This design comes from an exercise in tuning for small area and a short achievable clock period on the open sky130 flow, not from production work.
RTL that was checked went through simulation tests only; none was proved equivalent to the original.
Not every run is shown, and edits may drop behaviour that the tests do not exercise.
Only the layout flow was run in runs 2 to 4, 8 and 9; the RTL was not checked for function there.
Power figures rest on the tool's default switching activity, not on a simulated workload.

==> flow/run.sh <==
#!/bin/bash
# synth_recipe.tcl (not shown) runs the flow's synth.tcl, then flattens the netlist and writes it again
# the make line also repeats each setting of config.mk as NAME=value (left out here)
make -C /OpenROAD-flow-scripts/flow DESIGN_CONFIG=/design/flow/config.mk WORK_HOME=/design/flow/orfs CLKGATE_MAP_FILE= SYNTH_SCRIPT=/design/flow/synth_recipe.tcl finish
==> flow/constraint.sdc <==
create_clock -name core_clock -period 6.0 [get_ports {clk}]
set_input_delay 1.2000 -clock core_clock [delete_from_list [all_inputs] [get_ports {clk}]]
set_output_delay 1.2000 -clock core_clock [all_outputs]
set_load 0.01 [all_outputs]
==> flow/config.mk <==
export PLATFORM = sky130hd
export DESIGN_NAME = top
export DESIGN_NICKNAME = top
export VERILOG_FILES = /design/flow/design.v
export SDC_FILE = /design/flow/constraint.sdc
export NUM_CORES = 4
export LEC_CHECK = 0
export CAP_MARGIN = 20
export CORE_MARGIN = 2
export CORE_UTILIZATION = 40
export SLEW_MARGIN = 20
==> flow/design.v <==
module top(clk,reset,a1,a2,a3,b1,b2,b3,c1,c2,c3,c4,c5,c6,c7,c8,c9);
 parameter data_size=8;
 input wire clk,reset;
 input wire [data_size-1:0] a1,a2,a3,b1,b2,b3;
 output wire [2*data_size:0] c1,c2,c3,c4,c5,c6,c7,c8,c9;
 wire [data_size-1:0] a12,a23,a45,a56,a78,a89,b14,b25,b36,b47,b58,b69;
 pe pe1 (.clk(clk), .reset(reset), .in_a(a1), .in_b(b1), .out_a(a12), .out_b(b14), .out_c(c1));
 pe pe2 (.clk(clk), .reset(reset), .in_a(a12), .in_b(b2), .out_a(a23), .out_b(b25), .out_c(c2));
 pe pe3 (.clk(clk), .reset(reset), .in_a(a23), .in_b(b3), .out_a(), .out_b(b36), .out_c(c3));
 pe pe4 (.clk(clk), .reset(reset), .in_a(a2), .in_b(b14), .out_a(a45), .out_b(b47), .out_c(c4));
 pe pe5 (.clk(clk), .reset(reset), .in_a(a45), .in_b(b25), .out_a(a56), .out_b(b58), .out_c(c5));
 pe pe6 (.clk(clk), .reset(reset), .in_a(a56), .in_b(b36), .out_a(), .out_b(b69), .out_c(c6));
 pe pe7 (.clk(clk), .reset(reset), .in_a(a3), .in_b(b47), .out_a(a78), .out_b(), .out_c(c7));
 pe pe8 (.clk(clk), .reset(reset), .in_a(a78), .in_b(b58), .out_a(a89), .out_b(), .out_c(c8));
 pe pe9 (.clk(clk), .reset(reset), .in_a(a89), .in_b(b69), .out_a(), .out_b(), .out_c(c9));
endmodule
module pe(clk,reset,in_a,in_b,out_a,out_b,out_c);
 parameter data_size=8;
 input wire reset,clk;
 input wire [data_size-1:0] in_a,in_b;
 output reg [2*data_size:0] out_c;
 output reg [data_size-1:0] out_a,out_b;
 always @(posedge clk)begin
    if(reset) begin
      out_a<=0;
      out_b<=0;
      out_c<=0;
    end
    else begin  
      out_c<=out_c+in_a*in_b;
      out_a<=in_a;
      out_b<=in_b;
    end
 end
endmodule
Fig. 1: run 1, placed cells, one color a class
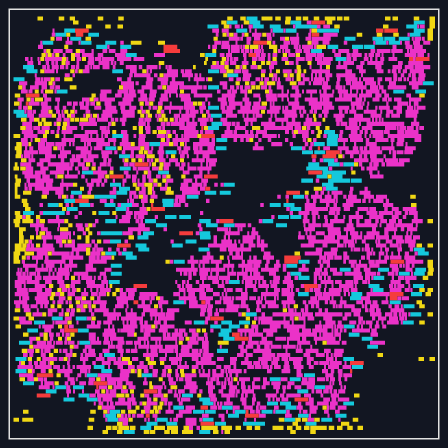
- cyan: sequential cells (cells 249; share of their area 13%)
- magenta: combinational and other logic (cells 3,337; share of their area 72%)
- red: clock drivers and dummy loads (cells 62; share of their area 3.1%)
- yellow: remaining buffers and delay cells (cells 545; share of their area 12%)

Fig. 2: run 1, pin map
Pins as bars across the die edge, other pins in gray.
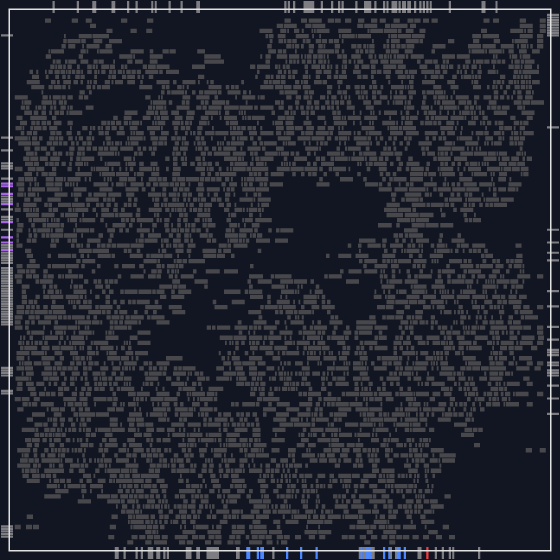
- red: reset (pins 1; direction input; edge south)
- blue: c5 (pins 17; direction output; edge south)
- purple: b2 (pins 8; direction input; edge west)
- all pins by edge: 63 west, 59 south, 52 north, 29 east

Fig. 3: run 1, placement view
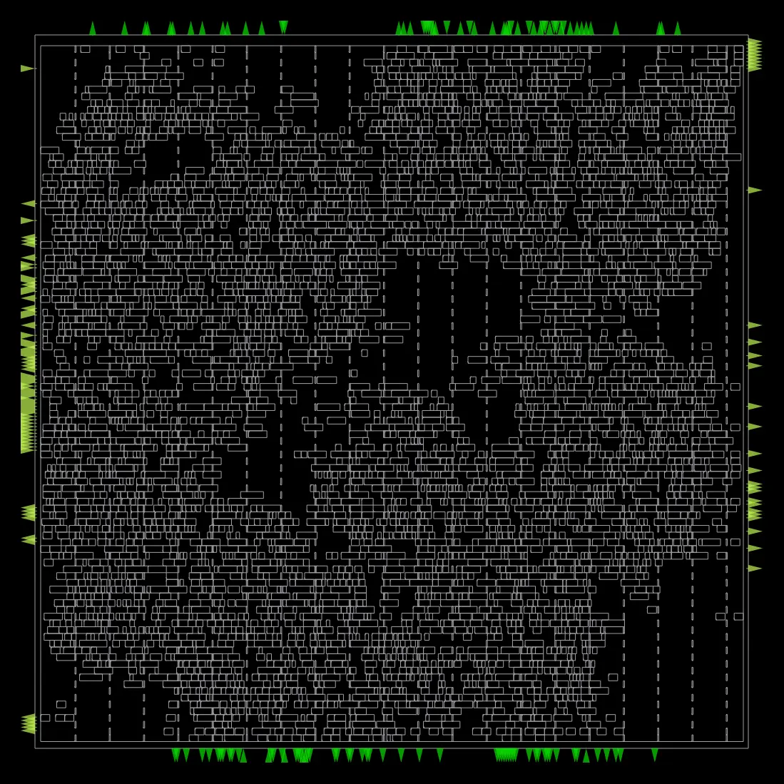
Non-Filler Instances: 5,244
sequential cell area share: 12.7%
Core Area: 79,300 sq um

Fig. 4: run 1, wiring heat map
Bar = 100 microns. 29 x 29 tiles, from black (low) to pale yellow (high), scaled to the fullest tile. Values are wire area over tile area, all layers added.
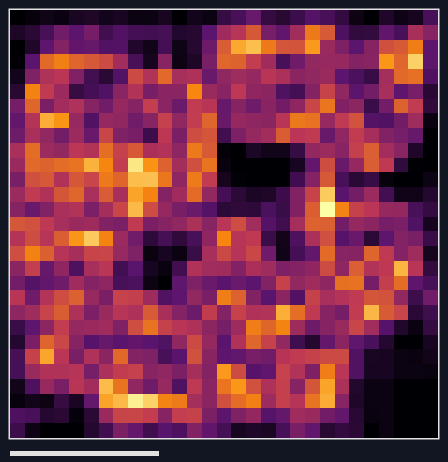
- densest ninth of the die: west
- tiles over half the peak: 26%
- emptiest ninth of the die: south-east
- nearly empty tiles: 5.1%
drt total wl: 80,500 microns
routed vias: 26,300
drt wl/cell: 15.4 microns

==> results_dict.tcl, run 1 <==
set metrics [dict create \
    utilization_pct 49.5 \
    root_buffer "clkbuf_16" \
    hold_class "reg2reg" \
    nNetsFinal 5028 \
    via_per_inst 5.02 \
    worstMarginPinSlew_ns 0.915 \
    place_ws_ns -0.963 \
    clkSlewWorstSetupHoldPaths_ns 0.05 \
    cts_buffer_depth 3 \
    hp-start "pe1.out_c[16]" \
    clkLatencyLatePin_ns 0.57 \
    placed_cell_area_sq_um 37800 \
    initial_core_util_pct 40.5 \
    drt_iter0_markers 1070 \
    cts.sinks 249 \
    postSynthCellCount 3638 \
    finalCriticalPeriod_ns 5.82 \
    die_w_microns 287 \
    ys_ff_latch 249 \
    synthArstFlopShare_pct 0 \
    ys_seq_area_share_pct 15.5 \
    max_slew_margin_pct 39.0 \
    rsz0062_at_grt "true" \
    grtUsageMet3_pct 2.23 \
    syn_avg_cell_area_sq_um 8.82 \
    ioPinCount 203 \
    setup-tns-final_ns 0 \
    htreeDepth 2 \
    area_delta_synth_final_pct 22.4 \
    ant_nets 0 \
    gr-usage-met2_pct 36.3 \
    seqPwrFrac_pct 20.4 \
    ir_worst_vdd_uv 354 \
    syn_nets 4498 \
    finish.instance_area_sq_um 39300 \
    power_mw 11.0 \
    final_common_cell "inv_1" \
    skew_ns 0.0317 \
    chipHeight_microns 287 \
    fin_crit_sh_pct 97.0 \
    dr.pass1.iters 5 \
    startpoint "a2[5]" \
    globalplace.congestion 0.898 \
    seqCellArea_sq_um 5000 \
    port_buffers 202 \
    drv_slew 0 \
    yosysUniqueCellTypes 72 \
    cts_made_buffers 35 \
    crit_fanout 4 \
    status "no timing/DRC/antenna violations" \
    cp.arrival_ns 6.27 \
    setup_ws_ns 0.181 \
    cp-end-kind "register" \
    drv_cap 0 \
    hpwl_microns 66200 \
    grt_antenna_before_repair 3 \
    drive_above_1_share_pct 12.6 \
    yosysWarnings 1 \
    fmax_mhz 172 \
    n_fill_cell 7661 \
    grt_pass1_wl_microns 134000 \
    grt.overflow.total 0 \
    p_leak_nw 19.9 \
    grt_use_total_pct 19.7 \
    worstPathRequired_ns 6.45 \
    final_cell_mix "494 x inv_1, 486 x and2_1, 471 x ha_1" \
    intPower_mw 6.57 \
    grt_pass1_vias 26900 \
    grt.busiest_layer "met2" \
    finalSetupViolations 0 \
    criticalPathCategory "in2reg" \
    std_cell_rows 103 \
    cp-start-kind "input port" \
    r2r_start "pe5.out_a[4]" \
    synth_top_cell_area_share_pct 20.8 \
    die-area_sq_um 82500 \
    ys.flop_type "dfxtp_1" \
    switching_share_pct 40.2 \
    synth.top_cells.by_area "fa_1 21%, ha_1 19%, dfxtp_1 16%" \
    syn-cell-area_sq_um 32100 \
    multiInputGateArea_sq_um 25400 \
    grt_max_degree 119 \
    hold_violations 0 \
    cts_tree "yes" \
    clkPwrFrac_pct 19.6 \
    grt_use_met1_pct 24.6 \
    drc 0 \
]
==> run 1: stage by stage <==
step,std cells,hold WS [ns]
after detailed placement,5172,0.509
after global routing,5244,0.549
after floorplan,3638,0.500
after global placement,5172,0.502
after CTS,5236,0.526
final,5244,0.514
==> run 1: sequential cells by signal, summed over array words and instances (netlist names) <==
signal	flops
pe1.out_a	8
pe4.out_c	17
pe6.out_c	17
pe9.out_c	17
pe5.out_a	8
pe2.out_c	17
pe2.out_b	8
pe7.out_c	17
pe1.out_b	8
pe5.out_c	17
pe6.out_b	8
pe8.out_c	17
pe1.out_c	17
pe3.out_c	17
pe5.out_b	8
pe3.out_b	8
pe7.out_a	8
pe4.out_a	8
pe2.out_a	8
pe4.out_b	8
pe8.out_a	8
==> run 1: layout make-up <==
type,instances,area share [%]
Timing Repair Buffer,545,11.6
Multi-Input combinational cell,2839,64.6
Clock inverter,13,0.421
Antenna cell,1,0.00637
Inverter,498,4.76
Sequential cell,249,12.7
Clock buffer,49,2.54
Tap cell,1050,3.35
==> run 1: final timing paths <==
| check | endpoint | slack, ns | depth (start not counted) |
|---|---|---|---|
| min | pe1.out_c[16] | 0.51 | 2 |
| max reg2reg | pe6.out_c[14] | 0.30 | 20 |
| max | pe4.out_c[15] | 0.18 | 21 |
| min reg2reg | pe1.out_c[16] | 0.51 | 2 |
==> run 1: routing by layer <==
metal,up-vias,routed length [microns]
met5,-,30
met4,4,1360
met3,82,2390
met2,347,41400
met1,12800,35400
li1,13100,-
==> run 1: logic make-up after synthesis <==
kind of cell | share of synthesized area (%)
buf+inv | 6.49
xor+xnor | 5.35
simple gates | 20.2
fa+ha+maj | 39.4
mux | 0.456
flops | 15.5
compound gates | 12.6
==> run 1: timing repair <==
action                     4_1_cts  5_1_grt
pin swaps                       12       60
hold buffers                     0        0
gates resized for setup         46      129
setup endpoints to repair       18       29
buffers inserted                 2        7
==> run 1: cells in the mapped netlist (all sizes together) (22+ instances only) <==
cell type  number
inv           498
and2          490
ha            477
fa            333
dfxtp         249
nor2          244
nand2         176
a21oi         145
xnor2         141
nor2b         137
o21ai         129
a21o           62
a211oi         58
xor2           55
nor3           49
o21a           37
nand3          32
clkbuf         30
o21bai         29
nand2b         27
nand4          23
o31ai          23
buf            22
==> run 1: power groups by stage <==
stage	Combinational, mW	Clock (mW)	Sequential, mW
2_1_floorplan	3.73	0	2.25
3_3_place_gp	6.33	0	2.29
3_5_place_dp	6.38	0	2.28
4_1_cts	6.48	2.24	2.25
5_1_grt	7.39	2.28	2.27
6_report	6.60	2.16	2.24
==> run 1: worst max-delay path, cell delays in order <==
cell and delay [ns]:
clkdlybuf4s15_1 0.24, buf_4 0.18, and2_1 0.14, fa_1 0.49, fa_1 0.43, fa_1 0.49
inv_1 0.05, fa_1 0.48, inv_1 0.04, ha_2 0.25, or2_2 0.32, o311ai_0 0.11
o21bai_1 0.13, a21oi_1 0.17, xnor2_1 0.16, ha_1 0.30, a21oi_2 0.18, o21ai_1 0.09
a21o_1 0.19, a221oi_2 0.27, mux2_1 0.35
## Run 2: files that changed since run 1, shown whole
==> flow/design.v <==
module top(clk,reset,a1,a2,a3,b1,b2,b3,c1,c2,c3,c4,c5,c6,c7,c8,c9);
 input wire clk,reset;
 input wire [7:0] a1,a2,a3,b1,b2,b3;
 output wire [16:0] c1,c2,c3,c4,c5,c6,c7,c8,c9;
 reg [7:0] a01,a02,a11,a12,a21,a22,b10,b11,b12,b20,b21,b22;
 reg [16:0] acc1,acc2,acc3,acc4,acc5,acc6,acc7,acc8,acc9;
 wire [16:0] s1,s2,s3,s4,s5,s6,s7,s8,s9;
 mac m1 (.a(a1),  .b(b1),  .acc(acc1), .s(s1));
 mac m2 (.a(a01), .b(b2),  .acc(acc2), .s(s2));
 mac m3 (.a(a02), .b(b3),  .acc(acc3), .s(s3));
 mac m4 (.a(a2),  .b(b10), .acc(acc4), .s(s4));
 mac m5 (.a(a11), .b(b11), .acc(acc5), .s(s5));
 mac m6 (.a(a12), .b(b12), .acc(acc6), .s(s6));
 mac m7 (.a(a3),  .b(b20), .acc(acc7), .s(s7));
 mac m8 (.a(a21), .b(b21), .acc(acc8), .s(s8));
 mac m9 (.a(a22), .b(b22), .acc(acc9), .s(s9));
 always @(posedge clk) begin
    if (reset) begin
      a01 <= 0; a02 <= 0; a11 <= 0; a12 <= 0; a21 <= 0; a22 <= 0;
      b10 <= 0; b11 <= 0; b12 <= 0; b20 <= 0; b21 <= 0; b22 <= 0;
      acc1 <= 0; acc2 <= 0; acc3 <= 0; acc4 <= 0; acc5 <= 0;
      acc6 <= 0; acc7 <= 0; acc8 <= 0; acc9 <= 0;
    end
    else begin
      a01 <= a1; a02 <= a01; a11 <= a2; a12 <= a11; a21 <= a3; a22 <= a21;
      b10 <= b1; b20 <= b10; b11 <= b2; b21 <= b11; b12 <= b3; b22 <= b12;
      acc1 <= s1; acc2 <= s2; acc3 <= s3; acc4 <= s4; acc5 <= s5;
      acc6 <= s6; acc7 <= s7; acc8 <= s8; acc9 <= s9;
    end
 end
 assign c1 = acc1; assign c2 = acc2; assign c3 = acc3;
 assign c4 = acc4; assign c5 = acc5; assign c6 = acc6;
 assign c7 = acc7; assign c8 = acc8; assign c9 = acc9;
endmodule
module mac(input wire [7:0] a, input wire [7:0] b, input wire [16:0] acc, output wire [16:0] s);
  wire pp0_0 = a[0] & b[0];
  wire pp0_1 = a[0] & b[1];
  wire pp0_2 = a[0] & b[2];
  wire pp0_3 = a[0] & b[3];
  wire pp0_4 = a[0] & b[4];
  wire pp0_5 = a[0] & b[5];
  wire pp0_6 = a[0] & b[6];
  wire pp0_7 = a[0] & b[7];
  wire pp1_0 = a[1] & b[0];
  wire pp1_1 = a[1] & b[1];
  wire pp1_2 = a[1] & b[2];
  wire pp1_3 = a[1] & b[3];
  wire pp1_4 = a[1] & b[4];
  wire pp1_5 = a[1] & b[5];
  wire pp1_6 = a[1] & b[6];
  wire pp1_7 = a[1] & b[7];
  wire pp2_0 = a[2] & b[0];
  wire pp2_1 = a[2] & b[1];
  wire pp2_2 = a[2] & b[2];
  wire pp2_3 = a[2] & b[3];
  wire pp2_4 = a[2] & b[4];
  wire pp2_5 = a[2] & b[5];
  wire pp2_6 = a[2] & b[6];
  wire pp2_7 = a[2] & b[7];
  wire pp3_0 = a[3] & b[0];
  wire pp3_1 = a[3] & b[1];
  wire pp3_2 = a[3] & b[2];
  wire pp3_3 = a[3] & b[3];
  wire pp3_4 = a[3] & b[4];
  wire pp3_5 = a[3] & b[5];
  wire pp3_6 = a[3] & b[6];
  wire pp3_7 = a[3] & b[7];
  wire pp4_0 = a[4] & b[0];
  wire pp4_1 = a[4] & b[1];
  wire pp4_2 = a[4] & b[2];
  wire pp4_3 = a[4] & b[3];
  wire pp4_4 = a[4] & b[4];
  wire pp4_5 = a[4] & b[5];
  wire pp4_6 = a[4] & b[6];
  wire pp4_7 = a[4] & b[7];
  wire pp5_0 = a[5] & b[0];
  wire pp5_1 = a[5] & b[1];
  wire pp5_2 = a[5] & b[2];
  wire pp5_3 = a[5] & b[3];
  wire pp5_4 = a[5] & b[4];
  wire pp5_5 = a[5] & b[5];
  wire pp5_6 = a[5] & b[6];
  wire pp5_7 = a[5] & b[7];
  wire pp6_0 = a[6] & b[0];
  wire pp6_1 = a[6] & b[1];
  wire pp6_2 = a[6] & b[2];
  wire pp6_3 = a[6] & b[3];
  wire pp6_4 = a[6] & b[4];
  wire pp6_5 = a[6] & b[5];
  wire pp6_6 = a[6] & b[6];
  wire pp6_7 = a[6] & b[7];
  wire pp7_0 = a[7] & b[0];
  wire pp7_1 = a[7] & b[1];
  wire pp7_2 = a[7] & b[2];
  wire pp7_3 = a[7] & b[3];
  wire pp7_4 = a[7] & b[4];
  wire pp7_5 = a[7] & b[5];
  wire pp7_6 = a[7] & b[6];
  wire pp7_7 = a[7] & b[7];
  wire s1, c2;
  ha us1 (acc[5], pp0_5, s1, c2);
  wire s3, c4;
  fa us3 (acc[6], pp0_6, pp1_5, s3, c4);
  wire s5, c6;
  ha us5 (pp2_4, pp3_3, s5, c6);
  wire s7, c8;
  fa us7 (acc[7], pp0_7, pp1_6, s7, c8);
  wire s9, c10;
  fa us9 (pp2_5, pp3_4, pp4_3, s9, c10);
  wire s11, c12;
  ha us11 (pp5_2, pp6_1, s11, c12);
  wire s13, c14;
  fa us13 (acc[8], pp1_7, pp2_6, s13, c14);
  wire s15, c16;
  fa us15 (pp3_5, pp4_4, pp5_3, s15, c16);
  wire s17, c18;
  ha us17 (pp6_2, pp7_1, s17, c18);
  wire s19, c20;
  fa us19 (acc[9], pp2_7, pp3_6, s19, c20);
  wire s21, c22;
  fa us21 (pp4_5, pp5_4, pp6_3, s21, c22);
  wire s23, c24;
  fa us23 (acc[10], pp3_7, pp4_6, s23, c24);
  wire s25, c26;
  ha us25 (acc[3], pp0_3, s25, c26);
  wire s27, c28;
  fa us27 (acc[4], pp0_4, pp1_3, s27, c28);
  wire s29, c30;
  ha us29 (pp2_2, pp3_1, s29, c30);
  wire s31, c32;
  fa us31 (pp1_4, pp2_3, pp3_2, s31, c32);
  wire s33, c34;
  fa us33 (pp4_1, pp5_0, s1, s33, c34);
  wire s35, c36;
  fa us35 (pp4_2, pp5_1, pp6_0, s35, c36);
  wire s37, c38;
  fa us37 (s3, s5, c2, s37, c38);
  wire s39, c40;
  fa us39 (pp7_0, s7, s9, s39, c40);
  wire s41, c42;
  fa us41 (s11, c4, c6, s41, c42);
  wire s43, c44;
  fa us43 (s13, s15, s17, s43, c44);
  wire s45, c46;
  fa us45 (c8, c10, c12, s45, c46);
  wire s47, c48;
  fa us47 (pp7_2, s19, s21, s47, c48);
  wire s49, c50;
  fa us49 (c14, c16, c18, s49, c50);
  wire s51, c52;
  fa us51 (pp5_5, pp6_4, pp7_3, s51, c52);
  wire s53, c54;
  fa us53 (s23, c20, c22, s53, c54);
  wire s55, c56;
  fa us55 (acc[11], pp4_7, pp5_6, s55, c56);
  wire s57, c58;
  fa us57 (pp6_5, pp7_4, c24, s57, c58);
  wire s59, c60;
  fa us59 (acc[12], pp5_7, pp6_6, s59, c60);
  wire s61, c62;
  ha us61 (acc[2], pp0_2, s61, c62);
  wire s63, c64;
  fa us63 (pp1_2, pp2_1, pp3_0, s63, c64);
  wire s65, c66;
  fa us65 (pp4_0, s27, s29, s65, c66);
  wire s67, c68;
  fa us67 (s31, s33, c28, s67, c68);
  wire s69, c70;
  fa us69 (s35, s37, c32, s69, c70);
  wire s71, c72;
  fa us71 (s39, s41, c36, s71, c72);
  wire s73, c74;
  fa us73 (s43, s45, c40, s73, c74);
  wire s75, c76;
  fa us75 (s47, s49, c44, s75, c76);
  wire s77, c78;
  fa us77 (s51, s53, c48, s77, c78);
  wire s79, c80;
  fa us79 (s55, s57, c52, s79, c80);
  wire s81, c82;
  fa us81 (pp7_5, s59, c56, s81, c82);
  wire s83, c84;
  fa us83 (acc[13], pp6_7, pp7_6, s83, c84);
  wire s85, c86;
  ha us85 (acc[1], pp0_1, s85, c86);
  wire s87, c88;
  fa us87 (pp1_1, pp2_0, s61, s87, c88);
  wire s89, c90;
  fa us89 (s25, s63, c62, s89, c90);
  wire s91, c92;
  fa us91 (c26, s65, c64, s91, c92);
  wire s93, c94;
  fa us93 (c30, s67, c66, s93, c94);
  wire s95, c96;
  fa us95 (c34, s69, c68, s95, c96);
  wire s97, c98;
  fa us97 (c38, s71, c70, s97, c98);
  wire s99, c100;
  fa us99 (c42, s73, c72, s99, c100);
  wire s101, c102;
  fa us101 (c46, s75, c74, s101, c102);
  wire s103, c104;
  fa us103 (c50, s77, c76, s103, c104);
  wire s105, c106;
  fa us105 (c54, s79, c78, s105, c106);
  wire s107, c108;
  fa us107 (c58, s81, c80, s107, c108);
  wire s109, c110;
  fa us109 (c60, s83, c82, s109, c110);
  wire s111, c112;
  fa us111 (acc[14], pp7_7, c84, s111, c112);
  wire [16:0] x = {acc[16], acc[15], s111, s109, s107, s105, s103, s101, s99, s97, s95, s93, s91, s89, s87, pp1_0, acc[0]};
  wire [16:0] y = {1'b0, c112, c110, c108, c106, c104, c102, c100, c98, c96, c94, c92, c90, c88, c86, s85, pp0_0};
  assign s = x + y;
endmodule
module fa(input wire x, input wire y, input wire z, output wire s, output wire c);
  assign s = x ^ y ^ z;
  assign c = (x & y) | (z & (x ^ y));
endmodule
module ha(input wire x, input wire y, output wire s, output wire c);
  assign s = x ^ y;
  assign c = x & y;
endmodule
==> flow/config.mk <==
export PLATFORM = sky130hd
export DESIGN_NAME = top
export DESIGN_NICKNAME = top
export VERILOG_FILES = /design/flow/design.v
export SDC_FILE = /design/flow/constraint.sdc
export NUM_CORES = 4
export LEC_CHECK = 0
export CAP_MARGIN = 20
export CORE_MARGIN = 2
export CORE_UTILIZATION = 40
export SLEW_MARGIN = 20
export SYNTH_HIERARCHICAL = 1
Fig. 5: run 2, pin map
Pins as bars across the die edge, other pins in gray.
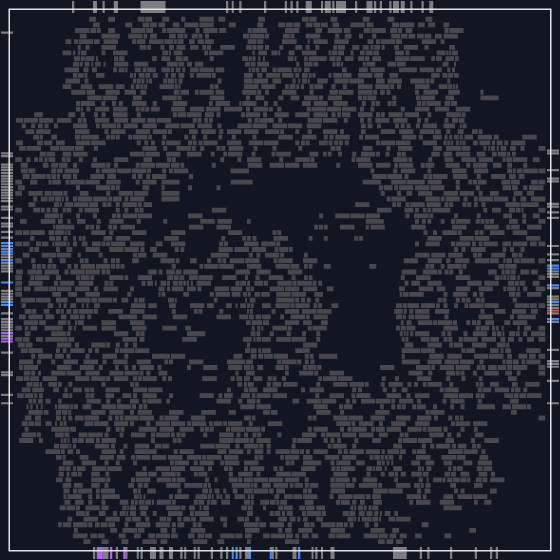
- purple: b2 (pins 8; direction input; edge 5 south, 3 west)
- blue: c5 (pins 17; direction output; edge 7 west, 5 south, 5 east)
- red: reset (pins 1; direction input; edge east)
- all pins by edge: 57 west, 57 south, 55 north, 34 east

Fig. 6: run 2, placed cells, one color a class
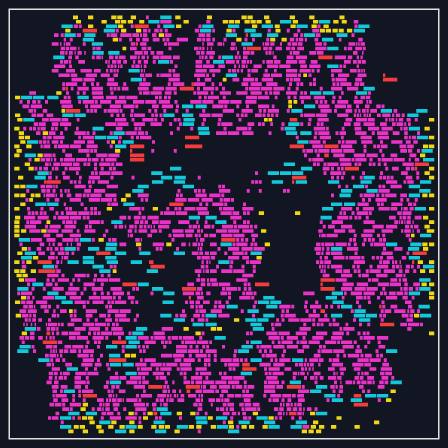
# rows: 94
Core Area: 65,700 sq um

==> run 2 against run 1 <==
Compared with the run above: still clean; combinational power is 12% lower; worst setup slack gained 0.58 ns; routed wire length is 20% lower; cell area down 22%; first-iteration DRC count fell by 30%; sequential cell count is the same; clock power hardly changed; sequential share of layout area is 3.4 points higher; critical endpoint is now acc3[13].
==> results_dict.tcl, run 2 <==
set metrics [dict create \
    cts_buffer_depth 3 \
    grt_antenna_before_repair 0 \
    hold_class "reg2reg" \
    port_buffers 202 \
    p_leak_nw 14.7 \
    grt_max_degree 106 \
    chipHeight_microns 262 \
    cp-end-kind "register" \
    fin_crit_sh_pct 87.3 \
    finalSetupViolations 0 \
    cts.sinks 249 \
    drv_cap 0 \
    finalCriticalPeriod_ns 5.24 \
    final_cell_mix "585 x and2_1, 441 x fa_1, 267 x nor2b_1" \
    synth.top_cells.by_area "fa_1 33%, dfxtp_1 19%, and2_1 14%" \
    setup-tns-final_ns 0 \
    globalplace.congestion 0.861 \
    ys_seq_area_share_pct 18.8 \
    finish.instance_area_sq_um 30800 \
    htreeDepth 2 \
    n_fill_cell 6110 \
    grt.overflow.total 0 \
    ir_worst_vdd_uv 358 \
    rsz0062_at_grt "false" \
    syn-cell-area_sq_um 26500 \
    cp-start-kind "input port" \
    setup_ws_ns 0.763 \
    cp.arrival_ns 5.65 \
    num_vias 17900 \
    cts_setup_buffers 0 \
    crit_slowest_cell "clkdlybuf4s50_1" \
    hpwl_microns 51400 \
    synth.most_common_cell "and2_1" \
    place_inst 3452 \
    synth_top_cell_area_share_pct 33.3 \
    clkSlewWorstSetupHoldPaths_ns 0.05 \
    yosys-top-cells-count "585 x and2_1, 441 x fa_1, 267 x nor2b_1, 249 x dfxtp_1, 216 x ha_1" \
    ys_ff_latch 249 \
    crit_chain "clkdlybuf4s50_1 -> and2_1 -> fa_1 -> fa_1 -> fa_1 -> fa_1 -> ha_1 -> a21o_1 -> o21ai_0 -> nor4_2 -> o21ai_2 -> a21oi_2 -> xor2_1 -> nor2b_1" \
    drc 0 \
    cp_num_buf_inv 1 \
    hold_violations 0 \
    synthArstFlopShare_pct 0 \
    cp_slowest_stage_delay_ns 0.59 \
    crit_top_cell "fa_1" \
    n_antenna_cell 0 \
    syn_avg_cell_area_sq_um 11.1 \
    root_buffer "clkbuf_16" \
    cpLargestDelayFamily "adder cells" \
    drive_above_1_share_pct 6.86 \
    worstPathRequired_ns 6.41 \
    utilization_pct 46.9 \
    synth_edf_count 0 \
    grt_pass1_vias 20400 \
    ys.flop_type "dfxtp_1" \
    final_common_cell "and2_1" \
    crit_fanout 9 \
    wl_per_cell_microns 18.3 \
    postSynthCellCount 2397 \
    instances_no_fill 3516 \
    drt_iter0_markers 748 \
    cts_tree "yes" \
    ctsResizeCount 0 \
    via_per_inst 5.10 \
    dr.pass1.iters 5 \
    ioPinCount 203 \
    yosysWarnings 7 \
    status "no timing/DRC/antenna violations" \
    fmax_mhz 191 \
    placed_cell_area_sq_um 29600 \
    yosysUniqueCellTypes 33 \
    initial_core_util_pct 40.3 \
    synth_top_cell_by_area "fa_1" \
    grt_use_total_pct 19.8 \
    max_slew_margin_pct 48.2 \
    syn_nets 3104 \
    hold_buffers 0 \
    clkLatencyLatePin_ns 0.56 \
    die-area_sq_um 68400 \
    area_delta_synth_final_pct 16.1 \
    cts_made_buffers 36 \
    criticalPathCategory "in2reg" \
    grt_pass1_wl_microns 108000 \
    skew_ns 0.0182 \
    die_w_microns 262 \
    hold_slack_ns 0.575 \
    worstMarginPinSlew_ns 0.777 \
    place_ws_ns 0.239 \
    drv_slew 0 \
    power_mw 10.2 \
    p_per_area_nw_per_um2 333 \
    wirelength_microns 64500 \
    ant_nets 0 \
    nNetsFinal 3333 \
]
run 2: cell count changes in the layout (fill, tap and decap cells not counted), moves of 130 or more:
cell,before,now
buf_4,341,16
ha_1,471,216
inv_1,494,9
nand2_1,176,27
nor2_1,240,54
nor2b_1,137,267
run 2: cells by family (layout without fill, tap and decap cells):
kind of cell             after synthesis  after routing  share of synthesized area (%)
AO/OA/AOI/OAI                        351            351                           10.4
XOR/XNOR                             135            135                           4.46
adder cells (fa/ha/maj)              657            657                           43.5
buffers and inverters                 36            291                          0.623
flip-flops                           249            249                           18.8
AND/OR/NAND/NOR                      969            969                           22.3
run 2: routing by layer:
layer	GRT usage (%)	share of wire (%)	vias up
li1	-	-	8404
met1	25.4	43	9055
met2	33.6	49	349
met3	3.97	5.0	118
met4	6.23	2.8	0
met5	0	0	-
run 2: per-module statistics from Yosys, one instance, submodules excluded:
module  times used  flops+latches
mac              9              0
top              1            249
fa             432              0
ha              72              0
run 2: area by class of cell:
class	count	area (sq um)	area share, %
clock inverter	16	176	0.573
timing repair buffer	218	2150	6.97
inverter	9	33.8	0.110
multi-input combinational	2112	21400	69.4
clock buffer	48	1010	3.27
tap	864	1080	3.51
sequential	249	4980	16.2
run 2: worst reg2reg max path, stage by stage (launching register included):
cell	delay [ns]
dfxtp_1	0.40
and2_1	0.23
fa_1	0.55
fa_1	0.44
fa_1	0.52
fa_1	0.51
ha_1	0.36
a21o_1	0.23
o21ai_0	0.47
nor4_2	0.11
o21ai_2	0.28
a21oi_2	0.09
xor2_1	0.14
nor2b_1	0.13
run 2: report_power, final:
group | internal, mW | switching, mW | total [mW]
sequential | 1.95 | 0.315 | 2.27
clock | 1.31 | 0.843 | 2.15
combinational | 2.86 | 2.96 | 5.82
total | 6.12 | 4.12 | 10.2
run 2: worst paths after layout:
check | from | end | slack (ns) | cells past startpoint
max | b3[5] | acc3[13] | 0.76 | 14
min | acc6[16] | acc6[16] | 0.58 | 2
max reg2reg | b22[6] | acc9[13] | 1.40 | 13
min reg2reg | acc6[16] | acc6[16] | 0.58 | 2
==> run 3, diff against run 2 <==
==> flow/flow/run.sh (new file) <==
#!/bin/bash
# Standard ORFS layout with small port buffers and no CTS dummy loads.
set -euo pipefail
export BUFFER_PORTS_ARGS="-buffer_cell sky130_fd_sc_hd__buf_2"
export CTS_ARGS="-sink_clustering_enable -repair_clock_nets -dont_use_dummy_load -buf_list sky130_fd_sc_hd__clkbuf_8"
bash standard.sh > standard_flow.log 2>&1
==> flow/standard.sh (new file) <==
#!/bin/bash
# synth_recipe.tcl (not shown) runs the flow's synth.tcl, then flattens the netlist and writes it again
# the make line also repeats each setting of config.mk as NAME=value (left out here)
make -C /OpenROAD-flow-scripts/flow DESIGN_CONFIG=/design/flow/config.mk WORK_HOME=/design/flow/orfs CLKGATE_MAP_FILE= SYNTH_SCRIPT=/design/flow/synth_recipe.tcl "${@:-finish}"
removed: flow/run.sh
Fig. 7: run 3, placement view
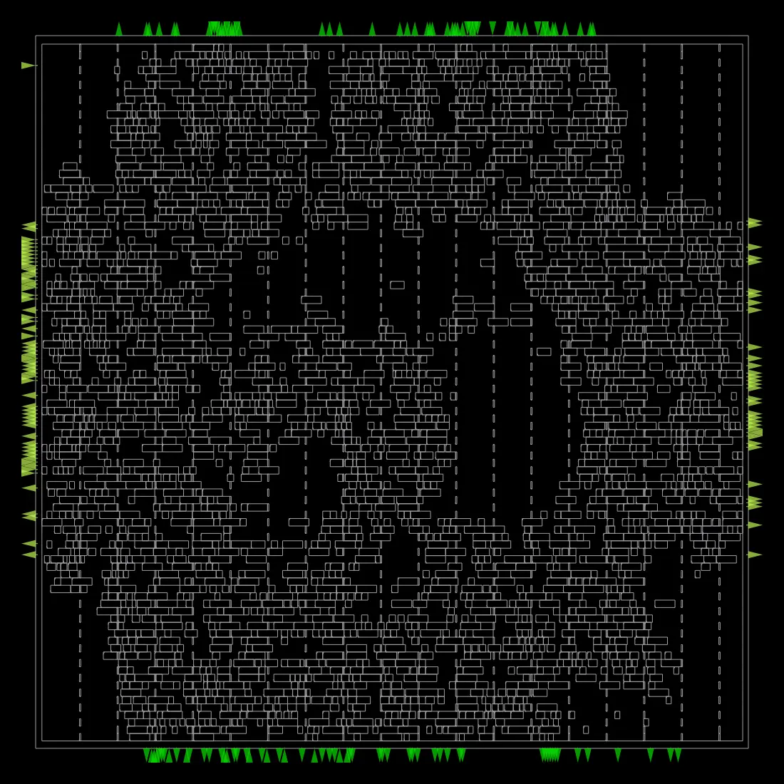
flip-flop and latch count: 249
Util after Layout: 44.5%
Fill cells: 6,181
sequential cell area share: 17.1%
tap cells: 864

Fig. 8: run 3, the metal 2 layer
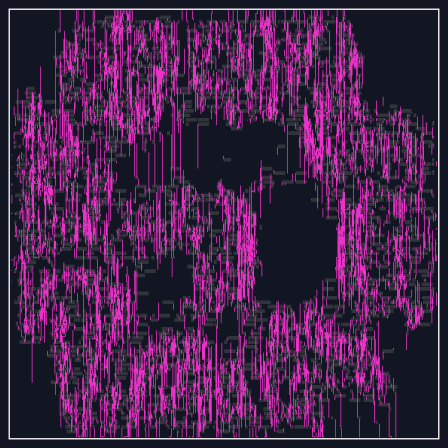
- wire length on this layer: 30.8 mm
- share of all routed wire: 49%
- nets with wire on the layer: 2,902

==> run 3 against run 2 <==
Compared with the run above: first-iteration DRC count shrank 21%; worst hold slack lost 0.010 ns; clock skew grew 0.050 ns; clock power shrank 31%; critical path depth is the same; largest power group unchanged; highest routed layer unchanged.
==> results_dict.tcl, run 3 <==
set metrics [dict create \
    status "no timing/DRC/antenna violations" \
    criticalPathCategory "in2reg" \
    fin_crit_sh_pct 76.0 \
    hold_path_depth 2 \
    yosys-top-cells-count "585 x and2_1, 441 x fa_1, 267 x nor2b_1, 249 x dfxtp_1, 216 x ha_1" \
    ys.flop_type "dfxtp_1" \
    initial_core_util_pct 40.3 \
    drv_slew 0 \
    crit_fanout 9 \
    globalplace.congestion 0.892 \
    cts_setup_buffers 0 \
    die_w_microns 262 \
    drt_iter0_markers 592 \
    worstPathRequired_ns 6.47 \
    finalSetupViolations 0 \
    std_cell_rows 94 \
    grt_antenna_before_repair 1 \
    grt_pass1_wl_microns 104000 \
    wl_per_cell_microns 18.1 \
    cp-end-kind "register" \
    reg2reg_depth 13 \
    cts_tree "yes" \
    final_common_cell "and2_1" \
    finish.instance_area_sq_um 29200 \
    clkLatencyLatePin_ns 0.67 \
    postSynthCellCount 2397 \
    met1_length_microns 28100 \
    cts_made_buffers 52 \
    ant_nets 0 \
    synthArstFlopShare_pct 0 \
    synth.most_common_cell "and2_1" \
    port_buffers 202 \
    ys_seq_area_share_pct 18.8 \
    yosysWarnings 7 \
    clkSlewWorstSetupHoldPaths_ns 0.05 \
    wirelength_microns 63000 \
    syn-cell-area_sq_um 26500 \
    cp.arrival_ns 5.03 \
    ioPinCount 203 \
    worstMarginPinSlew_ns 0.897 \
    drive_above_1_share_pct 13.8 \
    hold_class "reg2reg" \
    die-area_sq_um 68400 \
    route.met2.wl_microns 30800 \
    hpwl_microns 49900 \
    synth_edf_count 0 \
    grt_use_total_pct 19.0 \
    wl_met3_microns 2630 \
    synth.top_cells.by_area "fa_1 33%, dfxtp_1 19%, and2_1 14%" \
    chipHeight_microns 262 \
    grt_pass1_vias 19800 \
    drv_cap 0 \
    via_per_inst 5.07 \
    synth_top_cell_area_share_pct 33.3 \
    grt_max_degree 133 \
    max_slew_margin_pct 40.2 \
    syn_nets 3104 \
    rsz0062_at_grt "false" \
    ys_ff_latch 249 \
    cts.sinks 249 \
    ir_worst_vdd_uv 462 \
    ctsResizeCount 0 \
    top_layer_used "met4" \
    placed_cell_area_sq_um 28500 \
    hold_buffers 0 \
    num_vias 17700 \
    p_per_area_nw_per_um2 318 \
    setup-tns-final_ns 0 \
    syn_avg_cell_area_sq_um 11.1 \
    area_delta_synth_final_pct 10.2 \
]
==> run 3: cell counts after synthesis <==
Identical to the previous run, type by type.
==> run 3: cell families (layout without fill, tap and decap cells) <==
| group | Yosys count | count (layout) | synth area share, % |
|---|---|---|---|
| AND/OR/NAND/NOR | 969 | 969 | 22.3 |
| buffers and inverters | 36 | 264 | 0.623 |
| adder cells (fa/ha/maj) | 657 | 657 | 43.5 |
| other | 0 | 1 | 0 |
| flip-flops | 249 | 249 | 18.8 |
| AO/OA/AOI/OAI | 351 | 351 | 10.4 |
| XOR/XNOR | 135 | 135 | 4.46 |
==> run 3: power breakdown <==
group          internal [mW]  switching, mW  total, mW
Clock                  0.753          0.732       1.49
Sequential              1.96          0.305       2.26
Combinational           2.61           2.94       5.55
Total                   5.32           3.97       9.30
==> run 3: per-module statistics from Yosys (local to each module, per instance) <==
module	cells inside	flops+latches
ha	1	0
mac	152	0
fa	1	0
top	525	249
==> run 3: layout make-up <==
class                           instances  area (sq um)
Antenna cell                            1          2.50
Clock buffer                           52           716
Fill cell                            6181         36500
Inverter                                9          33.8
Multi-Input combinational cell       2112         21400
Sequential cell                       249          4980
Tap cell                              864          1080
Timing Repair Buffer                  203          1040
==> run 3: worst max-delay path, stage by stage <==
cell and delay, ns:
buf_2 0.16, and2_1 0.17, fa_1 0.55, fa_1 0.45, fa_1 0.52, fa_1 0.50
ha_1 0.35, a21o_1 0.23, o21ai_0 0.28, nor4_2 0.09, o21ai_2 0.18, o21ai_2 0.08
xor2_1 0.14, nor2b_1 0.12
==> run 3: metal layers <==
layer / GRT usage [%] / up-vias
met3: 3.63 / 89
met2: 32.2 / 285
met4: 4.89 / 0
li1: - / 8367
met1: 25.0 / 8958
met5: 0 / -
==> run 3: path summary, 6_finish.rpt <==
| path | from | slack, ns | endpoint |
|---|---|---|---|
| hold / removal | acc7[16] | 0.56 | acc7[16] |
| hold reg to reg | acc7[16] | 0.56 | acc7[16] |
| setup / recovery | a2[0] | 1.44 | acc4[15] |
| setup reg to reg | b11[5] | 1.52 | acc5[15] |
==> run 3: through the flow <==
step           cells  setup WS, ns  util, %  hold WS [ns]  total power, mW
6_report        3490          1.44     44.5         0.565             9.30
4_1_cts         3489          1.49     44.5         0.566             9.45
2_1_floorplan   2397          1.22        -         0.500             6.46
3_5_place_dp    3437         0.767     43.4         0.550             7.86
3_3_place_gp    3437         0.839     43.4         0.553             7.78
5_1_grt         3490          1.25     44.5         0.592             10.2
## Run 4: files that changed since run 3, shown whole
==> flow/design.v <==
module top(clk,reset,a1,a2,a3,b1,b2,b3,c1,c2,c3,c4,c5,c6,c7,c8,c9);
 input wire clk,reset;
 input wire [7:0] a1,a2,a3,b1,b2,b3;
 output wire [16:0] c1,c2,c3,c4,c5,c6,c7,c8,c9;
 reg [7:0] a01n,a02n,a11n,a12n,a21n,a22n,b10n,b11n,b12n,b20n,b21n,b22n;
 reg [16:0] acc1,acc2,acc3,acc4,acc5,acc6,acc7,acc8,acc9;
 wire [16:0] s1n,s2n,s3n,s4n,s5n,s6n,s7n,s8n,s9n;
 mac m1 (.an(~a1),  .bn(~b1),  .acc(acc1), .sn(s1n));
 mac m2 (.an(a01n), .bn(~b2),  .acc(acc2), .sn(s2n));
 mac m3 (.an(a02n), .bn(~b3),  .acc(acc3), .sn(s3n));
 mac m4 (.an(~a2),  .bn(b10n), .acc(acc4), .sn(s4n));
 mac m5 (.an(a11n), .bn(b11n), .acc(acc5), .sn(s5n));
 mac m6 (.an(a12n), .bn(b12n), .acc(acc6), .sn(s6n));
 mac m7 (.an(~a3),  .bn(b20n), .acc(acc7), .sn(s7n));
 mac m8 (.an(a21n), .bn(b21n), .acc(acc8), .sn(s8n));
 mac m9 (.an(a22n), .bn(b22n), .acc(acc9), .sn(s9n));
 always @(posedge clk) begin
    if (reset) begin
      a01n <= 8'hff; a02n <= 8'hff; a11n <= 8'hff; a12n <= 8'hff; a21n <= 8'hff; a22n <= 8'hff;
      b10n <= 8'hff; b11n <= 8'hff; b12n <= 8'hff; b20n <= 8'hff; b21n <= 8'hff; b22n <= 8'hff;
      acc1 <= 0; acc2 <= 0; acc3 <= 0; acc4 <= 0; acc5 <= 0;
      acc6 <= 0; acc7 <= 0; acc8 <= 0; acc9 <= 0;
    end
    else begin
      a01n <= ~a1; a02n <= a01n; a11n <= ~a2; a12n <= a11n; a21n <= ~a3; a22n <= a21n;
      b10n <= ~b1; b20n <= b10n; b11n <= ~b2; b21n <= b11n; b12n <= ~b3; b22n <= b12n;
      acc1 <= ~s1n; acc2 <= ~s2n; acc3 <= ~s3n; acc4 <= ~s4n; acc5 <= ~s5n;
      acc6 <= ~s6n; acc7 <= ~s7n; acc8 <= ~s8n; acc9 <= ~s9n;
    end
 end
 assign c1 = acc1; assign c2 = acc2; assign c3 = acc3;
 assign c4 = acc4; assign c5 = acc5; assign c6 = acc6;
 assign c7 = acc7; assign c8 = acc8; assign c9 = acc9;
endmodule
module mac(input wire [7:0] an, input wire [7:0] bn, input wire [16:0] acc, output wire [16:0] sn);
  wire pp0_0 = ~(an[0] | bn[0]);
  wire pp0_1 = ~(an[0] | bn[1]);
  wire pp0_2 = ~(an[0] | bn[2]);
  wire pp0_3 = ~(an[0] | bn[3]);
  wire pp0_4 = ~(an[0] | bn[4]);
  wire pp0_5 = ~(an[0] | bn[5]);
  wire pp0_6 = ~(an[0] | bn[6]);
  wire pp0_7 = ~(an[0] | bn[7]);
  wire pp1_0 = ~(an[1] | bn[0]);
  wire pp1_1 = ~(an[1] | bn[1]);
  wire pp1_2 = ~(an[1] | bn[2]);
  wire pp1_3 = ~(an[1] | bn[3]);
  wire pp1_4 = ~(an[1] | bn[4]);
  wire pp1_5 = ~(an[1] | bn[5]);
  wire pp1_6 = ~(an[1] | bn[6]);
  wire pp1_7 = ~(an[1] | bn[7]);
  wire pp2_0 = ~(an[2] | bn[0]);
  wire pp2_1 = ~(an[2] | bn[1]);
  wire pp2_2 = ~(an[2] | bn[2]);
  wire pp2_3 = ~(an[2] | bn[3]);
  wire pp2_4 = ~(an[2] | bn[4]);
  wire pp2_5 = ~(an[2] | bn[5]);
  wire pp2_6 = ~(an[2] | bn[6]);
  wire pp2_7 = ~(an[2] | bn[7]);
  wire pp3_0 = ~(an[3] | bn[0]);
  wire pp3_1 = ~(an[3] | bn[1]);
  wire pp3_2 = ~(an[3] | bn[2]);
  wire pp3_3 = ~(an[3] | bn[3]);
  wire pp3_4 = ~(an[3] | bn[4]);
  wire pp3_5 = ~(an[3] | bn[5]);
  wire pp3_6 = ~(an[3] | bn[6]);
  wire pp3_7 = ~(an[3] | bn[7]);
  wire pp4_0 = ~(an[4] | bn[0]);
  wire pp4_1 = ~(an[4] | bn[1]);
  wire pp4_2 = ~(an[4] | bn[2]);
  wire pp4_3 = ~(an[4] | bn[3]);
  wire pp4_4 = ~(an[4] | bn[4]);
  wire pp4_5 = ~(an[4] | bn[5]);
  wire pp4_6 = ~(an[4] | bn[6]);
  wire pp4_7 = ~(an[4] | bn[7]);
  wire pp5_0 = ~(an[5] | bn[0]);
  wire pp5_1 = ~(an[5] | bn[1]);
  wire pp5_2 = ~(an[5] | bn[2]);
  wire pp5_3 = ~(an[5] | bn[3]);
  wire pp5_4 = ~(an[5] | bn[4]);
  wire pp5_5 = ~(an[5] | bn[5]);
  wire pp5_6 = ~(an[5] | bn[6]);
  wire pp5_7 = ~(an[5] | bn[7]);
  wire pp6_0 = ~(an[6] | bn[0]);
  wire pp6_1 = ~(an[6] | bn[1]);
  wire pp6_2 = ~(an[6] | bn[2]);
  wire pp6_3 = ~(an[6] | bn[3]);
  wire pp6_4 = ~(an[6] | bn[4]);
  wire pp6_5 = ~(an[6] | bn[5]);
  wire pp6_6 = ~(an[6] | bn[6]);
  wire pp6_7 = ~(an[6] | bn[7]);
  wire pp7_0 = ~(an[7] | bn[0]);
  wire pp7_1 = ~(an[7] | bn[1]);
  wire pp7_2 = ~(an[7] | bn[2]);
  wire pp7_3 = ~(an[7] | bn[3]);
  wire pp7_4 = ~(an[7] | bn[4]);
  wire pp7_5 = ~(an[7] | bn[5]);
  wire pp7_6 = ~(an[7] | bn[6]);
  wire pp7_7 = ~(an[7] | bn[7]);
  wire s1, c2;
  ha us1 (acc[5], pp0_5, s1, c2);
  wire s3, c4;
  fa us3 (acc[6], pp0_6, pp1_5, s3, c4);
  wire s5, c6;
  ha us5 (pp2_4, pp3_3, s5, c6);
  wire s7, c8;
  fa us7 (acc[7], pp0_7, pp1_6, s7, c8);
  wire s9, c10;
  fa us9 (pp2_5, pp3_4, pp4_3, s9, c10);
  wire s11, c12;
  ha us11 (pp5_2, pp6_1, s11, c12);
  wire s13, c14;
  fa us13 (acc[8], pp1_7, pp2_6, s13, c14);
  wire s15, c16;
  fa us15 (pp3_5, pp4_4, pp5_3, s15, c16);
  wire s17, c18;
  ha us17 (pp6_2, pp7_1, s17, c18);
  wire s19, c20;
  fa us19 (acc[9], pp2_7, pp3_6, s19, c20);
  wire s21, c22;
  fa us21 (pp4_5, pp5_4, pp6_3, s21, c22);
  wire s23, c24;
  fa us23 (acc[10], pp3_7, pp4_6, s23, c24);
  wire s25, c26;
  ha us25 (acc[3], pp0_3, s25, c26);
  wire s27, c28;
  fa us27 (acc[4], pp0_4, pp1_3, s27, c28);
  wire s29, c30;
  ha us29 (pp2_2, pp3_1, s29, c30);
  wire s31, c32;
  fa us31 (pp1_4, pp2_3, pp3_2, s31, c32);
  wire s33, c34;
  fa us33 (pp4_1, pp5_0, s1, s33, c34);
  wire s35, c36;
  fa us35 (pp4_2, pp5_1, pp6_0, s35, c36);
  wire s37, c38;
  fa us37 (s3, s5, c2, s37, c38);
  wire s39, c40;
  fa us39 (pp7_0, s7, s9, s39, c40);
  wire s41, c42;
  fa us41 (s11, c4, c6, s41, c42);
  wire s43, c44;
  fa us43 (s13, s15, s17, s43, c44);
  wire s45, c46;
  fa us45 (c8, c10, c12, s45, c46);
  wire s47, c48;
  fa us47 (pp7_2, s19, s21, s47, c48);
  wire s49, c50;
  fa us49 (c14, c16, c18, s49, c50);
  wire s51, c52;
  fa us51 (pp5_5, pp6_4, pp7_3, s51, c52);
  wire s53, c54;
  fa us53 (s23, c20, c22, s53, c54);
  wire s55, c56;
  fa us55 (acc[11], pp4_7, pp5_6, s55, c56);
  wire s57, c58;
  fa us57 (pp6_5, pp7_4, c24, s57, c58);
  wire s59, c60;
  fa us59 (acc[12], pp5_7, pp6_6, s59, c60);
  wire s61, c62;
  ha us61 (acc[2], pp0_2, s61, c62);
  wire s63, c64;
  fa us63 (pp1_2, pp2_1, pp3_0, s63, c64);
  wire s65, c66;
  fa us65 (pp4_0, s27, s29, s65, c66);
  wire s67, c68;
  fa us67 (s31, s33, c28, s67, c68);
  wire s69, c70;
  fa us69 (s35, s37, c32, s69, c70);
  wire s71, c72;
  fa us71 (s39, s41, c36, s71, c72);
  wire s73, c74;
  fa us73 (s43, s45, c40, s73, c74);
  wire s75, c76;
  fa us75 (s47, s49, c44, s75, c76);
  wire s77, c78;
  fa us77 (s51, s53, c48, s77, c78);
  wire s79, c80;
  fa us79 (s55, s57, c52, s79, c80);
  wire s81, c82;
  fa us81 (pp7_5, s59, c56, s81, c82);
  wire s83, c84;
  fa us83 (acc[13], pp6_7, pp7_6, s83, c84);
  wire s85, c86;
  ha us85 (acc[1], pp0_1, s85, c86);
  wire s87, c88;
  fa us87 (pp1_1, pp2_0, s61, s87, c88);
  wire s89, c90;
  fa us89 (s25, s63, c62, s89, c90);
  wire s91, c92;
  fa us91 (c26, s65, c64, s91, c92);
  wire s93, c94;
  fa us93 (c30, s67, c66, s93, c94);
  wire s95, c96;
  fa us95 (c34, s69, c68, s95, c96);
  wire s97, c98;
  fa us97 (c38, s71, c70, s97, c98);
  wire s99, c100;
  fa us99 (c42, s73, c72, s99, c100);
  wire s101, c102;
  fa us101 (c46, s75, c74, s101, c102);
  wire s103, c104;
  fa us103 (c50, s77, c76, s103, c104);
  wire s105, c106;
  fa us105 (c54, s79, c78, s105, c106);
  wire s107, c108;
  fa us107 (c58, s81, c80, s107, c108);
  wire s109, c110;
  fa us109 (c60, s83, c82, s109, c110);
  wire s111, c112;
  fa us111 (acc[14], pp7_7, c84, s111, c112);
  wire [16:0] x = {acc[16], acc[15], s111, s109, s107, s105, s103, s101, s99, s97, s95, s93, s91, s89, s87, pp1_0, acc[0]};
  wire [16:0] y = {1'b0, c112, c110, c108, c106, c104, c102, c100, c98, c96, c94, c92, c90, c88, c86, s85, pp0_0};
  assign sn = ~(x + y);
endmodule
module fa(input wire x, input wire y, input wire z, output wire s, output wire c);
  assign s = x ^ y ^ z;
  assign c = (x & y) | (z & (x ^ y));
endmodule
module ha(input wire x, input wire y, output wire s, output wire c);
  assign s = x ^ y;
  assign c = x & y;
endmodule
Fig. 9: run 4, wiring heat map
Bar = 100 microns. 26 x 26 tiles, from black (low) to pale yellow (high), scaled to the fullest tile. Values are wire area over tile area, all layers added.
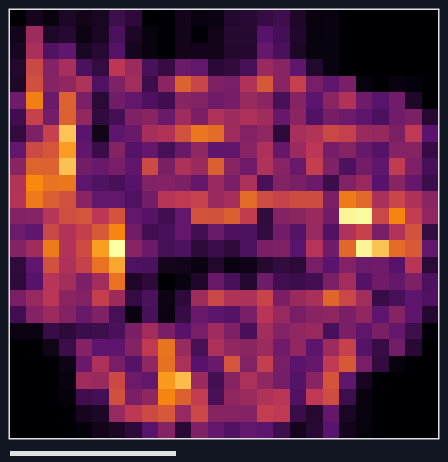
- nearly empty tiles: 11%
- emptiest ninth of the die: north-east
- fullest tile: 0.57
drt total wl: 67,000 microns
drt wl/cell: 18.5 microns
routed vias: 18,900

Fig. 10: run 4, pin map
Pins as bars across the die edge, other pins in gray.
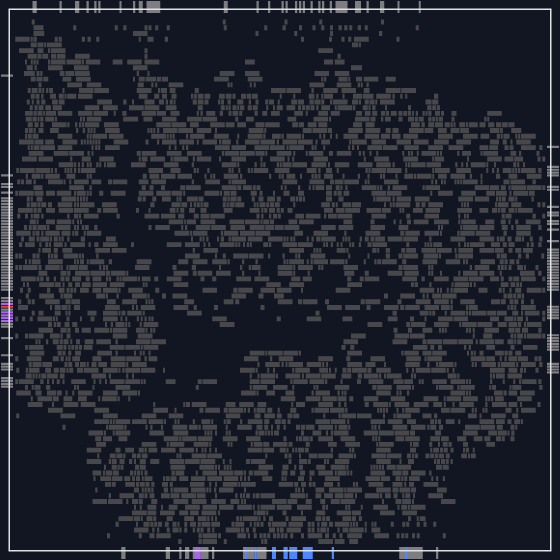
- red: reset (pins 1; direction input; edge west)
- blue: c5 (pins 17; direction output; edge south)
- purple: b2 (pins 8; direction input; edge 5 west, 3 south)
- all pins by edge: 58 west, 55 south, 46 north, 44 east
die extent in x: 257 microns
Port-buffer cells: 202

==> run 4 against run 3 <==
Compared with the run above: via count is 6.5% higher; power is 4.2% higher; first-iteration DRC count grew 89%; area after synthesis is 3.2% lower; clock power about the same; worst hold slack got worse by 0.042 ns; critical path depth is 1 higher; cell count rose by 3.7%; maximum frequency is 8.2% lower; worst setup slack worse by 0.41 ns; register-to-register slack got worse by 0.18 ns; cell area decreased by 5.1%.
==> results_dict.tcl, run 4 <==
set metrics [dict create \
    hold_slack_ns 0.523 \
    cts_tree "yes" \
    ys_ff_latch 249 \
    cts.sinks 249 \
    n_fill_cell 6187 \
    drv_cap 0 \
    fmax_mhz 201 \
    synthArstFlopShare_pct 0 \
    cts_setup_buffers 0 \
    place_inst 3568 \
    synth.top_cells.by_area "fa_1 34%, dfxtp_1 19%, nor2_1 11%" \
    finish.instance_area_sq_um 27700 \
    ant_nets 0 \
    area_delta_synth_final_pct 8.03 \
    ir_worst_vdd_uv 506 \
    setup-tns-final_ns 0 \
    cp.arrival_ns 5.46 \
    power_mw 9.69 \
    grt.overflow.total 0 \
    fin_crit_sh_pct 82.8 \
    drc 0 \
    htreeDepth 2 \
    dr.pass1.iters 5 \
    syn_avg_cell_area_sq_um 9.52 \
    max_slew_margin_pct 38.8 \
    grt_use_total_pct 20.6 \
    yosys-top-cells-count "756 x nor2_1, 441 x fa_1, 249 x dfxtp_1, 216 x ha_1, 149 x clkbuf_1" \
    nNetsFinal 3482 \
    syn-cell-area_sq_um 25700 \
    seqCellArea_sq_um 4980 \
    drt_iter0_markers 1117 \
    ctsResizeCount 0 \
    root_buffer "clkbuf_8" \
    synth_edf_count 0 \
    hpwl_microns 54300 \
    status "no timing/DRC/antenna violations" \
    syn_nets 3404 \
    std_cell_rows 92 \
    ioPinCount 203 \
    criticalPathCategory "in2reg" \
    hold_class "reg2reg" \
    cp-start-kind "input port" \
    rsz0062_at_grt "false" \
    hold_buffers 0 \
    worstPathRequired_ns 6.49 \
    final_common_cell "nor2_1" \
    yosysUniqueCellTypes 40 \
    globalplace.congestion 0.930 \
    cp-end-kind "register" \
    die-area_sq_um 66200 \
    clkLatencyLatePin_ns 0.63 \
    cts_made_buffers 51 \
    synth_top_cell_area_share_pct 34.4 \
    multiInputGateArea_sq_um 19500 \
    initial_core_util_pct 40.6 \
    grt_antenna_before_repair 4 \
    ys.flop_type "dfxtp_1" \
    cts_buffer_depth 3 \
    drive_above_1_share_pct 14.2 \
    clkSlewWorstSetupHoldPaths_ns 0.05 \
    finalSetupViolations 0 \
    grt_pass1_vias 20500 \
    finalCriticalPeriod_ns 4.97 \
    coreArea_sq_um 63300 \
    placed_cell_area_sq_um 27000 \
    postSynthCellCount 2697 \
    p_per_area_nw_per_um2 349 \
    grt_max_degree 102 \
    final_cell_mix "756 x nor2_1, 441 x fa_1, 249 x dfxtp_1" \
    yosysWarnings 7 \
    skew_ns 0.0465 \
    hold_violations 0 \
    drv_slew 0 \
    instances_no_fill 3620 \
    p_leak_nw 13.9 \
    grt_pass1_wl_microns 109000 \
    crit_fanout 8 \
    synth_top_cell_by_area "fa_1" \
    via_per_inst 5.21 \
    worstMarginPinSlew_ns 0.919 \
    synth.most_common_cell "nor2_1" \
    ys_seq_area_share_pct 19.4 \
]
==> run 4: report_power, final <==
group | total (mW) | switching (mW) | internal [mW]
registers | 2.34 | 0.368 | 1.97
logic | 5.88 | 3.35 | 2.54
clock network | 1.46 | 0.724 | 0.740
==> run 4: final timing paths <==
check / startpoint / end / slack, ns / cells after the start
hold reg to reg: acc3[16] / acc3[16] / 0.52 / 2
hold / removal: acc3[16] / acc3[16] / 0.52 / 2
setup / recovery: b3[7] / acc3[15] / 1.03 / 15
setup reg to reg: b10n[7] / acc4[14] / 1.34 / 13
==> run 4: cell families after synthesis <==
kind of cell	after synthesis	synth area share, %
AO/OA/AOI/OAI	270	8.20
XOR/XNOR	117	3.99
adder cells (fa/ha/maj)	657	44.9
buffers and inverters	291	4.52
flip-flops	249	19.4
AND/OR/NAND/NOR	1113	19.0
==> run 4: final cells by class <==
type                            instances  area share [%]
Sequential cell                       249            18.0
Multi-Input combinational cell       2157            70.4
Antenna cell                            1         0.00902
Clock buffer                           51            2.53
Tap cell                              846            3.82
Timing Repair Buffer                  205            3.76
Inverter                              111            1.50
==> run 4: critical path: stages <==
cell and delay (ns):
buf_2 0.16, inv_1 0.27, nor2_1 0.12, fa_1 0.51, fa_1 0.59, fa_1 0.46, fa_1 0.49, ha_1 0.36
a21oi_1 0.28, nand2_1 0.12, a21oi_1 0.20, o21bai_1 0.12, a221oi_2 0.33, xor2_1 0.18, nor2_1 0.06
==> run 4: modules after synthesis, one instance, submodules excluded <==
module,times used,cells inside,flip-flops and latches
ha,72,1,0
mac,9,180,0
top,1,573,249
fa,432,1,0
==> run 4: layer usage <==
layer	vias up	track usage, %	wire, microns
li1	8760	-	-
met1	9432	25.8	27800
met2	541	35.5	32900
met3	117	4.50	4480
met4	6	6.47	1780
met5	-	0	37
==> run 4: metrics by stage <==
step,util [%],setup WS (ns)
final,43.8,1.03
after global routing,43.8,0.831
after CTS,43.8,1.10
after detailed placement,42.7,0.404
after global placement,42.7,0.507
after floorplan,-,0.921
--- run 5: outline of the changes from run 4 ---
flow/design.v: 223 -> 1362 lines; modules unchanged: 2
  top: edited, 34 -> 34 lines
  mac_pp: new, 326 lines
  mac_np: new, 326 lines
  mac_pn: new, 326 lines
  mac_nn: new, 326 lines
  fax: new, 6 lines
  hax: new, 4 lines
  x2: new, 3 lines
  xn2: new, 3 lines
  removed: mac
==> module mac_np as of run 5 <==
module mac_np(input wire [7:0] an, input wire [7:0] b, input wire [16:0] acc, output wire [16:0] sn);
  wire pp0_0 = ~an[0] & b[0];
  wire pp0_1 = ~an[0] & b[1];
  wire pp0_2 = ~an[0] & b[2];
  wire pp0_3 = ~an[0] & b[3];
  wire pp0_4 = ~an[0] & b[4];
  wire pp0_5 = ~an[0] & b[5];
  wire pp0_6 = ~an[0] & b[6];
  wire pp0_7 = ~an[0] & b[7];
  wire pp1_0 = ~an[1] & b[0];
  wire pp1_1 = ~an[1] & b[1];
  wire pp1_2 = ~an[1] & b[2];
  wire pp1_3 = ~an[1] & b[3];
  wire pp1_4 = ~an[1] & b[4];
  wire pp1_5 = ~an[1] & b[5];
  wire pp1_6 = ~an[1] & b[6];
  wire pp1_7 = ~an[1] & b[7];
  wire pp2_0 = ~an[2] & b[0];
  wire pp2_1 = ~an[2] & b[1];
  wire pp2_2 = ~an[2] & b[2];
  wire pp2_3 = ~an[2] & b[3];
  wire pp2_4 = ~an[2] & b[4];
  wire pp2_5 = ~an[2] & b[5];
  wire pp2_6 = ~an[2] & b[6];
  wire pp2_7 = ~an[2] & b[7];
  wire pp3_0 = ~an[3] & b[0];
  wire pp3_1 = ~an[3] & b[1];
  wire pp3_2 = ~an[3] & b[2];
  wire pp3_3 = ~an[3] & b[3];
  wire pp3_4 = ~an[3] & b[4];
  wire pp3_5 = ~an[3] & b[5];
  wire pp3_6 = ~an[3] & b[6];
  wire pp3_7 = ~an[3] & b[7];
  wire pp4_0 = ~an[4] & b[0];
  wire pp4_1 = ~an[4] & b[1];
  wire pp4_2 = ~an[4] & b[2];
  wire pp4_3 = ~an[4] & b[3];
  wire pp4_4 = ~an[4] & b[4];
  wire pp4_5 = ~an[4] & b[5];
  wire pp4_6 = ~an[4] & b[6];
  wire pp4_7 = ~an[4] & b[7];
  wire pp5_0 = ~an[5] & b[0];
  wire pp5_1 = ~an[5] & b[1];
  wire pp5_2 = ~an[5] & b[2];
  wire pp5_3 = ~an[5] & b[3];
  wire pp5_4 = ~an[5] & b[4];
  wire pp5_5 = ~an[5] & b[5];
  wire pp5_6 = ~an[5] & b[6];
  wire pp5_7 = ~an[5] & b[7];
  wire pp6_0 = ~an[6] & b[0];
  wire pp6_1 = ~an[6] & b[1];
  wire pp6_2 = ~an[6] & b[2];
  wire pp6_3 = ~an[6] & b[3];
  wire pp6_4 = ~an[6] & b[4];
  wire pp6_5 = ~an[6] & b[5];
  wire pp6_6 = ~an[6] & b[6];
  wire pp6_7 = ~an[6] & b[7];
  wire pp7_0 = ~an[7] & b[0];
  wire pp7_1 = ~an[7] & b[1];
  wire pp7_2 = ~an[7] & b[2];
  wire pp7_3 = ~an[7] & b[3];
  wire pp7_4 = ~an[7] & b[4];
  wire pp7_5 = ~an[7] & b[5];
  wire pp7_6 = ~an[7] & b[6];
  wire pp7_7 = ~an[7] & b[7];
  wire s1, c1;
  ha us1 (acc[5], pp0_5, s1, c1);
  wire s2, c2;
  fax us2 (acc[6], pp0_6, pp1_5, s2, c2);
  wire s3, c3;
  hax us3 (pp2_4, pp3_3, s3, c3);
  wire s4, c4;
  fax us4 (acc[7], pp0_7, pp1_6, s4, c4);
  wire s5, c5;
  fax us5 (pp2_5, pp3_4, pp4_3, s5, c5);
  wire s6, c6;
  ha us6 (pp5_2, pp6_1, s6, c6);
  wire s7, c7;
  fax us7 (acc[8], pp1_7, pp2_6, s7, c7);
  wire s8, c8;
  fa us8 (pp3_5, pp4_4, pp5_3, s8, c8);
  wire s9, c9;
  hax us9 (pp6_2, pp7_1, s9, c9);
  wire s10, c10;
  fax us10 (acc[9], pp2_7, pp3_6, s10, c10);
  wire s11, c11;
  fax us11 (pp4_5, pp5_4, pp6_3, s11, c11);
  wire s12, c12;
  fax us12 (acc[10], pp3_7, pp4_6, s12, c12);
  wire s13, c13;
  ha us13 (acc[3], pp0_3, s13, c13);
  wire s14, c14;
  fa us14 (acc[4], pp0_4, pp1_3, s14, c14);
  wire s15, c15;
  ha us15 (pp2_2, pp3_1, s15, c15);
  wire s16, c16;
  fax us16 (pp1_4, pp2_3, pp3_2, s16, c16);
  wire s17, c17;
  fax us17 (pp4_1, pp5_0, s1, s17, c17);
  wire s18, c18;
  fa us18 (pp4_2, pp5_1, pp6_0, s18, c18);
  wire s19, c19;
  fax us19 (c1, s3, s2, s19, c19);
  wire s20, c20;
  fax us20 (pp7_0, c3, s6, s20, c20);
  wire s21, c21;
  fa us21 (c2, s4, s5, s21, c21);
  wire s22, c22;
  fax us22 (c6, s9, c4, s22, c22);
  wire s23, c23;
  fax us23 (c5, s7, s8, s23, c23);
  wire s24, c24;
  fax us24 (pp7_2, c9, c7, s24, c24);
  wire s25, c25;
  fa us25 (c8, s10, s11, s25, c25);
  wire s26, c26;
  fa us26 (pp5_5, pp6_4, pp7_3, s26, c26);
  wire s27, c27;
  fa us27 (c10, c11, s12, s27, c27);
  wire s28, c28;
  fa us28 (acc[11], pp4_7, pp5_6, s28, c28);
  wire s29, c29;
  fax us29 (pp6_5, pp7_4, c12, s29, c29);
  wire s30, c30;
  fa us30 (acc[12], pp5_7, pp6_6, s30, c30);
  wire s31, c31;
  ha us31 (acc[2], pp0_2, s31, c31);
  wire s32, c32;
  fa us32 (pp1_2, pp2_1, pp3_0, s32, c32);
  wire s33, c33;
  fa us33 (pp4_0, c13, s15, s33, c33);
  wire s34, c34;
  fa us34 (c15, c14, s16, s34, c34);
  wire s35, c35;
  fax us35 (c16, c17, s18, s35, c35);
  wire s36, c36;
  fa us36 (c18, s20, c19, s36, c36);
  wire s37, c37;
  fax us37 (c20, s22, c21, s37, c37);
  wire s38, c38;
  fax us38 (s24, c22, c23, s38, c38);
  wire s39, c39;
  fax us39 (s26, c24, s27, s39, c39);
  wire s40, c40;
  fax us40 (c26, s28, s29, s40, c40);
  wire s41, c41;
  fax us41 (pp7_5, c28, s30, s41, c41);
  wire s42, c42;
  fa us42 (acc[13], pp6_7, pp7_6, s42, c42);
  wire s43, c43;
  ha us43 (acc[1], pp0_1, s43, c43);
  wire s44, c44;
  fa us44 (pp1_1, pp2_0, s31, s44, c44);
  wire s45, c45;
  fa us45 (c31, s13, s32, s45, c45);
  wire s46, c46;
  fa us46 (c32, s14, s33, s46, c46);
  wire s47, c47;
  fa us47 (s17, c33, s34, s47, c47);
  wire s48, c48;
  fa us48 (s19, c34, s35, s48, c48);
  wire s49, c49;
  fax us49 (c35, s21, s36, s49, c49);
  wire s50, c50;
  fax us50 (s23, c36, s37, s50, c50);
  wire s51, c51;
  fax us51 (s25, s38, c37, s51, c51);
  wire s52, c52;
  fax us52 (c25, c38, s39, s52, c52);
  wire s53, c53;
  fax us53 (c27, s40, c39, s53, c53);
  wire s54, c54;
  fa us54 (c29, s41, c40, s54, c54);
  wire s55, c55;
  fa us55 (c30, s42, c41, s55, c55);
  wire s56, c56;
  fa us56 (acc[14], pp7_7, c42, s56, c56);
  wire p0_0, g0_0;
  x2 px0 (acc[0], pp0_0, p0_0);
  assign g0_0 = acc[0] & pp0_0;
  wire p1_1, g1_1;
  x2 px1 (pp1_0, s43, p1_1);
  assign g1_1 = pp1_0 & s43;
  wire p2_2, g2_2;
  x2 px2 (s44, c43, p2_2);
  assign g2_2 = s44 & c43;
  wire p3_3, g3_3;
  x2 px3 (s45, c44, p3_3);
  assign g3_3 = s45 & c44;
  wire p4_4, g4_4;
  x2 px4 (s46, c45, p4_4);
  assign g4_4 = s46 & c45;
  wire p5_5, g5_5;
  x2 px5 (s47, c46, p5_5);
  assign g5_5 = s47 & c46;
  wire p6_6, g6_6;
  x2 px6 (s48, c47, p6_6);
  assign g6_6 = s48 & c47;
  wire p7_7, g7_7;
  x2 px7 (s49, c48, p7_7);
  assign g7_7 = s49 & c48;
  wire p8_8, g8_8;
  x2 px8 (s50, c49, p8_8);
  assign g8_8 = s50 & c49;
  wire p9_9, g9_9;
  x2 px9 (s51, c50, p9_9);
  assign g9_9 = s51 & c50;
  wire p10_10, g10_10;
  x2 px10 (s52, c51, p10_10);
  assign g10_10 = s52 & c51;
  wire p11_11, g11_11;
  x2 px11 (s53, c52, p11_11);
  assign g11_11 = s53 & c52;
  wire p12_12, g12_12;
  x2 px12 (s54, c53, p12_12);
  assign g12_12 = s54 & c53;
  wire p13_13, g13_13;
  x2 px13 (s55, c54, p13_13);
  assign g13_13 = s55 & c54;
  wire p14_14, g14_14;
  x2 px14 (s56, c55, p14_14);
  assign g14_14 = s56 & c55;
  wire p15_15, g15_15;
  x2 px15 (acc[15], c56, p15_15);
  assign g15_15 = acc[15] & c56;
  wire g1_0 = g1_1 | (p1_1 & g0_0);
  wire g2_1 = g2_2 | (p2_2 & g1_1);
  wire p2_1 = p2_2 & p1_1;
  wire g3_2 = g3_3 | (p3_3 & g2_2);
  wire p3_2 = p3_3 & p2_2;
  wire g4_3 = g4_4 | (p4_4 & g3_3);
  wire p4_3 = p4_4 & p3_3;
  wire g5_4 = g5_5 | (p5_5 & g4_4);
  wire p5_4 = p5_5 & p4_4;
  wire g6_5 = g6_6 | (p6_6 & g5_5);
  wire p6_5 = p6_6 & p5_5;
  wire g7_6 = g7_7 | (p7_7 & g6_6);
  wire p7_6 = p7_7 & p6_6;
  wire g8_7 = g8_8 | (p8_8 & g7_7);
  wire p8_7 = p8_8 & p7_7;
  wire g9_8 = g9_9 | (p9_9 & g8_8);
  wire p9_8 = p9_9 & p8_8;
  wire g10_9 = g10_10 | (p10_10 & g9_9);
  wire p10_9 = p10_10 & p9_9;
  wire g11_10 = g11_11 | (p11_11 & g10_10);
  wire p11_10 = p11_11 & p10_10;
  wire g12_11 = g12_12 | (p12_12 & g11_11);
  wire p12_11 = p12_12 & p11_11;
  wire g13_12 = g13_13 | (p13_13 & g12_12);
  wire p13_12 = p13_13 & p12_12;
  wire g14_13 = g14_14 | (p14_14 & g13_13);
  wire p14_13 = p14_14 & p13_13;
  wire g15_14 = g15_15 | (p15_15 & g14_14);
  wire p15_14 = p15_15 & p14_14;
  wire g2_0 = g2_1 | (p2_1 & g0_0);
  wire g3_0 = g3_2 | (p3_2 & g1_0);
  wire g4_1 = g4_3 | (p4_3 & g2_1);
  wire p4_1 = p4_3 & p2_1;
  wire g5_2 = g5_4 | (p5_4 & g3_2);
  wire p5_2 = p5_4 & p3_2;
  wire g6_3 = g6_5 | (p6_5 & g4_3);
  wire p6_3 = p6_5 & p4_3;
  wire g7_4 = g7_6 | (p7_6 & g5_4);
  wire p7_4 = p7_6 & p5_4;
  wire g8_5 = g8_7 | (p8_7 & g6_5);
  wire p8_5 = p8_7 & p6_5;
  wire g9_6 = g9_8 | (p9_8 & g7_6);
  wire p9_6 = p9_8 & p7_6;
  wire g10_7 = g10_9 | (p10_9 & g8_7);
  wire p10_7 = p10_9 & p8_7;
  wire g11_8 = g11_10 | (p11_10 & g9_8);
  wire p11_8 = p11_10 & p9_8;
  wire g12_9 = g12_11 | (p12_11 & g10_9);
  wire p12_9 = p12_11 & p10_9;
  wire g13_10 = g13_12 | (p13_12 & g11_10);
  wire p13_10 = p13_12 & p11_10;
  wire g14_11 = g14_13 | (p14_13 & g12_11);
  wire p14_11 = p14_13 & p12_11;
  wire g15_12 = g15_14 | (p15_14 & g13_12);
  wire p15_12 = p15_14 & p13_12;
  wire g4_0 = g4_1 | (p4_1 & g0_0);
  wire g5_0 = g5_2 | (p5_2 & g1_0);
  wire g6_0 = g6_3 | (p6_3 & g2_0);
  wire g7_0 = g7_4 | (p7_4 & g3_0);
  wire g8_1 = g8_5 | (p8_5 & g4_1);
  wire p8_1 = p8_5 & p4_1;
  wire g9_2 = g9_6 | (p9_6 & g5_2);
  wire p9_2 = p9_6 & p5_2;
  wire g10_3 = g10_7 | (p10_7 & g6_3);
  wire p10_3 = p10_7 & p6_3;
  wire g11_4 = g11_8 | (p11_8 & g7_4);
  wire p11_4 = p11_8 & p7_4;
  wire g12_5 = g12_9 | (p12_9 & g8_5);
  wire p12_5 = p12_9 & p8_5;
  wire g13_6 = g13_10 | (p13_10 & g9_6);
  wire p13_6 = p13_10 & p9_6;
  wire g14_7 = g14_11 | (p14_11 & g10_7);
  wire p14_7 = p14_11 & p10_7;
  wire g15_8 = g15_12 | (p15_12 & g11_8);
  wire p15_8 = p15_12 & p11_8;
  wire g8_0 = g8_1 | (p8_1 & g0_0);
  wire g9_0 = g9_2 | (p9_2 & g1_0);
  wire g10_0 = g10_3 | (p10_3 & g2_0);
  wire g11_0 = g11_4 | (p11_4 & g3_0);
  wire g12_0 = g12_5 | (p12_5 & g4_0);
  wire g13_0 = g13_6 | (p13_6 & g5_0);
  wire g14_0 = g14_7 | (p14_7 & g6_0);
  wire g15_0 = g15_8 | (p15_8 & g7_0);
  assign sn[0] = ~p0_0;
  xn2 sx1 (p1_1, g0_0, sn[1]);
  xn2 sx2 (p2_2, g1_0, sn[2]);
  xn2 sx3 (p3_3, g2_0, sn[3]);
  xn2 sx4 (p4_4, g3_0, sn[4]);
  xn2 sx5 (p5_5, g4_0, sn[5]);
  xn2 sx6 (p6_6, g5_0, sn[6]);
  xn2 sx7 (p7_7, g6_0, sn[7]);
  xn2 sx8 (p8_8, g7_0, sn[8]);
  xn2 sx9 (p9_9, g8_0, sn[9]);
  xn2 sx10 (p10_10, g9_0, sn[10]);
  xn2 sx11 (p11_11, g10_0, sn[11]);
  xn2 sx12 (p12_12, g11_0, sn[12]);
  xn2 sx13 (p13_13, g12_0, sn[13]);
  xn2 sx14 (p14_14, g13_0, sn[14]);
  xn2 sx15 (p15_15, g14_0, sn[15]);
  xn2 sx16 (acc[16], g15_0, sn[16]);
endmodule
==> module xn2 as of run 5 <==
module xn2(input wire x, input wire y, output wire s);
  assign s = ~(x ^ y);
endmodule
==> module hax as of run 5 <==
module hax(input wire x, input wire y, output wire s, output wire c);
  x2 u0 (x, y, s);
  assign c = x & y;
endmodule
==> module fax as of run 5 <==
module fax(input wire x, input wire y, input wire z, output wire s, output wire c);
  wire t;
  x2 u0 (x, y, t);
  x2 u1 (t, z, s);
  assign c = (x & y) | (z & t);
endmodule
==> module x2 as of run 5 <==
module x2(input wire x, input wire y, output wire s);
  assign s = x ^ y;
endmodule
--- a/flow/config.mk
+++ b/flow/config.mk
@@ -9,4 +9,5 @@
 export CORE_MARGIN = 2
 export CORE_UTILIZATION = 40
+export SETUP_SLACK_MARGIN = 1.0
 export SLEW_MARGIN = 20
 export SYNTH_HIERARCHICAL = 1
Fig. 11: run 5, placement view
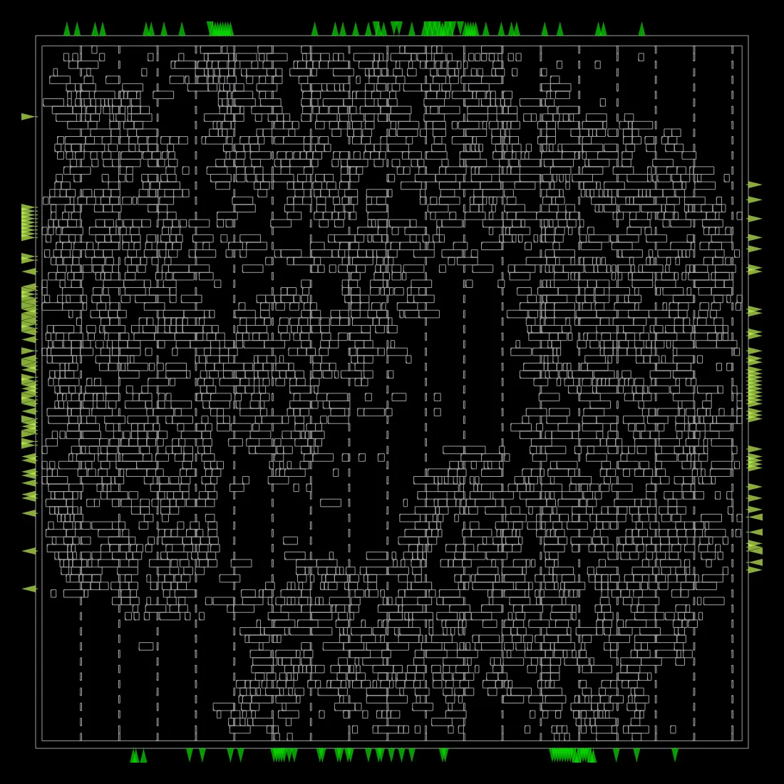
Non-Filler Instances: 3,734
# rows: 92

Fig. 12: run 5, the metal 2 layer
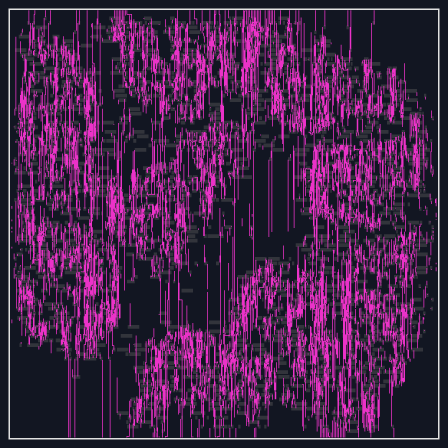
- share of all routed wire: 48%
- longest straight run: 118 microns
- main direction: vertical
- wire length on this layer: 32.6 mm

==> run 5 against run 4 <==
Compared with the run above: sequential cell count unchanged; first-iteration DRC count decreased by 22%; worst setup slack improved by 0.42 ns; sequential power about the same; clock skew increased by 0.0059 ns; still clean on timing, DRC and antenna; routed wire length increased by 1.5%; power decreased by 4.5%; largest power group unchanged; cell count increased by 3.1%; sequential share of layout area decreased by 0.10 points; critical path depth decreased by 2; via count increased by 4.8%; global-route usage decreased by 0.12 points.
==> results_dict.tcl, run 5 <==
set metrics [dict create \
    synth_top_cell_by_area "fa_1" \
    wl_per_cell_microns 18.2 \
    reg2reg_depth 13 \
    cp-end-kind "register" \
    syn-cell-area_sq_um 25500 \
    ir_worst_vdd_uv 318 \
    final_cell_mix "494 x xor2_1, 416 x nor2_1, 262 x fa_1" \
    fin_crit_sh_pct 75.7 \
    hpwl_microns 52200 \
    drc 0 \
    synth_edf_count 0 \
    cts_tree "yes" \
    n_fill_cell 6266 \
    reg2reg_slack_ns 1.46 \
    worstPathRequired_ns 6.46 \
    skew_ns 0.0524 \
    placed_cell_area_sq_um 27200 \
    grt_use_total_pct 20.5 \
    yosysWarnings 7 \
    yosysUniqueCellTypes 52 \
    initial_core_util_pct 40.5 \
    status "no timing/DRC/antenna violations" \
    drt_iter0_markers 869 \
    cts_made_buffers 52 \
    synth_top_cell_area_share_pct 20.5 \
    intPower_mw 5.04 \
    final_common_cell "xor2_1" \
    postSynthCellCount 2724 \
    cts_setup_buffers 0 \
    globalplace.congestion 0.872 \
    syn_avg_cell_area_sq_um 9.37 \
    synth.most_common_cell "xor2_1" \
    combinationalPowerShare_pct 59.0 \
    criticalPathCategory "reg2reg" \
    nNetsFinal 3263 \
    drive_above_1_share_pct 12.0 \
    cp-start-kind "register" \
    ioPinCount 203 \
    synth.top_cells.by_area "fa_1 21%, dfxtp_1 20%, xor2_1 17%" \
    fmax_mhz 220 \
    max_slew_margin_pct 41.6 \
    utilization_pct 44.2 \
    cts_buffer_depth 3 \
    multiInputGateArea_sq_um 19900 \
    holdPathEnd "acc5[16]" \
    die_w_microns 257 \
    grt_max_degree 142 \
    chipHeight_microns 257 \
    dr.pass1.iters 5 \
    ant_nets 0 \
    hold_class "reg2reg" \
    ys_ff_latch 249 \
    drv_slew 0 \
    yosys-top-cells-count "494 x xor2_1, 416 x nor2_1, 262 x fa_1, 253 x nor2b_1, 249 x dfxtp_1" \
    ys_seq_area_share_pct 19.5 \
    finish.instance_area_sq_um 27900 \
    clkSlewWorstSetupHoldPaths_ns 0.05 \
    cts.sinks 249 \
    place_inst 3681 \
    syn_nets 3098 \
    p_per_area_nw_per_um2 332 \
    worstMarginPinSlew_ns 0.876 \
    finalCriticalPeriod_ns 4.54 \
    hold_violations 0 \
    via_per_inst 5.29 \
    area_delta_synth_final_pct 9.25 \
    timing.rr.end "acc5[16]" \
    num_vias 19800 \
    cp.arrival_ns 5.00 \
    grt_antenna_before_repair 8 \
    seqCellArea_sq_um 4980 \
    clkPwrFrac_pct 16.1 \
    p_leak_nw 14.0 \
    ys.flop_type "dfxtp_1" \
    setup-tns-final_ns 0 \
    coreArea_sq_um 63100 \
    switching_share_pct 45.5 \
    port_buffers 202 \
    root_buffer "clkbuf_8" \
    htreeDepth 2 \
    hold_buffers 0 \
    clkLatencyLatePin_ns 0.65 \
    hold_path_depth 2 \
    rsz0062_at_grt "false" \
    hp-start "acc5[16]" \
    wirelength_microns 67900 \
    r2r_start "a11n[5]" \
    grt.overflow.total 0 \
    seqPwrFrac_pct 24.9 \
    grt_pass1_vias 21000 \
    die-area_sq_um 65900 \
    drv_cap 0 \
    grt_pass1_wl_microns 110000 \
    p_switching_mw 4.21 \
    crit_fanout 9 \
    finalSetupViolations 0 \
    synthArstFlopShare_pct 0 \
    ctsResizeCount 0 \
]
[run 5: logic make-up (layout without fill, tap and decap cells)]
kind of cell / after synthesis / in the layout / share of synthesized area (%)
xor gates and xnor gates: 638 / 638 / 21.9
adders and majority gates: 324 / 324 / 23.6
DFF: 249 / 249 / 19.5
buffers and inverters: 131 / 294 / 2.35
AOI/OAI and AO/OA: 393 / 393 / 13.0
other: 0 / 1 / 0
and+or+nand+nor: 989 / 989 / 19.6
[run 5: power by group through the flow]
stage / logic [mW] / clock network (mW) / registers (mW)
floorplan: 4.22 / 0 / 2.30
global placement: 5.29 / 0 / 2.34
detailed placement: 5.39 / 0 / 2.34
CTS: 5.44 / 1.58 / 2.31
global route: 6.06 / 1.64 / 2.35
finish: 5.45 / 1.49 / 2.31
[run 5: metrics by stage]
stage | power [mW] | setup slack [ns] | hold WS (ns)
CTS | 9.34 | 1.44 | 0.527
floorplan | 6.52 | 1.64 | 0.408
finish | 9.25 | 1.46 | 0.517
global route | 10.0 | 1.12 | 0.561
detailed placement | 7.73 | 1.09 | 0.510
global placement | 7.63 | 1.21 | 0.500
[run 5: final cells by class]
cell class / count / area share, %
Antenna cell: 1 / 0.00897
Clock buffer: 52 / 2.57
Inverter: 39 / 0.525
Multi-Input combinational cell: 2344 / 71.5
Sequential cell: 249 / 17.9
Tap cell: 846 / 3.80
Timing Repair Buffer: 203 / 3.72
[run 5: Yosys stat by module (local to each module, per instance), excerpt]
module | flip-flops and latches | times used | cells inside
mac_pp | 0 | 1 | 111
mac_pn | 0 | 2 | 111
fa | 0 | 262 | 1
xn2 | 0 | 144 | 1
fax | 0 | 170 | 1
hax | 0 | 10 | 1
[run 5: worst max path at each step]
stage                     cells after the start     from       end
after floorplan                              12    b2[4]  acc2[13]
after global placement                       16    b3[7]  acc3[12]
after detailed placement                     13    b3[4]  acc3[13]
after CTS                                    14  a11n[0]  acc5[16]
after global routing                         15  a11n[5]  acc5[16]
final                                        13  a11n[5]  acc5[16]
[run 5: critical path, stage by stage (launching register included)]
cell,delay (ns)
dfxtp_1,0.74
nor2_1,0.10
ha_1,0.32
fa_1,0.49
fa_1,0.58
fa_1,0.45
xor2_1,0.19
and3_1,0.23
a32oi_1,0.31
nand3_1,0.16
o21ai_1,0.37
o221ai_1,0.19
xnor2_1,0.19
nor2_1,0.06
[run 5: per-layer routing]
| metal | GRT usage, % | vias to the layer above | part of all wire [%] |
|---|---|---|---|
| met1 | 26.0 | 9831 | 44 |
| met3 | 3.44 | 132 | 4.8 |
| li1 | - | 9366 | - |
| met5 | 0 | - | 0.11 |
| met4 | 7.59 | 12 | 3.4 |
| met2 | 35.0 | 423 | 48 |
==> run 6, diff against run 5 <==
--- a/flow/config.mk
+++ b/flow/config.mk
@@ -10,3 +10,3 @@
 export CORE_UTILIZATION = 40
-export SETUP_SLACK_MARGIN = 1.0
+export SETUP_SLACK_MARGIN = 2.0
 export SLEW_MARGIN = 20
Fig. 13: run 6, pin map
Pins as bars across the die edge, other pins in gray.
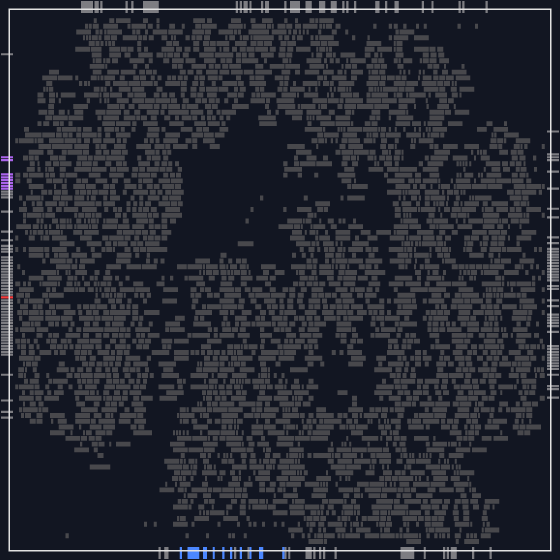
- blue: c5 (pins 17; direction output; edge south)
- purple: b2 (pins 8; direction input; edge west)
- red: reset (pins 1; direction input; edge west)

Fig. 14: run 6, wiring heat map
Bar = 100 microns. 26 x 26 tiles, from black (low) to pale yellow (high), scaled to the fullest tile. Values are wire area over tile area, all layers added.
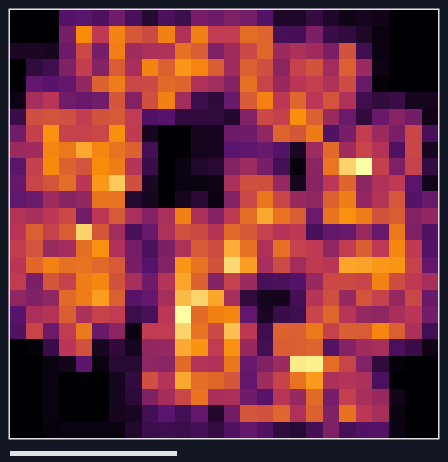
drt wl/cell: 18.9 microns
routed vias: 20,700

==> run 6 against run 5 <==
Compared with the run above: global-route usage rose by 0.48 points; die area did not move; clock skew rose by 0.0064 ns; critical path depth did not move; cell area rose by 16%; sequential cell count did not move; critical path type is now in2reg; highest routed layer is now met4.
==> results_dict.tcl, run 6 <==
set metrics [dict create \
    final_cell_mix "390 x nor2_1, 322 x xor2_1, 222 x fa_1" \
    setup-tns-final_ns 0 \
    synth.top_cells.by_area "fa_1 21%, dfxtp_1 20%, xor2_1 17%" \
    utilization_pct 51.1 \
    synth.most_common_cell "xor2_1" \
    p_leak_nw 15.4 \
    switching_share_pct 45.4 \
    synth_top_cell_area_share_pct 20.5 \
    synthArstFlopShare_pct 0 \
    root_buffer "clkbuf_8" \
    fin_crit_sh_pct 66.5 \
    die_w_microns 257 \
    cp.arrival_ns 4.48 \
    setup_ws_ns 2.01 \
    worstPathRequired_ns 6.49 \
    worstMarginPinSlew_ns 0.917 \
    ant_nets 0 \
    hold_slack_ns 0.514 \
    cts_tree "yes" \
    syn_avg_cell_area_sq_um 9.37 \
    clkLatencyLatePin_ns 0.66 \
    drc 0 \
    p_per_area_nw_per_um2 344 \
    globalplace.congestion 0.874 \
    rsz0062_at_grt "true" \
    seqCellArea_sq_um 5190 \
    fmax_mhz 251 \
    yosys-top-cells-count "494 x xor2_1, 416 x nor2_1, 262 x fa_1, 253 x nor2b_1, 249 x dfxtp_1" \
    intPower_mw 6.06 \
    grt_max_degree 125 \
    initial_core_util_pct 40.5 \
    cts_buffer_depth 3 \
    hold_class "reg2reg" \
    via_per_inst 5.30 \
    cp-end-kind "register" \
    clkSlewWorstSetupHoldPaths_ns 0.05 \
    cts_made_buffers 54 \
    dr.pass1.iters 5 \
    combinationalPowerShare_pct 65.2 \
    chipHeight_microns 257 \
    ys_seq_area_share_pct 19.5 \
    p_switching_mw 5.04 \
    syn_nets 3098 \
    skew_ns 0.0588 \
    cts.sinks 249 \
    yosysWarnings 7 \
    final_common_cell "nor2_1" \
    max_slew_margin_pct 38.9 \
    crit_fanout 9 \
    port_buffers 202 \
    status "no timing/DRC/antenna violations" \
    grt_pass1_vias 20900 \
    hold_violations 0 \
    coreArea_sq_um 63100 \
    ys_ff_latch 249 \
    hpwl_microns 53500 \
    die-area_sq_um 65900 \
    nNetsFinal 3436 \
    criticalPathCategory "in2reg" \
    ioPinCount 203 \
    n_fill_cell 5855 \
    synth_top_cell_by_area "fa_1" \
    hold_path_depth 1 \
    drv_slew 0 \
    seqPwrFrac_pct 21.1 \
    yosysUniqueCellTypes 52 \
    postSynthCellCount 2724 \
    multiInputGateArea_sq_um 22700 \
    finalCriticalPeriod_ns 3.99 \
    synth_edf_count 0 \
    drt_iter0_markers 1111 \
    wirelength_microns 74000 \
    n_antenna_cell 0 \
    clkPwrFrac_pct 13.7 \
    syn-cell-area_sq_um 25500 \
    std_cell_rows 92 \
    place_ws_ns 1.19 \
    ys.flop_type "dfxtp_1" \
    reg2reg_depth 13 \
    finalSetupViolations 0 \
    drv_cap 0 \
    area_delta_synth_final_pct 26.3 \
    cp-start-kind "input port" \
    grt_antenna_before_repair 0 \
    htreeDepth 2 \
    grt_pass1_wl_microns 112000 \
    grt.overflow.total 0 \
    drive_above_1_share_pct 32.8 \
    grt_use_total_pct 21.0 \
    ir_worst_vdd_uv 297 \
]
## run 6: cell counts after synthesis
No cell type changed its count.
## run 6: per-stage QoR
stage | power (mW) | std cells | cell area (sq um)
6_report | 11.1 | 3906 | 32200
3_5_place_dp | 7.98 | 3682 | 27500
2_1_floorplan | 6.69 | 2724 | 25900
3_3_place_gp | 7.88 | 3682 | 27500
5_1_grt | 11.9 | 3906 | 32200
4_1_cts | 9.88 | 3770 | 28900
## run 6: layout make-up
cell class	count	area share (%)
clock buffer	54	2.31
inverter	39	0.454
multi-input combinational	2344	70.3
sequential	249	16.1
tap	846	3.28
timing repair buffer	374	7.58
## run 6: Yosys stat by module (local to each module, per instance)
| module | flip-flops and latches | area, sq um |
|---|---|---|
| ha | 0 | 12.5 |
| x2 | 0 | 8.76 |
| fa | 0 | 20.0 |
| fax | 0 | 8.76 |
| mac_np | 0 | 727 |
| mac_nn | 0 | 616 |
| xn2 | 0 | 8.76 |
| top | 249 | 6320 |
| hax | 0 | 6.26 |
| mac_pp | 0 | 724 |
| mac_pn | 0 | 706 |
## run 6: cells by family after synthesis
logic type	count (synthesis)	synth area share (%)
AND/OR/NAND/NOR	989	19.6
XOR/XNOR	638	21.9
flip-flops	249	19.5
AO/OA/AOI/OAI	393	13.0
adder cells (fa/ha/maj)	324	23.6
buffers and inverters	131	2.35
## run 6: critical path, cell delays in order
cell	delay [ns]
buf_4	0.15
and2b_1	0.18
fa_2	0.37
fa_2	0.57
fa_2	0.50
xor2_4	0.20
and3_4	0.20
and4_4	0.19
a21o_4	0.24
or2_4	0.26
a22o_1	0.19
xnor2_1	0.16
nor2_1	0.06
## run 6: final timing paths
path / startpoint / slack (ns) / endpoint
max reg2reg: a22n[6] / 2.04 / acc9[11]
max: b3[4] / 2.01 / acc3[9]
min reg2reg: b11n[5] / 0.51 / b21n[5]
min: b11n[5] / 0.51 / b21n[5]
## run 6: per-layer routing
layer	GRT usage (%)	vias to the layer above	part of all wire (%)
met5	0	-	0
met1	27.3	10600	42
met3	3.67	135	5.1
met2	35.6	476	50
li1	-	9534	-
met4	6.14	0	2.9
## run 6: repair_timing
item,CTS,global route
resized for setup,138,465
hold buffers,0,0
setup endpoints to repair,53,73
setup buffers,34,136
pin swaps,46,355
## run 6: power by group through the flow
stage          sequential (mW)  combinational, mW  clock [mW]
2_1_floorplan             2.31               4.38           0
3_3_place_gp              2.37               5.51           0
3_5_place_dp              2.36               5.62           0
4_1_cts                   2.32               5.95        1.60
5_1_grt                   2.38               7.84        1.66
6_report                  2.34               7.24        1.52
==> run 7, diff against run 6 <==
--- a/flow/config.mk
+++ b/flow/config.mk
@@ -10,3 +10,2 @@
 export CORE_UTILIZATION = 40
-export SETUP_SLACK_MARGIN = 2.0
 export SLEW_MARGIN = 20
Fig. 15: run 7, placed cells, one color a class
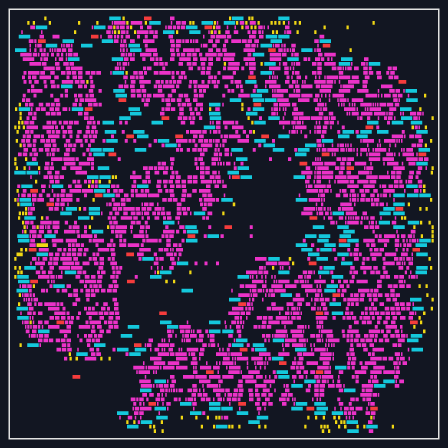
- yellow: remaining buffers and delay cells (cells 203; share of their area 3.9%)
- magenta: combinational and other logic (cells 2,383; share of their area 75%)
- cyan: sequential cells (cells 249; share of their area 19%)
- red: clock drivers (cells 52; share of their area 2.7%)

Fig. 16: run 7, pin map
Pins as bars across the die edge, other pins in gray.
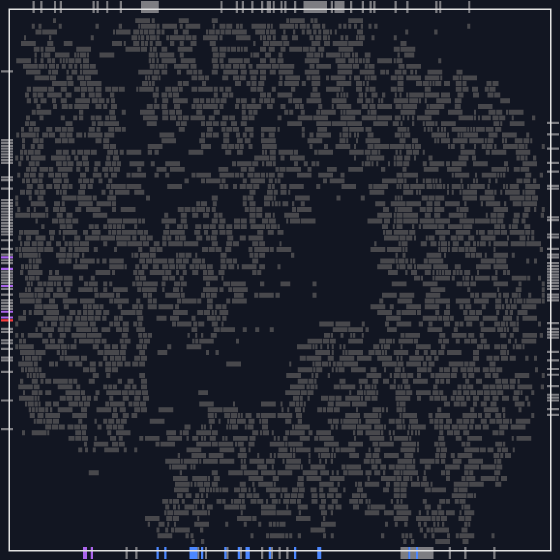
- red: reset (pins 1; direction input; edge west)
- purple: b2 (pins 8; direction input; edge 5 west, 3 south)
- blue: c5 (pins 17; direction output; edge south)
- all pins by edge: 58 west, 55 north, 48 south, 42 east

==> run 7 against run 6 <==
Compared with the run above: cell count shrank 4.4%; worst hold slack gained 0.0031 ns; area after synthesis is the same; utilization shrank 6.9 points; sequential share of layout area grew 1.8 points; largest power group unchanged.
==> results_dict.tcl, run 7 <==
set metrics [dict create \
    chipHeight_microns 257 \
    wirelength_microns 67900 \
    ctsResizeCount 0 \
    hold_buffers 0 \
    drive_above_1_share_pct 12.0 \
    r2r_start "a11n[5]" \
    drt_iter0_markers 869 \
    cts.sinks 249 \
    ys_seq_area_share_pct 19.5 \
    worstMarginPinSlew_ns 0.876 \
    synth_top_cell_by_area "fa_1" \
    grt_pass1_vias 21000 \
    hpwl_microns 52200 \
    num_vias 19800 \
    drc 0 \
    synth_edf_count 0 \
    ys.flop_type "dfxtp_1" \
    grt.overflow.total 0 \
    syn-cell-area_sq_um 25500 \
    seqCellArea_sq_um 4980 \
    hold_path_depth 2 \
    finalCriticalPeriod_ns 4.54 \
    status "no timing/DRC/antenna violations" \
    syn_avg_cell_area_sq_um 9.37 \
    rsz0062_at_grt "false" \
    n_fill_cell 6266 \
    root_buffer "clkbuf_8" \
    final_cell_mix "494 x xor2_1, 416 x nor2_1, 262 x fa_1" \
    port_buffers 202 \
    worstPathRequired_ns 6.46 \
    p_per_area_nw_per_um2 332 \
    hp-start "acc5[16]" \
    synthArstFlopShare_pct 0 \
    ir_worst_vdd_uv 318 \
    area_delta_synth_final_pct 9.25 \
    p_leak_nw 14.0 \
    clkLatencyLatePin_ns 0.65 \
    dr.pass1.iters 5 \
    fmax_mhz 220 \
    htreeDepth 2 \
    ioPinCount 203 \
    via_per_inst 5.29 \
    synth_top_cell_area_share_pct 20.5 \
    syn_nets 3098 \
    cts_tree "yes" \
    nNetsFinal 3263 \
    globalplace.congestion 0.872 \
    drv_slew 0 \
    grt_pass1_wl_microns 110000 \
    setup-tns-final_ns 0 \
    criticalPathCategory "reg2reg" \
    yosysWarnings 7 \
    synth.most_common_cell "xor2_1" \
    cts_buffer_depth 3 \
    hold_violations 0 \
    multiInputGateArea_sq_um 19900 \
    clkSlewWorstSetupHoldPaths_ns 0.05 \
    setup_ws_ns 1.46 \
    die_w_microns 257 \
    hold_class "reg2reg" \
    cts_setup_buffers 0 \
    yosys-top-cells-count "494 x xor2_1, 416 x nor2_1, 262 x fa_1, 253 x nor2b_1, 249 x dfxtp_1" \
    std_cell_rows 92 \
    power_mw 9.25 \
    synth.top_cells.by_area "fa_1 21%, dfxtp_1 20%, xor2_1 17%" \
    initial_core_util_pct 40.5 \
    fin_crit_sh_pct 75.7 \
    wl_per_cell_microns 18.2 \
    startpoint "a11n[5]" \
    grt_use_total_pct 20.5 \
    reg2reg_depth 13 \
    die-area_sq_um 65900 \
    postSynthCellCount 2724 \
    grt_max_degree 142 \
    crit_fanout 9 \
    cp-start-kind "register" \
    cp.arrival_ns 5.00 \
    max_slew_margin_pct 41.6 \
    place_ws_ns 1.09 \
    ys_ff_latch 249 \
    finalSetupViolations 0 \
    skew_ns 0.0524 \
    cts_made_buffers 52 \
    coreArea_sq_um 63100 \
    yosysUniqueCellTypes 52 \
    grt_antenna_before_repair 8 \
    drv_cap 0 \
    cp-end-kind "register" \
    ant_nets 0 \
    final_common_cell "xor2_1" \
]
run 7: cell counts after synthesis:
Identical to the previous run, type by type.
run 7: final cells by class:
| type | instances | share of cell area, % |
|---|---|---|
| diodes | 1 | 0.00897 |
| clock buffers | 52 | 2.57 |
| inverters | 39 | 0.525 |
| multi-input cells | 2344 | 71.5 |
| flip-flops and latches | 249 | 17.9 |
| well taps | 846 | 3.80 |
| repair buffers | 203 | 3.72 |
run 7: final timing paths:
check | endpoint | slack [ns]
min reg2reg | acc5[16] | 0.52
min | acc5[16] | 0.52
max reg2reg | acc5[16] | 1.46
max | acc5[16] | 1.46
run 7: critical path: stages, from the launching register on:
cell	delay, ns
dfxtp_1	0.74
nor2_1	0.10
ha_1	0.32
fa_1	0.49
fa_1	0.58
fa_1	0.45
xor2_1	0.19
and3_1	0.23
a32oi_1	0.31
nand3_1	0.16
o21ai_1	0.37
o221ai_1	0.19
xnor2_1	0.19
nor2_1	0.06
run 7: modules after synthesis, one instance, submodules excluded, a selection:
| module | flops+latches | times used | cell area [sq um] | cells inside |
|---|---|---|---|---|
| fax | 0 | 170 | 8.76 | 1 |
| mac_np | 0 | 2 | 727 | 110 |
| mac_pp | 0 | 1 | 724 | 111 |
| fa | 0 | 262 | 20.0 | 1 |
| mac_pn | 0 | 2 | 706 | 111 |
| x2 | 0 | 494 | 8.76 | 1 |
run 7: kinds of logic after synthesis:
kind of cell             share of synthesized area [%]
AO/OA/AOI/OAI                                     13.0
XOR/XNOR                                          21.9
adder cells (fa/ha/maj)                           23.6
buffers and inverters                             2.35
flip-flops                                        19.5
AND/OR/NAND/NOR                                   19.6
run 7: metal layers:
layer,track usage (%),routed length (microns),vias up,share of wire [%]
li1,-,-,9366,-
met1,26.0,29700,9831,44
met2,35.0,32600,423,48
met3,3.44,3240,132,4.8
met4,7.59,2290,12,3.4
met5,0,74,-,0.11
run 7: where the power goes:
group,internal (mW),leakage (nW),switching [mW]
combinational,2.33,11.6,3.13
sequential,1.96,2.06,0.343
clock,0.753,0.374,0.735
run 7: stage by stage:
stage,util [%],cell area [sq um],hold slack [ns],std cells
final,44.2,27900,0.517,3734
after global routing,44.2,27900,0.561,3734
after CTS,44.2,27900,0.527,3733
after detailed placement,43.1,27200,0.510,3681
after global placement,43.1,27200,0.500,3681
after floorplan,-,25500,0.408,2724
## Run 8: large edit since run 7, in outline
flow/design.v: 1362 -> 1364 lines; modules unchanged: 6
  top: edited, 34 -> 32 lines
  mac_pp: edited, 326 -> 327 lines
  mac_np: edited, 326 -> 327 lines
  mac_pn: edited, 326 -> 327 lines
  mac_nn: edited, 326 -> 327 lines
==> module top as of run 8 <==
module top(clk,reset,a1,a2,a3,b1,b2,b3,c1,c2,c3,c4,c5,c6,c7,c8,c9);
 input wire clk,reset;
 input wire [7:0] a1,a2,a3,b1,b2,b3;
 output wire [16:0] c1,c2,c3,c4,c5,c6,c7,c8,c9;
 reg [7:0] a01n,a02n,a11n,a12n,a21n,a22n,b10n,b11n,b12n,b20n,b21n,b22n;
 reg [16:0] acc1,acc2,acc3,acc4,acc5,acc6,acc7,acc8,acc9;
 wire [16:0] n1,n2,n3,n4,n5,n6,n7,n8,n9;
 mac_pp m1 (.a(a1),    .b(b1),    .acc(acc1), .reset(reset), .nxt(n1));
 mac_np m2 (.an(a01n), .b(b2),    .acc(acc2), .reset(reset), .nxt(n2));
 mac_np m3 (.an(a02n), .b(b3),    .acc(acc3), .reset(reset), .nxt(n3));
 mac_pn m4 (.a(a2),    .bn(b10n), .acc(acc4), .reset(reset), .nxt(n4));
 mac_nn m5 (.an(a11n), .bn(b11n), .acc(acc5), .reset(reset), .nxt(n5));
 mac_nn m6 (.an(a12n), .bn(b12n), .acc(acc6), .reset(reset), .nxt(n6));
 mac_pn m7 (.a(a3),    .bn(b20n), .acc(acc7), .reset(reset), .nxt(n7));
 mac_nn m8 (.an(a21n), .bn(b21n), .acc(acc8), .reset(reset), .nxt(n8));
 mac_nn m9 (.an(a22n), .bn(b22n), .acc(acc9), .reset(reset), .nxt(n9));
 always @(posedge clk) begin
    if (reset) begin
      a01n <= 8'hff; a02n <= 8'hff; a11n <= 8'hff; a12n <= 8'hff; a21n <= 8'hff; a22n <= 8'hff;
      b10n <= 8'hff; b11n <= 8'hff; b12n <= 8'hff; b20n <= 8'hff; b21n <= 8'hff; b22n <= 8'hff;
    end
    else begin
      a01n <= ~a1; a02n <= a01n; a11n <= ~a2; a12n <= a11n; a21n <= ~a3; a22n <= a21n;
      b10n <= ~b1; b20n <= b10n; b11n <= ~b2; b21n <= b11n; b12n <= ~b3; b22n <= b12n;
    end
    acc1 <= n1; acc2 <= n2; acc3 <= n3; acc4 <= n4; acc5 <= n5;
    acc6 <= n6; acc7 <= n7; acc8 <= n8; acc9 <= n9;
 end
 assign c1 = acc1; assign c2 = acc2; assign c3 = acc3;
 assign c4 = acc4; assign c5 = acc5; assign c6 = acc6;
 assign c7 = acc7; assign c8 = acc8; assign c9 = acc9;
endmodule
Fig. 17: run 8, pin map
Pins as bars across the die edge, other pins in gray.
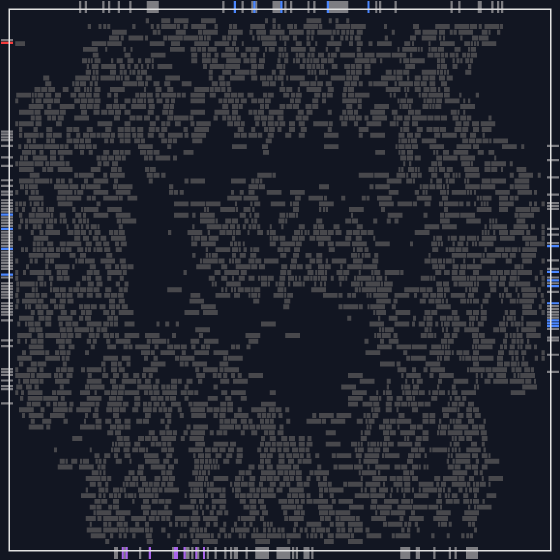
- blue: c5 (pins 17; direction output; edge 8 east, 5 north, 4 west)
- red: reset (pins 1; direction input; edge west)
- purple: b2 (pins 8; direction input; edge south)
- all pins by edge: 61 west, 60 south, 49 north, 33 east
Die Ht: 257 microns
die extent in x: 257 microns

Fig. 18: run 8, the metal 2 layer
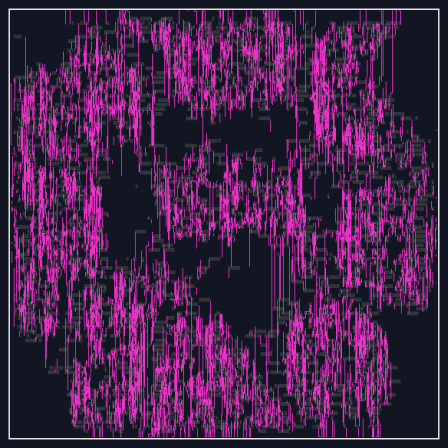
- main direction: vertical
- wire length on this layer: 32.2 mm
- share of all routed wire: 48%
- nets with wire on the layer: 2,972

==> run 8 against run 7 <==
Compared with the run above: cell count grew 1.6%; global-route usage shrank 0.44 points; synthesized cell count grew 1.8%; worst setup slack gained 0.25 ns; first-iteration DRC count grew 5.4%; utilization grew 0.21 points; non-clock buffer count grew 1; sequential share of layout area shrank 0.083 points; sequential power is essentially flat; critical path type is now in2reg; largest cell class unchanged; largest power group unchanged; highest routed layer is now met4.
==> results_dict.tcl, run 8 <==
set metrics [dict create \
    status "no timing/DRC/antenna violations" \
    p_per_area_nw_per_um2 328 \
    place_ws_ns 1.22 \
    grt_max_degree 116 \
    ys_ff_latch 249 \
    p_switching_mw 4.26 \
    hold_slack_ns 0.498 \
    crit_chain "buf_2 -> nor2b_1 -> xor2_1 -> xor2_1 -> fa_1 -> xor2_1 -> xor2_1 -> xor2_1 -> and4_1 -> a41o_1 -> o21ai_2 -> o31ai_1 -> xnor2_1 -> nor2_1" \
    clkPwrFrac_pct 16.1 \
    final_common_cell "xor2_1" \
    criticalPathCategory "in2reg" \
    yosys-top-cells-count "582 x xor2_1, 391 x nor2_1, 310 x nor2b_1, 253 x a22o_1, 249 x dfxtp_1" \
    hold_buffers 0 \
    cpLargestDelayFamily "XOR/XNOR gates" \
    htreeDepth 2 \
    combinationalPowerShare_pct 58.9 \
    drv_slew 0 \
    ant_nets 0 \
    die-area_sq_um 65900 \
    crit_top_cell "xor2_1" \
    cp_slowest_stage_delay_ns 0.48 \
    dr.pass1.iters 5 \
    fmax_mhz 233 \
    cp_num_buf_inv 1 \
    n_fill_cell 6213 \
    clkSlewWorstSetupHoldPaths_ns 0.04 \
    cts_setup_buffers 0 \
    drv_cap 0 \
    grt_pass1_vias 21100 \
    syn_avg_cell_area_sq_um 9.21 \
    std_cell_rows 92 \
    clkLatencyLatePin_ns 0.64 \
    seqPwrFrac_pct 25.0 \
    placed_cell_area_sq_um 27300 \
    syn_nets 3116 \
    root_buffer "clkbuf_8" \
    cts_buffer_depth 3 \
    switching_share_pct 46.3 \
    yosysUniqueCellTypes 31 \
    max_slew_margin_pct 46.6 \
    ir_worst_vdd_uv 376 \
    final_cell_mix "582 x xor2_1, 391 x nor2_1, 310 x nor2b_1" \
    fin_crit_sh_pct 71.5 \
    hold_violations 0 \
    synth_top_cell_area_share_pct 20.0 \
    ys_seq_area_share_pct 19.5 \
    cp.arrival_ns 4.77 \
    synthArstFlopShare_pct 0 \
    rsz0062_at_grt "false" \
    grt.overflow.total 0 \
    syn-cell-area_sq_um 25500 \
    port_buffers 202 \
    ys.flop_type "dfxtp_1" \
    yosysWarnings 7 \
    synth_top_cell_by_area "xor2_1" \
    crit_fanout 9 \
    synth.most_common_cell "xor2_1" \
    finalCriticalPeriod_ns 4.29 \
    instances_no_fill 3795 \
    wl_per_cell_microns 17.5 \
    grt_use_total_pct 20.1 \
    skew_ns 0.0384 \
    drive_above_1_share_pct 9.60 \
    finish.instance_area_sq_um 28000 \
    drt_iter0_markers 916 \
    cts_tree "yes" \
    coreArea_sq_um 63100 \
    initial_core_util_pct 40.5 \
    p_leak_nw 14.3 \
    synth_edf_count 0 \
    hold_class "reg2reg" \
    cp-end-kind "register" \
    setup_ws_ns 1.71 \
    crit_slowest_cell "fa_1" \
    intPower_mw 4.94 \
    cts.sinks 249 \
    globalplace.congestion 0.873 \
    setup-tns-final_ns 0 \
    via_per_inst 5.30 \
    finalSetupViolations 0 \
    worstMarginPinSlew_ns 0.802 \
    drc 0 \
    ctsResizeCount 0 \
    area_delta_synth_final_pct 9.69 \
    hpwl_microns 51500 \
    ioPinCount 203 \
    grt_pass1_wl_microns 109000 \
    num_vias 20100 \
    cp-start-kind "input port" \
    worstPathRequired_ns 6.48 \
    place_inst 3741 \
    cts_made_buffers 53 \
    postSynthCellCount 2774 \
    grt_antenna_before_repair 1 \
    wirelength_microns 66500 \
    synth.top_cells.by_area "xor2_1 20%, dfxtp_1 20%, fa_1 18%" \
    nNetsFinal 3292 \
]
-- run 8: cell count changes after synthesis, moves of 22 or more --
cell and delta:
a22o_1 +49, fa_1 -29, inv_1 -30, nor2_1 -25, nor2b_1 +57, o21ai_1 +22, or2_1 +34, or2_2 -40
xnor2_1 -27, xor2_1 +88
-- run 8: cells by family (layout without fill, tap and decap cells) --
family	count (synthesis)	count (layout)	share of synthesized area, %
flops	249	249	19.5
compound gates	424	424	13.7
simple gates	1009	1009	20.1
other cells	0	1	0
fa+ha+maj	292	292	21.1
buf+inv	101	275	1.63
xor+xnor	699	699	24.0
-- run 8: per-module statistics from Yosys (local to each module, per instance), a selection --
module,area (sq um),flops+latches
hax,6.26,0
mac_np,738,0
x2,8.76,0
mac_nn,638,0
top,5660,249
xn2,8.76,0
ha,12.5,0
fa,20.0,0
-- run 8: area by class of cell --
type	count	area (sq um)	area share, %
clock buffer	53	729	2.60
sequential	249	4980	17.8
antenna	1	2.50	0.00893
tap	846	1060	3.78
timing repair buffer	204	1030	3.69
multi-input combinational	2424	20100	71.9
inverter	18	67.6	0.241
-- run 8: worst reg2reg max path: cells and delay by family, from the launching register on --
family                     cells  cell delay, ns
xor gates and xnor gates       6            1.37
adders and majority gates      1            0.49
and+or+nand+nor                4            0.64
AOI/OAI and AO/OA              3            0.73
DFF                            1            0.61
-- run 8: path summary, 6_finish.rpt --
kind,from,end,slack [ns],cells past startpoint
worst max register to register,b11n[3],acc5[12],2.00,14
worst min-delay path,acc8[16],acc8[16],0.50,2
worst min register to register,acc8[16],acc8[16],0.50,2
worst max-delay path,b2[4],acc2[14],1.71,14
-- run 8: through the flow --
| stage | utilization [%] | power (mW) |
|---|---|---|
| finish | 44.4 | 9.20 |
| global route | 44.4 | 9.99 |
| CTS | 44.4 | 9.29 |
| detailed placement | 43.3 | 7.68 |
| global placement | 43.3 | 7.59 |
| floorplan | - | 6.45 |
-- run 8: layer usage --
layer / up-vias / GRT usage (%) / part of all wire [%]
met1: 9975 / 25.4 / 44
met2: 428 / 35.0 / 48
met3: 113 / 3.18 / 4.5
met5: - / 0 / 0
li1: 9599 / - / -
met4: 0 / 6.23 / 2.7
-- run 8: power by group through the flow --
stage	registers (mW)	logic [mW]	clock network (mW)
floorplan	2.30	4.16	0
global route	2.34	6.01	1.64
detailed placement	2.33	5.35	0
global placement	2.33	5.26	0
CTS	2.31	5.41	1.58
finish	2.30	5.41	1.48
==> run 9, diff against run 8 <==
--- a/flow/config.mk
+++ b/flow/config.mk
@@ -10,2 +10,3 @@
 export CORE_UTILIZATION = 40
+export SETUP_SLACK_MARGIN = 1.9
 export SLEW_MARGIN = 20
Fig. 19: run 9, the metal 2 layer
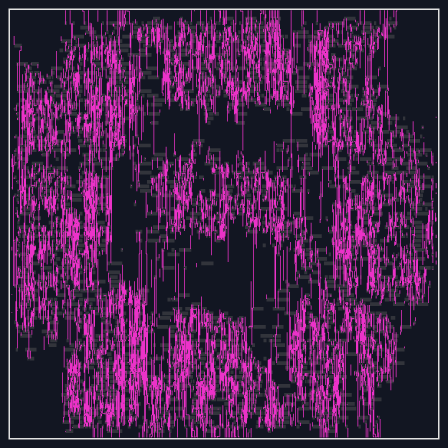
- nets with wire on the layer: 3,039
- share of all routed wire: 49%
- longest straight run: 88.3 microns
- wire length on this layer: 33.7 mm
- main direction: vertical

Fig. 20: run 9, pin map
Pins as bars across the die edge, other pins in gray.
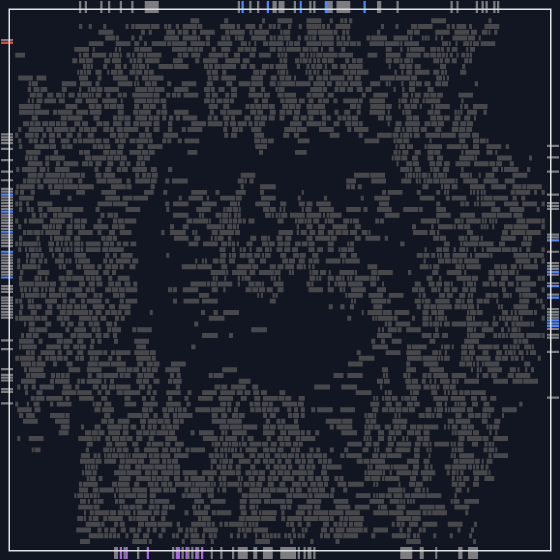
- blue: c5 (pins 17; direction output; edge 7 east, 5 west, 5 north)
- purple: b2 (pins 8; direction input; edge south)
- red: reset (pins 1; direction input; edge west)

==> run 9 against run 8 <==
Compared with the run above: first-iteration DRC count rose by 3.6%; global-route usage rose by 0.25 points; cell count rose by 1.4%; clock power barely moved; routed wire length rose by 2.7%; critical path type unchanged; register-to-register slack improved by 0.12 ns; power rose by 10%; synthesized cell count did not move.
==> results_dict.tcl, run 9 <==
set metrics [dict create \
    synth_top_cell_area_share_pct 20.0 \
    switching_share_pct 45.9 \
    finalSetupViolations 0 \
    cts_tree "yes" \
    die_w_microns 257 \
    grt_use_total_pct 20.3 \
    seqCellArea_sq_um 5020 \
    syn_avg_cell_area_sq_um 9.21 \
    p_switching_mw 4.65 \
    combinationalPowerShare_pct 62.6 \
    crit_chain "buf_2 -> and2_1 -> xor2_2 -> a22o_1 -> buf_4 -> a22o_1 -> xor2_1 -> xor2_1 -> a22o_1 -> xor2_2 -> a32oi_2 -> a21oi_2 -> nor3_1 -> a211oi_2 -> xnor2_1 -> nor2_1" \
    hold_path_depth 2 \
    syn_nets 3116 \
    p_leak_nw 14.6 \
    rsz0062_at_grt "true" \
    r2r_start "a22n[4]" \
    port_buffers 202 \
    holdPathEnd "acc8[16]" \
    wirelength_microns 68300 \
    initial_core_util_pct 40.5 \
    intPower_mw 5.47 \
    fin_crit_sh_pct 66.9 \
    seqPwrFrac_pct 22.9 \
    finalCriticalPeriod_ns 4.01 \
    fmax_mhz 249 \
    synth_edf_count 0 \
    criticalPathCategory "in2reg" \
    num_vias 20300 \
    n_fill_cell 6106 \
    reg2reg_slack_ns 2.12 \
    cpLargestDelayFamily "compound AO/OA/AOI/OAI gates" \
    placed_cell_area_sq_um 27300 \
    chipHeight_microns 257 \
    synth.top_cells.by_area "xor2_1 20%, dfxtp_1 20%, fa_1 18%" \
    crit_slowest_cell "xor2_1" \
    hpwl_microns 52000 \
    worstPathRequired_ns 6.48 \
    setup-tns-final_ns 0 \
    coreArea_sq_um 63100 \
    clkLatencyLatePin_ns 0.63 \
    grt_pass1_vias 21600 \
    wl_per_cell_microns 17.7 \
    drc 0 \
    hold_buffers 0 \
    ant_nets 0 \
    multiInputGateArea_sq_um 21100 \
    reg2reg_depth 14 \
    cp_slowest_stage_delay_ns 0.38 \
    grt.overflow.total 0 \
    final_common_cell "xor2_1" \
    yosysUniqueCellTypes 31 \
    ys.flop_type "dfxtp_1" \
    setup_ws_ns 1.99 \
    hold_class "reg2reg" \
    max_slew_margin_pct 42.9 \
    postSynthCellCount 2774 \
    drv_cap 0 \
    power_mw 10.1 \
    status "no timing/DRC/antenna violations" \
    cp.arrival_ns 4.50 \
    cp-end-kind "register" \
    area_delta_synth_final_pct 15.0 \
    p_per_area_nw_per_um2 345 \
    crit_fanout 9 \
    die-area_sq_um 65900 \
    worstMarginPinSlew_ns 0.856 \
    crit_top_cell "a22o_1" \
    instances_no_fill 3847 \
    nNetsFinal 3344 \
    drive_above_1_share_pct 16.8 \
    std_cell_rows 92 \
    cp_num_buf_inv 2 \
    via_per_inst 5.27 \
    yosys-top-cells-count "582 x xor2_1, 391 x nor2_1, 310 x nor2b_1, 253 x a22o_1, 249 x dfxtp_1" \
    globalplace.congestion 0.870 \
    cts.sinks 249 \
    synthArstFlopShare_pct 0 \
    cts_buffer_depth 3 \
    dr.pass1.iters 5 \
    hold_violations 0 \
    ys_seq_area_share_pct 19.5 \
    place_inst 3741 \
    skew_ns 0.0389 \
    hp-start "acc8[16]" \
    clkPwrFrac_pct 14.5 \
    yosysWarnings 7 \
    ir_worst_vdd_uv 431 \
    grt_pass1_wl_microns 110000 \
    hold_slack_ns 0.499 \
    place_ws_ns 1.11 \
    finish.instance_area_sq_um 29400 \
    grt_antenna_before_repair 1 \
    root_buffer "clkbuf_8" \
    timing.rr.end "acc9[15]" \
    final_cell_mix "492 x xor2_1, 391 x nor2_1, 283 x nor2b_1" \
    cts_made_buffers 52 \
    synth_top_cell_by_area "xor2_1" \
    utilization_pct 46.6 \
    ys_ff_latch 249 \
    htreeDepth 2 \
    drt_iter0_markers 949 \
    grt_max_degree 88 \
    ioPinCount 203 \
    clkSlewWorstSetupHoldPaths_ns 0.05 \
    drv_slew 0 \
    cp-start-kind "input port" \
    syn-cell-area_sq_um 25500 \
    synth.most_common_cell "xor2_1" \
]
==> run 9: worst max path at each step <==
stage                     start       end  slack [ns]  cells past startpoint
after floorplan           b1[4]  acc1[14]        1.91                     11
after global placement    a2[2]  acc4[16]        1.25                     14
after detailed placement  b2[7]  acc2[16]        1.11                     16
after CTS                 b2[5]  acc2[12]        1.90                     14
after global routing      b2[3]  acc2[14]        1.78                     15
final                     a1[1]  acc1[16]        1.99                     16
==> run 9: worst min-delay path: cells and delay by family (launching register included) <==
kind	cells	cell delay [ns]
xor+xnor	1	0.06
simple gates	1	0.07
flops	1	0.33
==> run 9: cell type report <==
cell class / instances / share of cell area [%]
Multi-Input combinational cell: 2424 / 71.7
Sequential cell: 249 / 17.1
Timing Repair Buffer: 257 / 4.90
Tap cell: 846 / 3.60
Clock buffer: 52 / 2.44
Inverter: 18 / 0.230
Antenna cell: 1 / 0.00852
==> run 9: kinds of logic (layout without fill, tap and decap cells) <==
| logic type | count (synthesis) | count (layout) | share of synthesized area (%) |
|---|---|---|---|
| other cells | 0 | 1 | 0 |
| simple gates | 1009 | 1009 | 20.1 |
| xor+xnor | 699 | 699 | 24.0 |
| fa+ha+maj | 292 | 292 | 21.1 |
| compound gates | 424 | 424 | 13.7 |
| buf+inv | 101 | 327 | 1.63 |
| flops | 249 | 249 | 19.5 |
==> run 9: power groups by stage <==
stage                     logic (mW)  registers (mW)  clock network (mW)
after floorplan                 4.18            2.30                   0
after global placement          5.26            2.33                   0
after detailed placement        5.36            2.34                   0
after CTS                       5.45            2.31                1.55
after global routing            6.98            2.35                1.61
final                           6.34            2.31                1.47
==> run 9: Yosys stat by module, one instance, submodules excluded <==
| module | copies in the design | cell area (sq um) | cells inside | flops+latches |
|---|---|---|---|---|
| fa | 233 | 20.0 | 1 | 0 |
| fax | 226 | 8.76 | 1 | 0 |
| ha | 59 | 12.5 | 1 | 0 |
| hax | 22 | 6.26 | 1 | 0 |
| mac_nn | 4 | 638 | 140 | 0 |
| mac_np | 2 | 738 | 124 | 0 |
| mac_pn | 2 | 738 | 124 | 0 |
| mac_pp | 1 | 738 | 124 | 0 |
| top | 1 | 5660 | 355 | 249 |
| x2 | 582 | 8.76 | 1 | 0 |
| xn2 | 117 | 8.76 | 1 | 0 |
==> run 9: repair_timing <==
item | in CTS | in global routing
resized for setup | 7 | 169
pin swaps | 0 | 85
setup buffers | 0 | 53
endpoints found under the setup margin | 4 | 52
==> run 9: per-layer routing <==
layer / routed length, microns / global-route usage, % / up-vias
li1: - / - / 9619
met1: 29700 / 25.2 / 10100
met2: 33700 / 35.9 / 419
met3: 2950 / 3.35 / 127
met4: 1970 / 6.38 / 0
met5: 0 / 0 / -

==> notes/layouts.md <==
Pictures saved along the way, in no particular order.

The metal 2 layer.
(a)
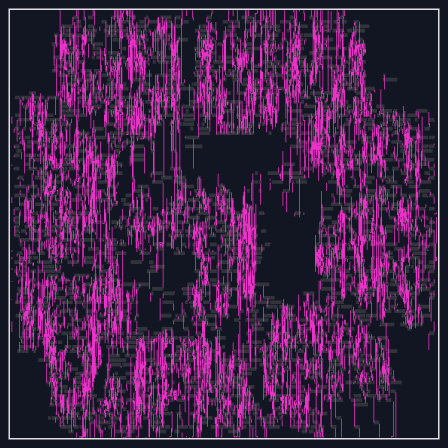
(b)
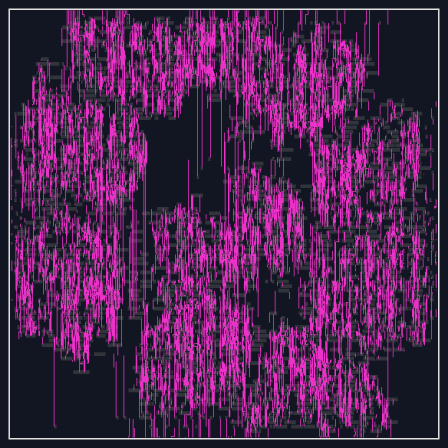
(c)
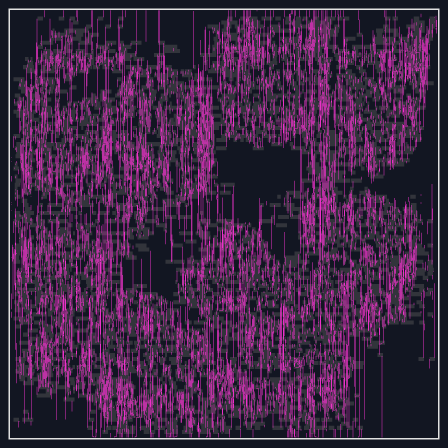
(d)
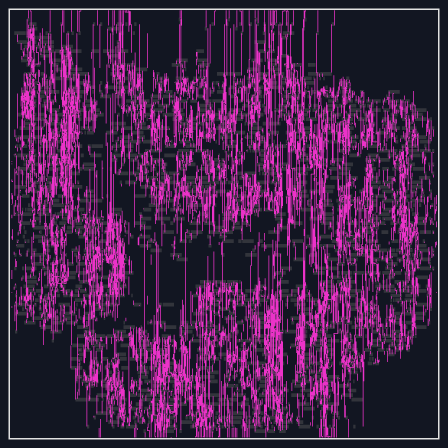
(a): run 2
(b): run 6
(d): run 4
(c): run 1

Key to (a):
- longest straight run: 70.2 microns
- share of all routed wire: 49%
- main direction: vertical
- nets with wire on the layer: 2,933
- wire length on this layer: 31.6 mm


==> layout pictures side by side <==
Wiring heat map.
Bar = 100 microns. 26 x 26 tiles, from black (low) to pale yellow (high), scaled to the fullest tile. Values are wire area over tile area, all layers added.
Plate I
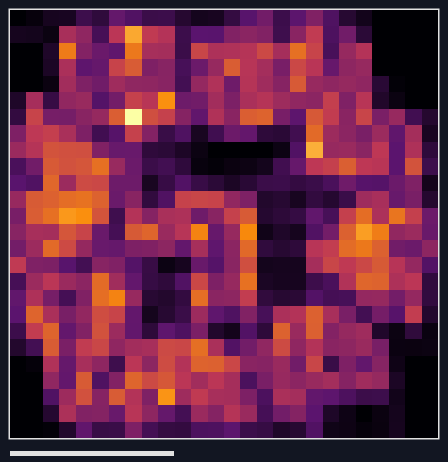
Plate II
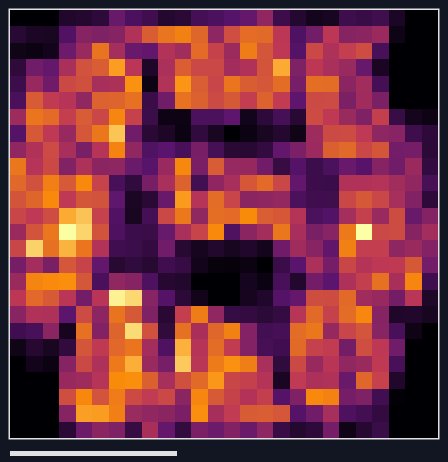
Plate III
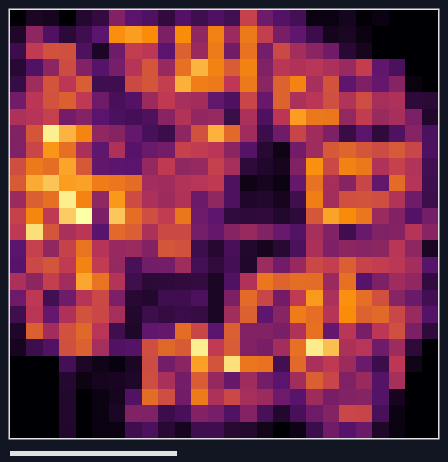
Plate II: run 9
Plate I: run 2
Plate III: run 5

-- separate check: timing with driven ports --
In the flow no input, the clock included, has a driving cell. The finished layouts below were timed again as built, in two steps.
Step 1 (the two cells are an assumption about what drives the block):
set clk [get_ports {clk}]
set_driving_cell -lib_cell sky130_fd_sc_hd__clkbuf_16 $clk
set_driving_cell -lib_cell sky130_fd_sc_hd__buf_2 [delete_from_list [all_inputs] $clk]
Step 2, shift: input delay + t, output delay - t, t = (earliest + latest rising clock arrival at the registers) / 2. This alone moves slack from input paths to output paths.
Slacks: no drivers / after step 1 / after step 2; pairs: no drivers / after step 1.
run	t, ns	setup slack, ns	worst hold slack (ns)	worst setup path after step 2	pins driven straight from the clock port
run 1	0.617	0.181 / 0.184 / -0.433	0.514 / 0.514 / 0.514	input to register	1
run 2	0.609	0.763 / 0.806 / 0.198	0.575 / 0.575 / 0.575	input to register	1
run 3	0.688	1.442 / 1.479 / 0.791	0.565 / 0.565 / 0.565	input to register	1
run 4	0.665	1.034 / 1.070 / 0.405	0.523 / 0.523 / 0.523	input to register	1
run 5	0.684	1.458 / 1.458 / 1.000	0.517 / 0.517 / 0.517	input to register	1
run 6	0.694	2.009 / 2.040 / 1.347	0.514 / 0.514 / 0.514	input to register	1
run 7	0.684	1.458 / 1.458 / 1.000	0.517 / 0.517 / 0.517	input to register	1
run 8	0.673	1.713 / 1.748 / 1.075	0.498 / 0.498 / 0.498	input to register	1
run 9	0.665	1.985 / 2.023 / 1.358	0.499 / 0.499 / 0.499	input to register	1
With both steps, setup timing fails in run 1, where it was met with ideal ports. For run 6, which loses most, drivers alone change the setup slack by +0.031 ns; drivers and shift together by -0.662 ns.
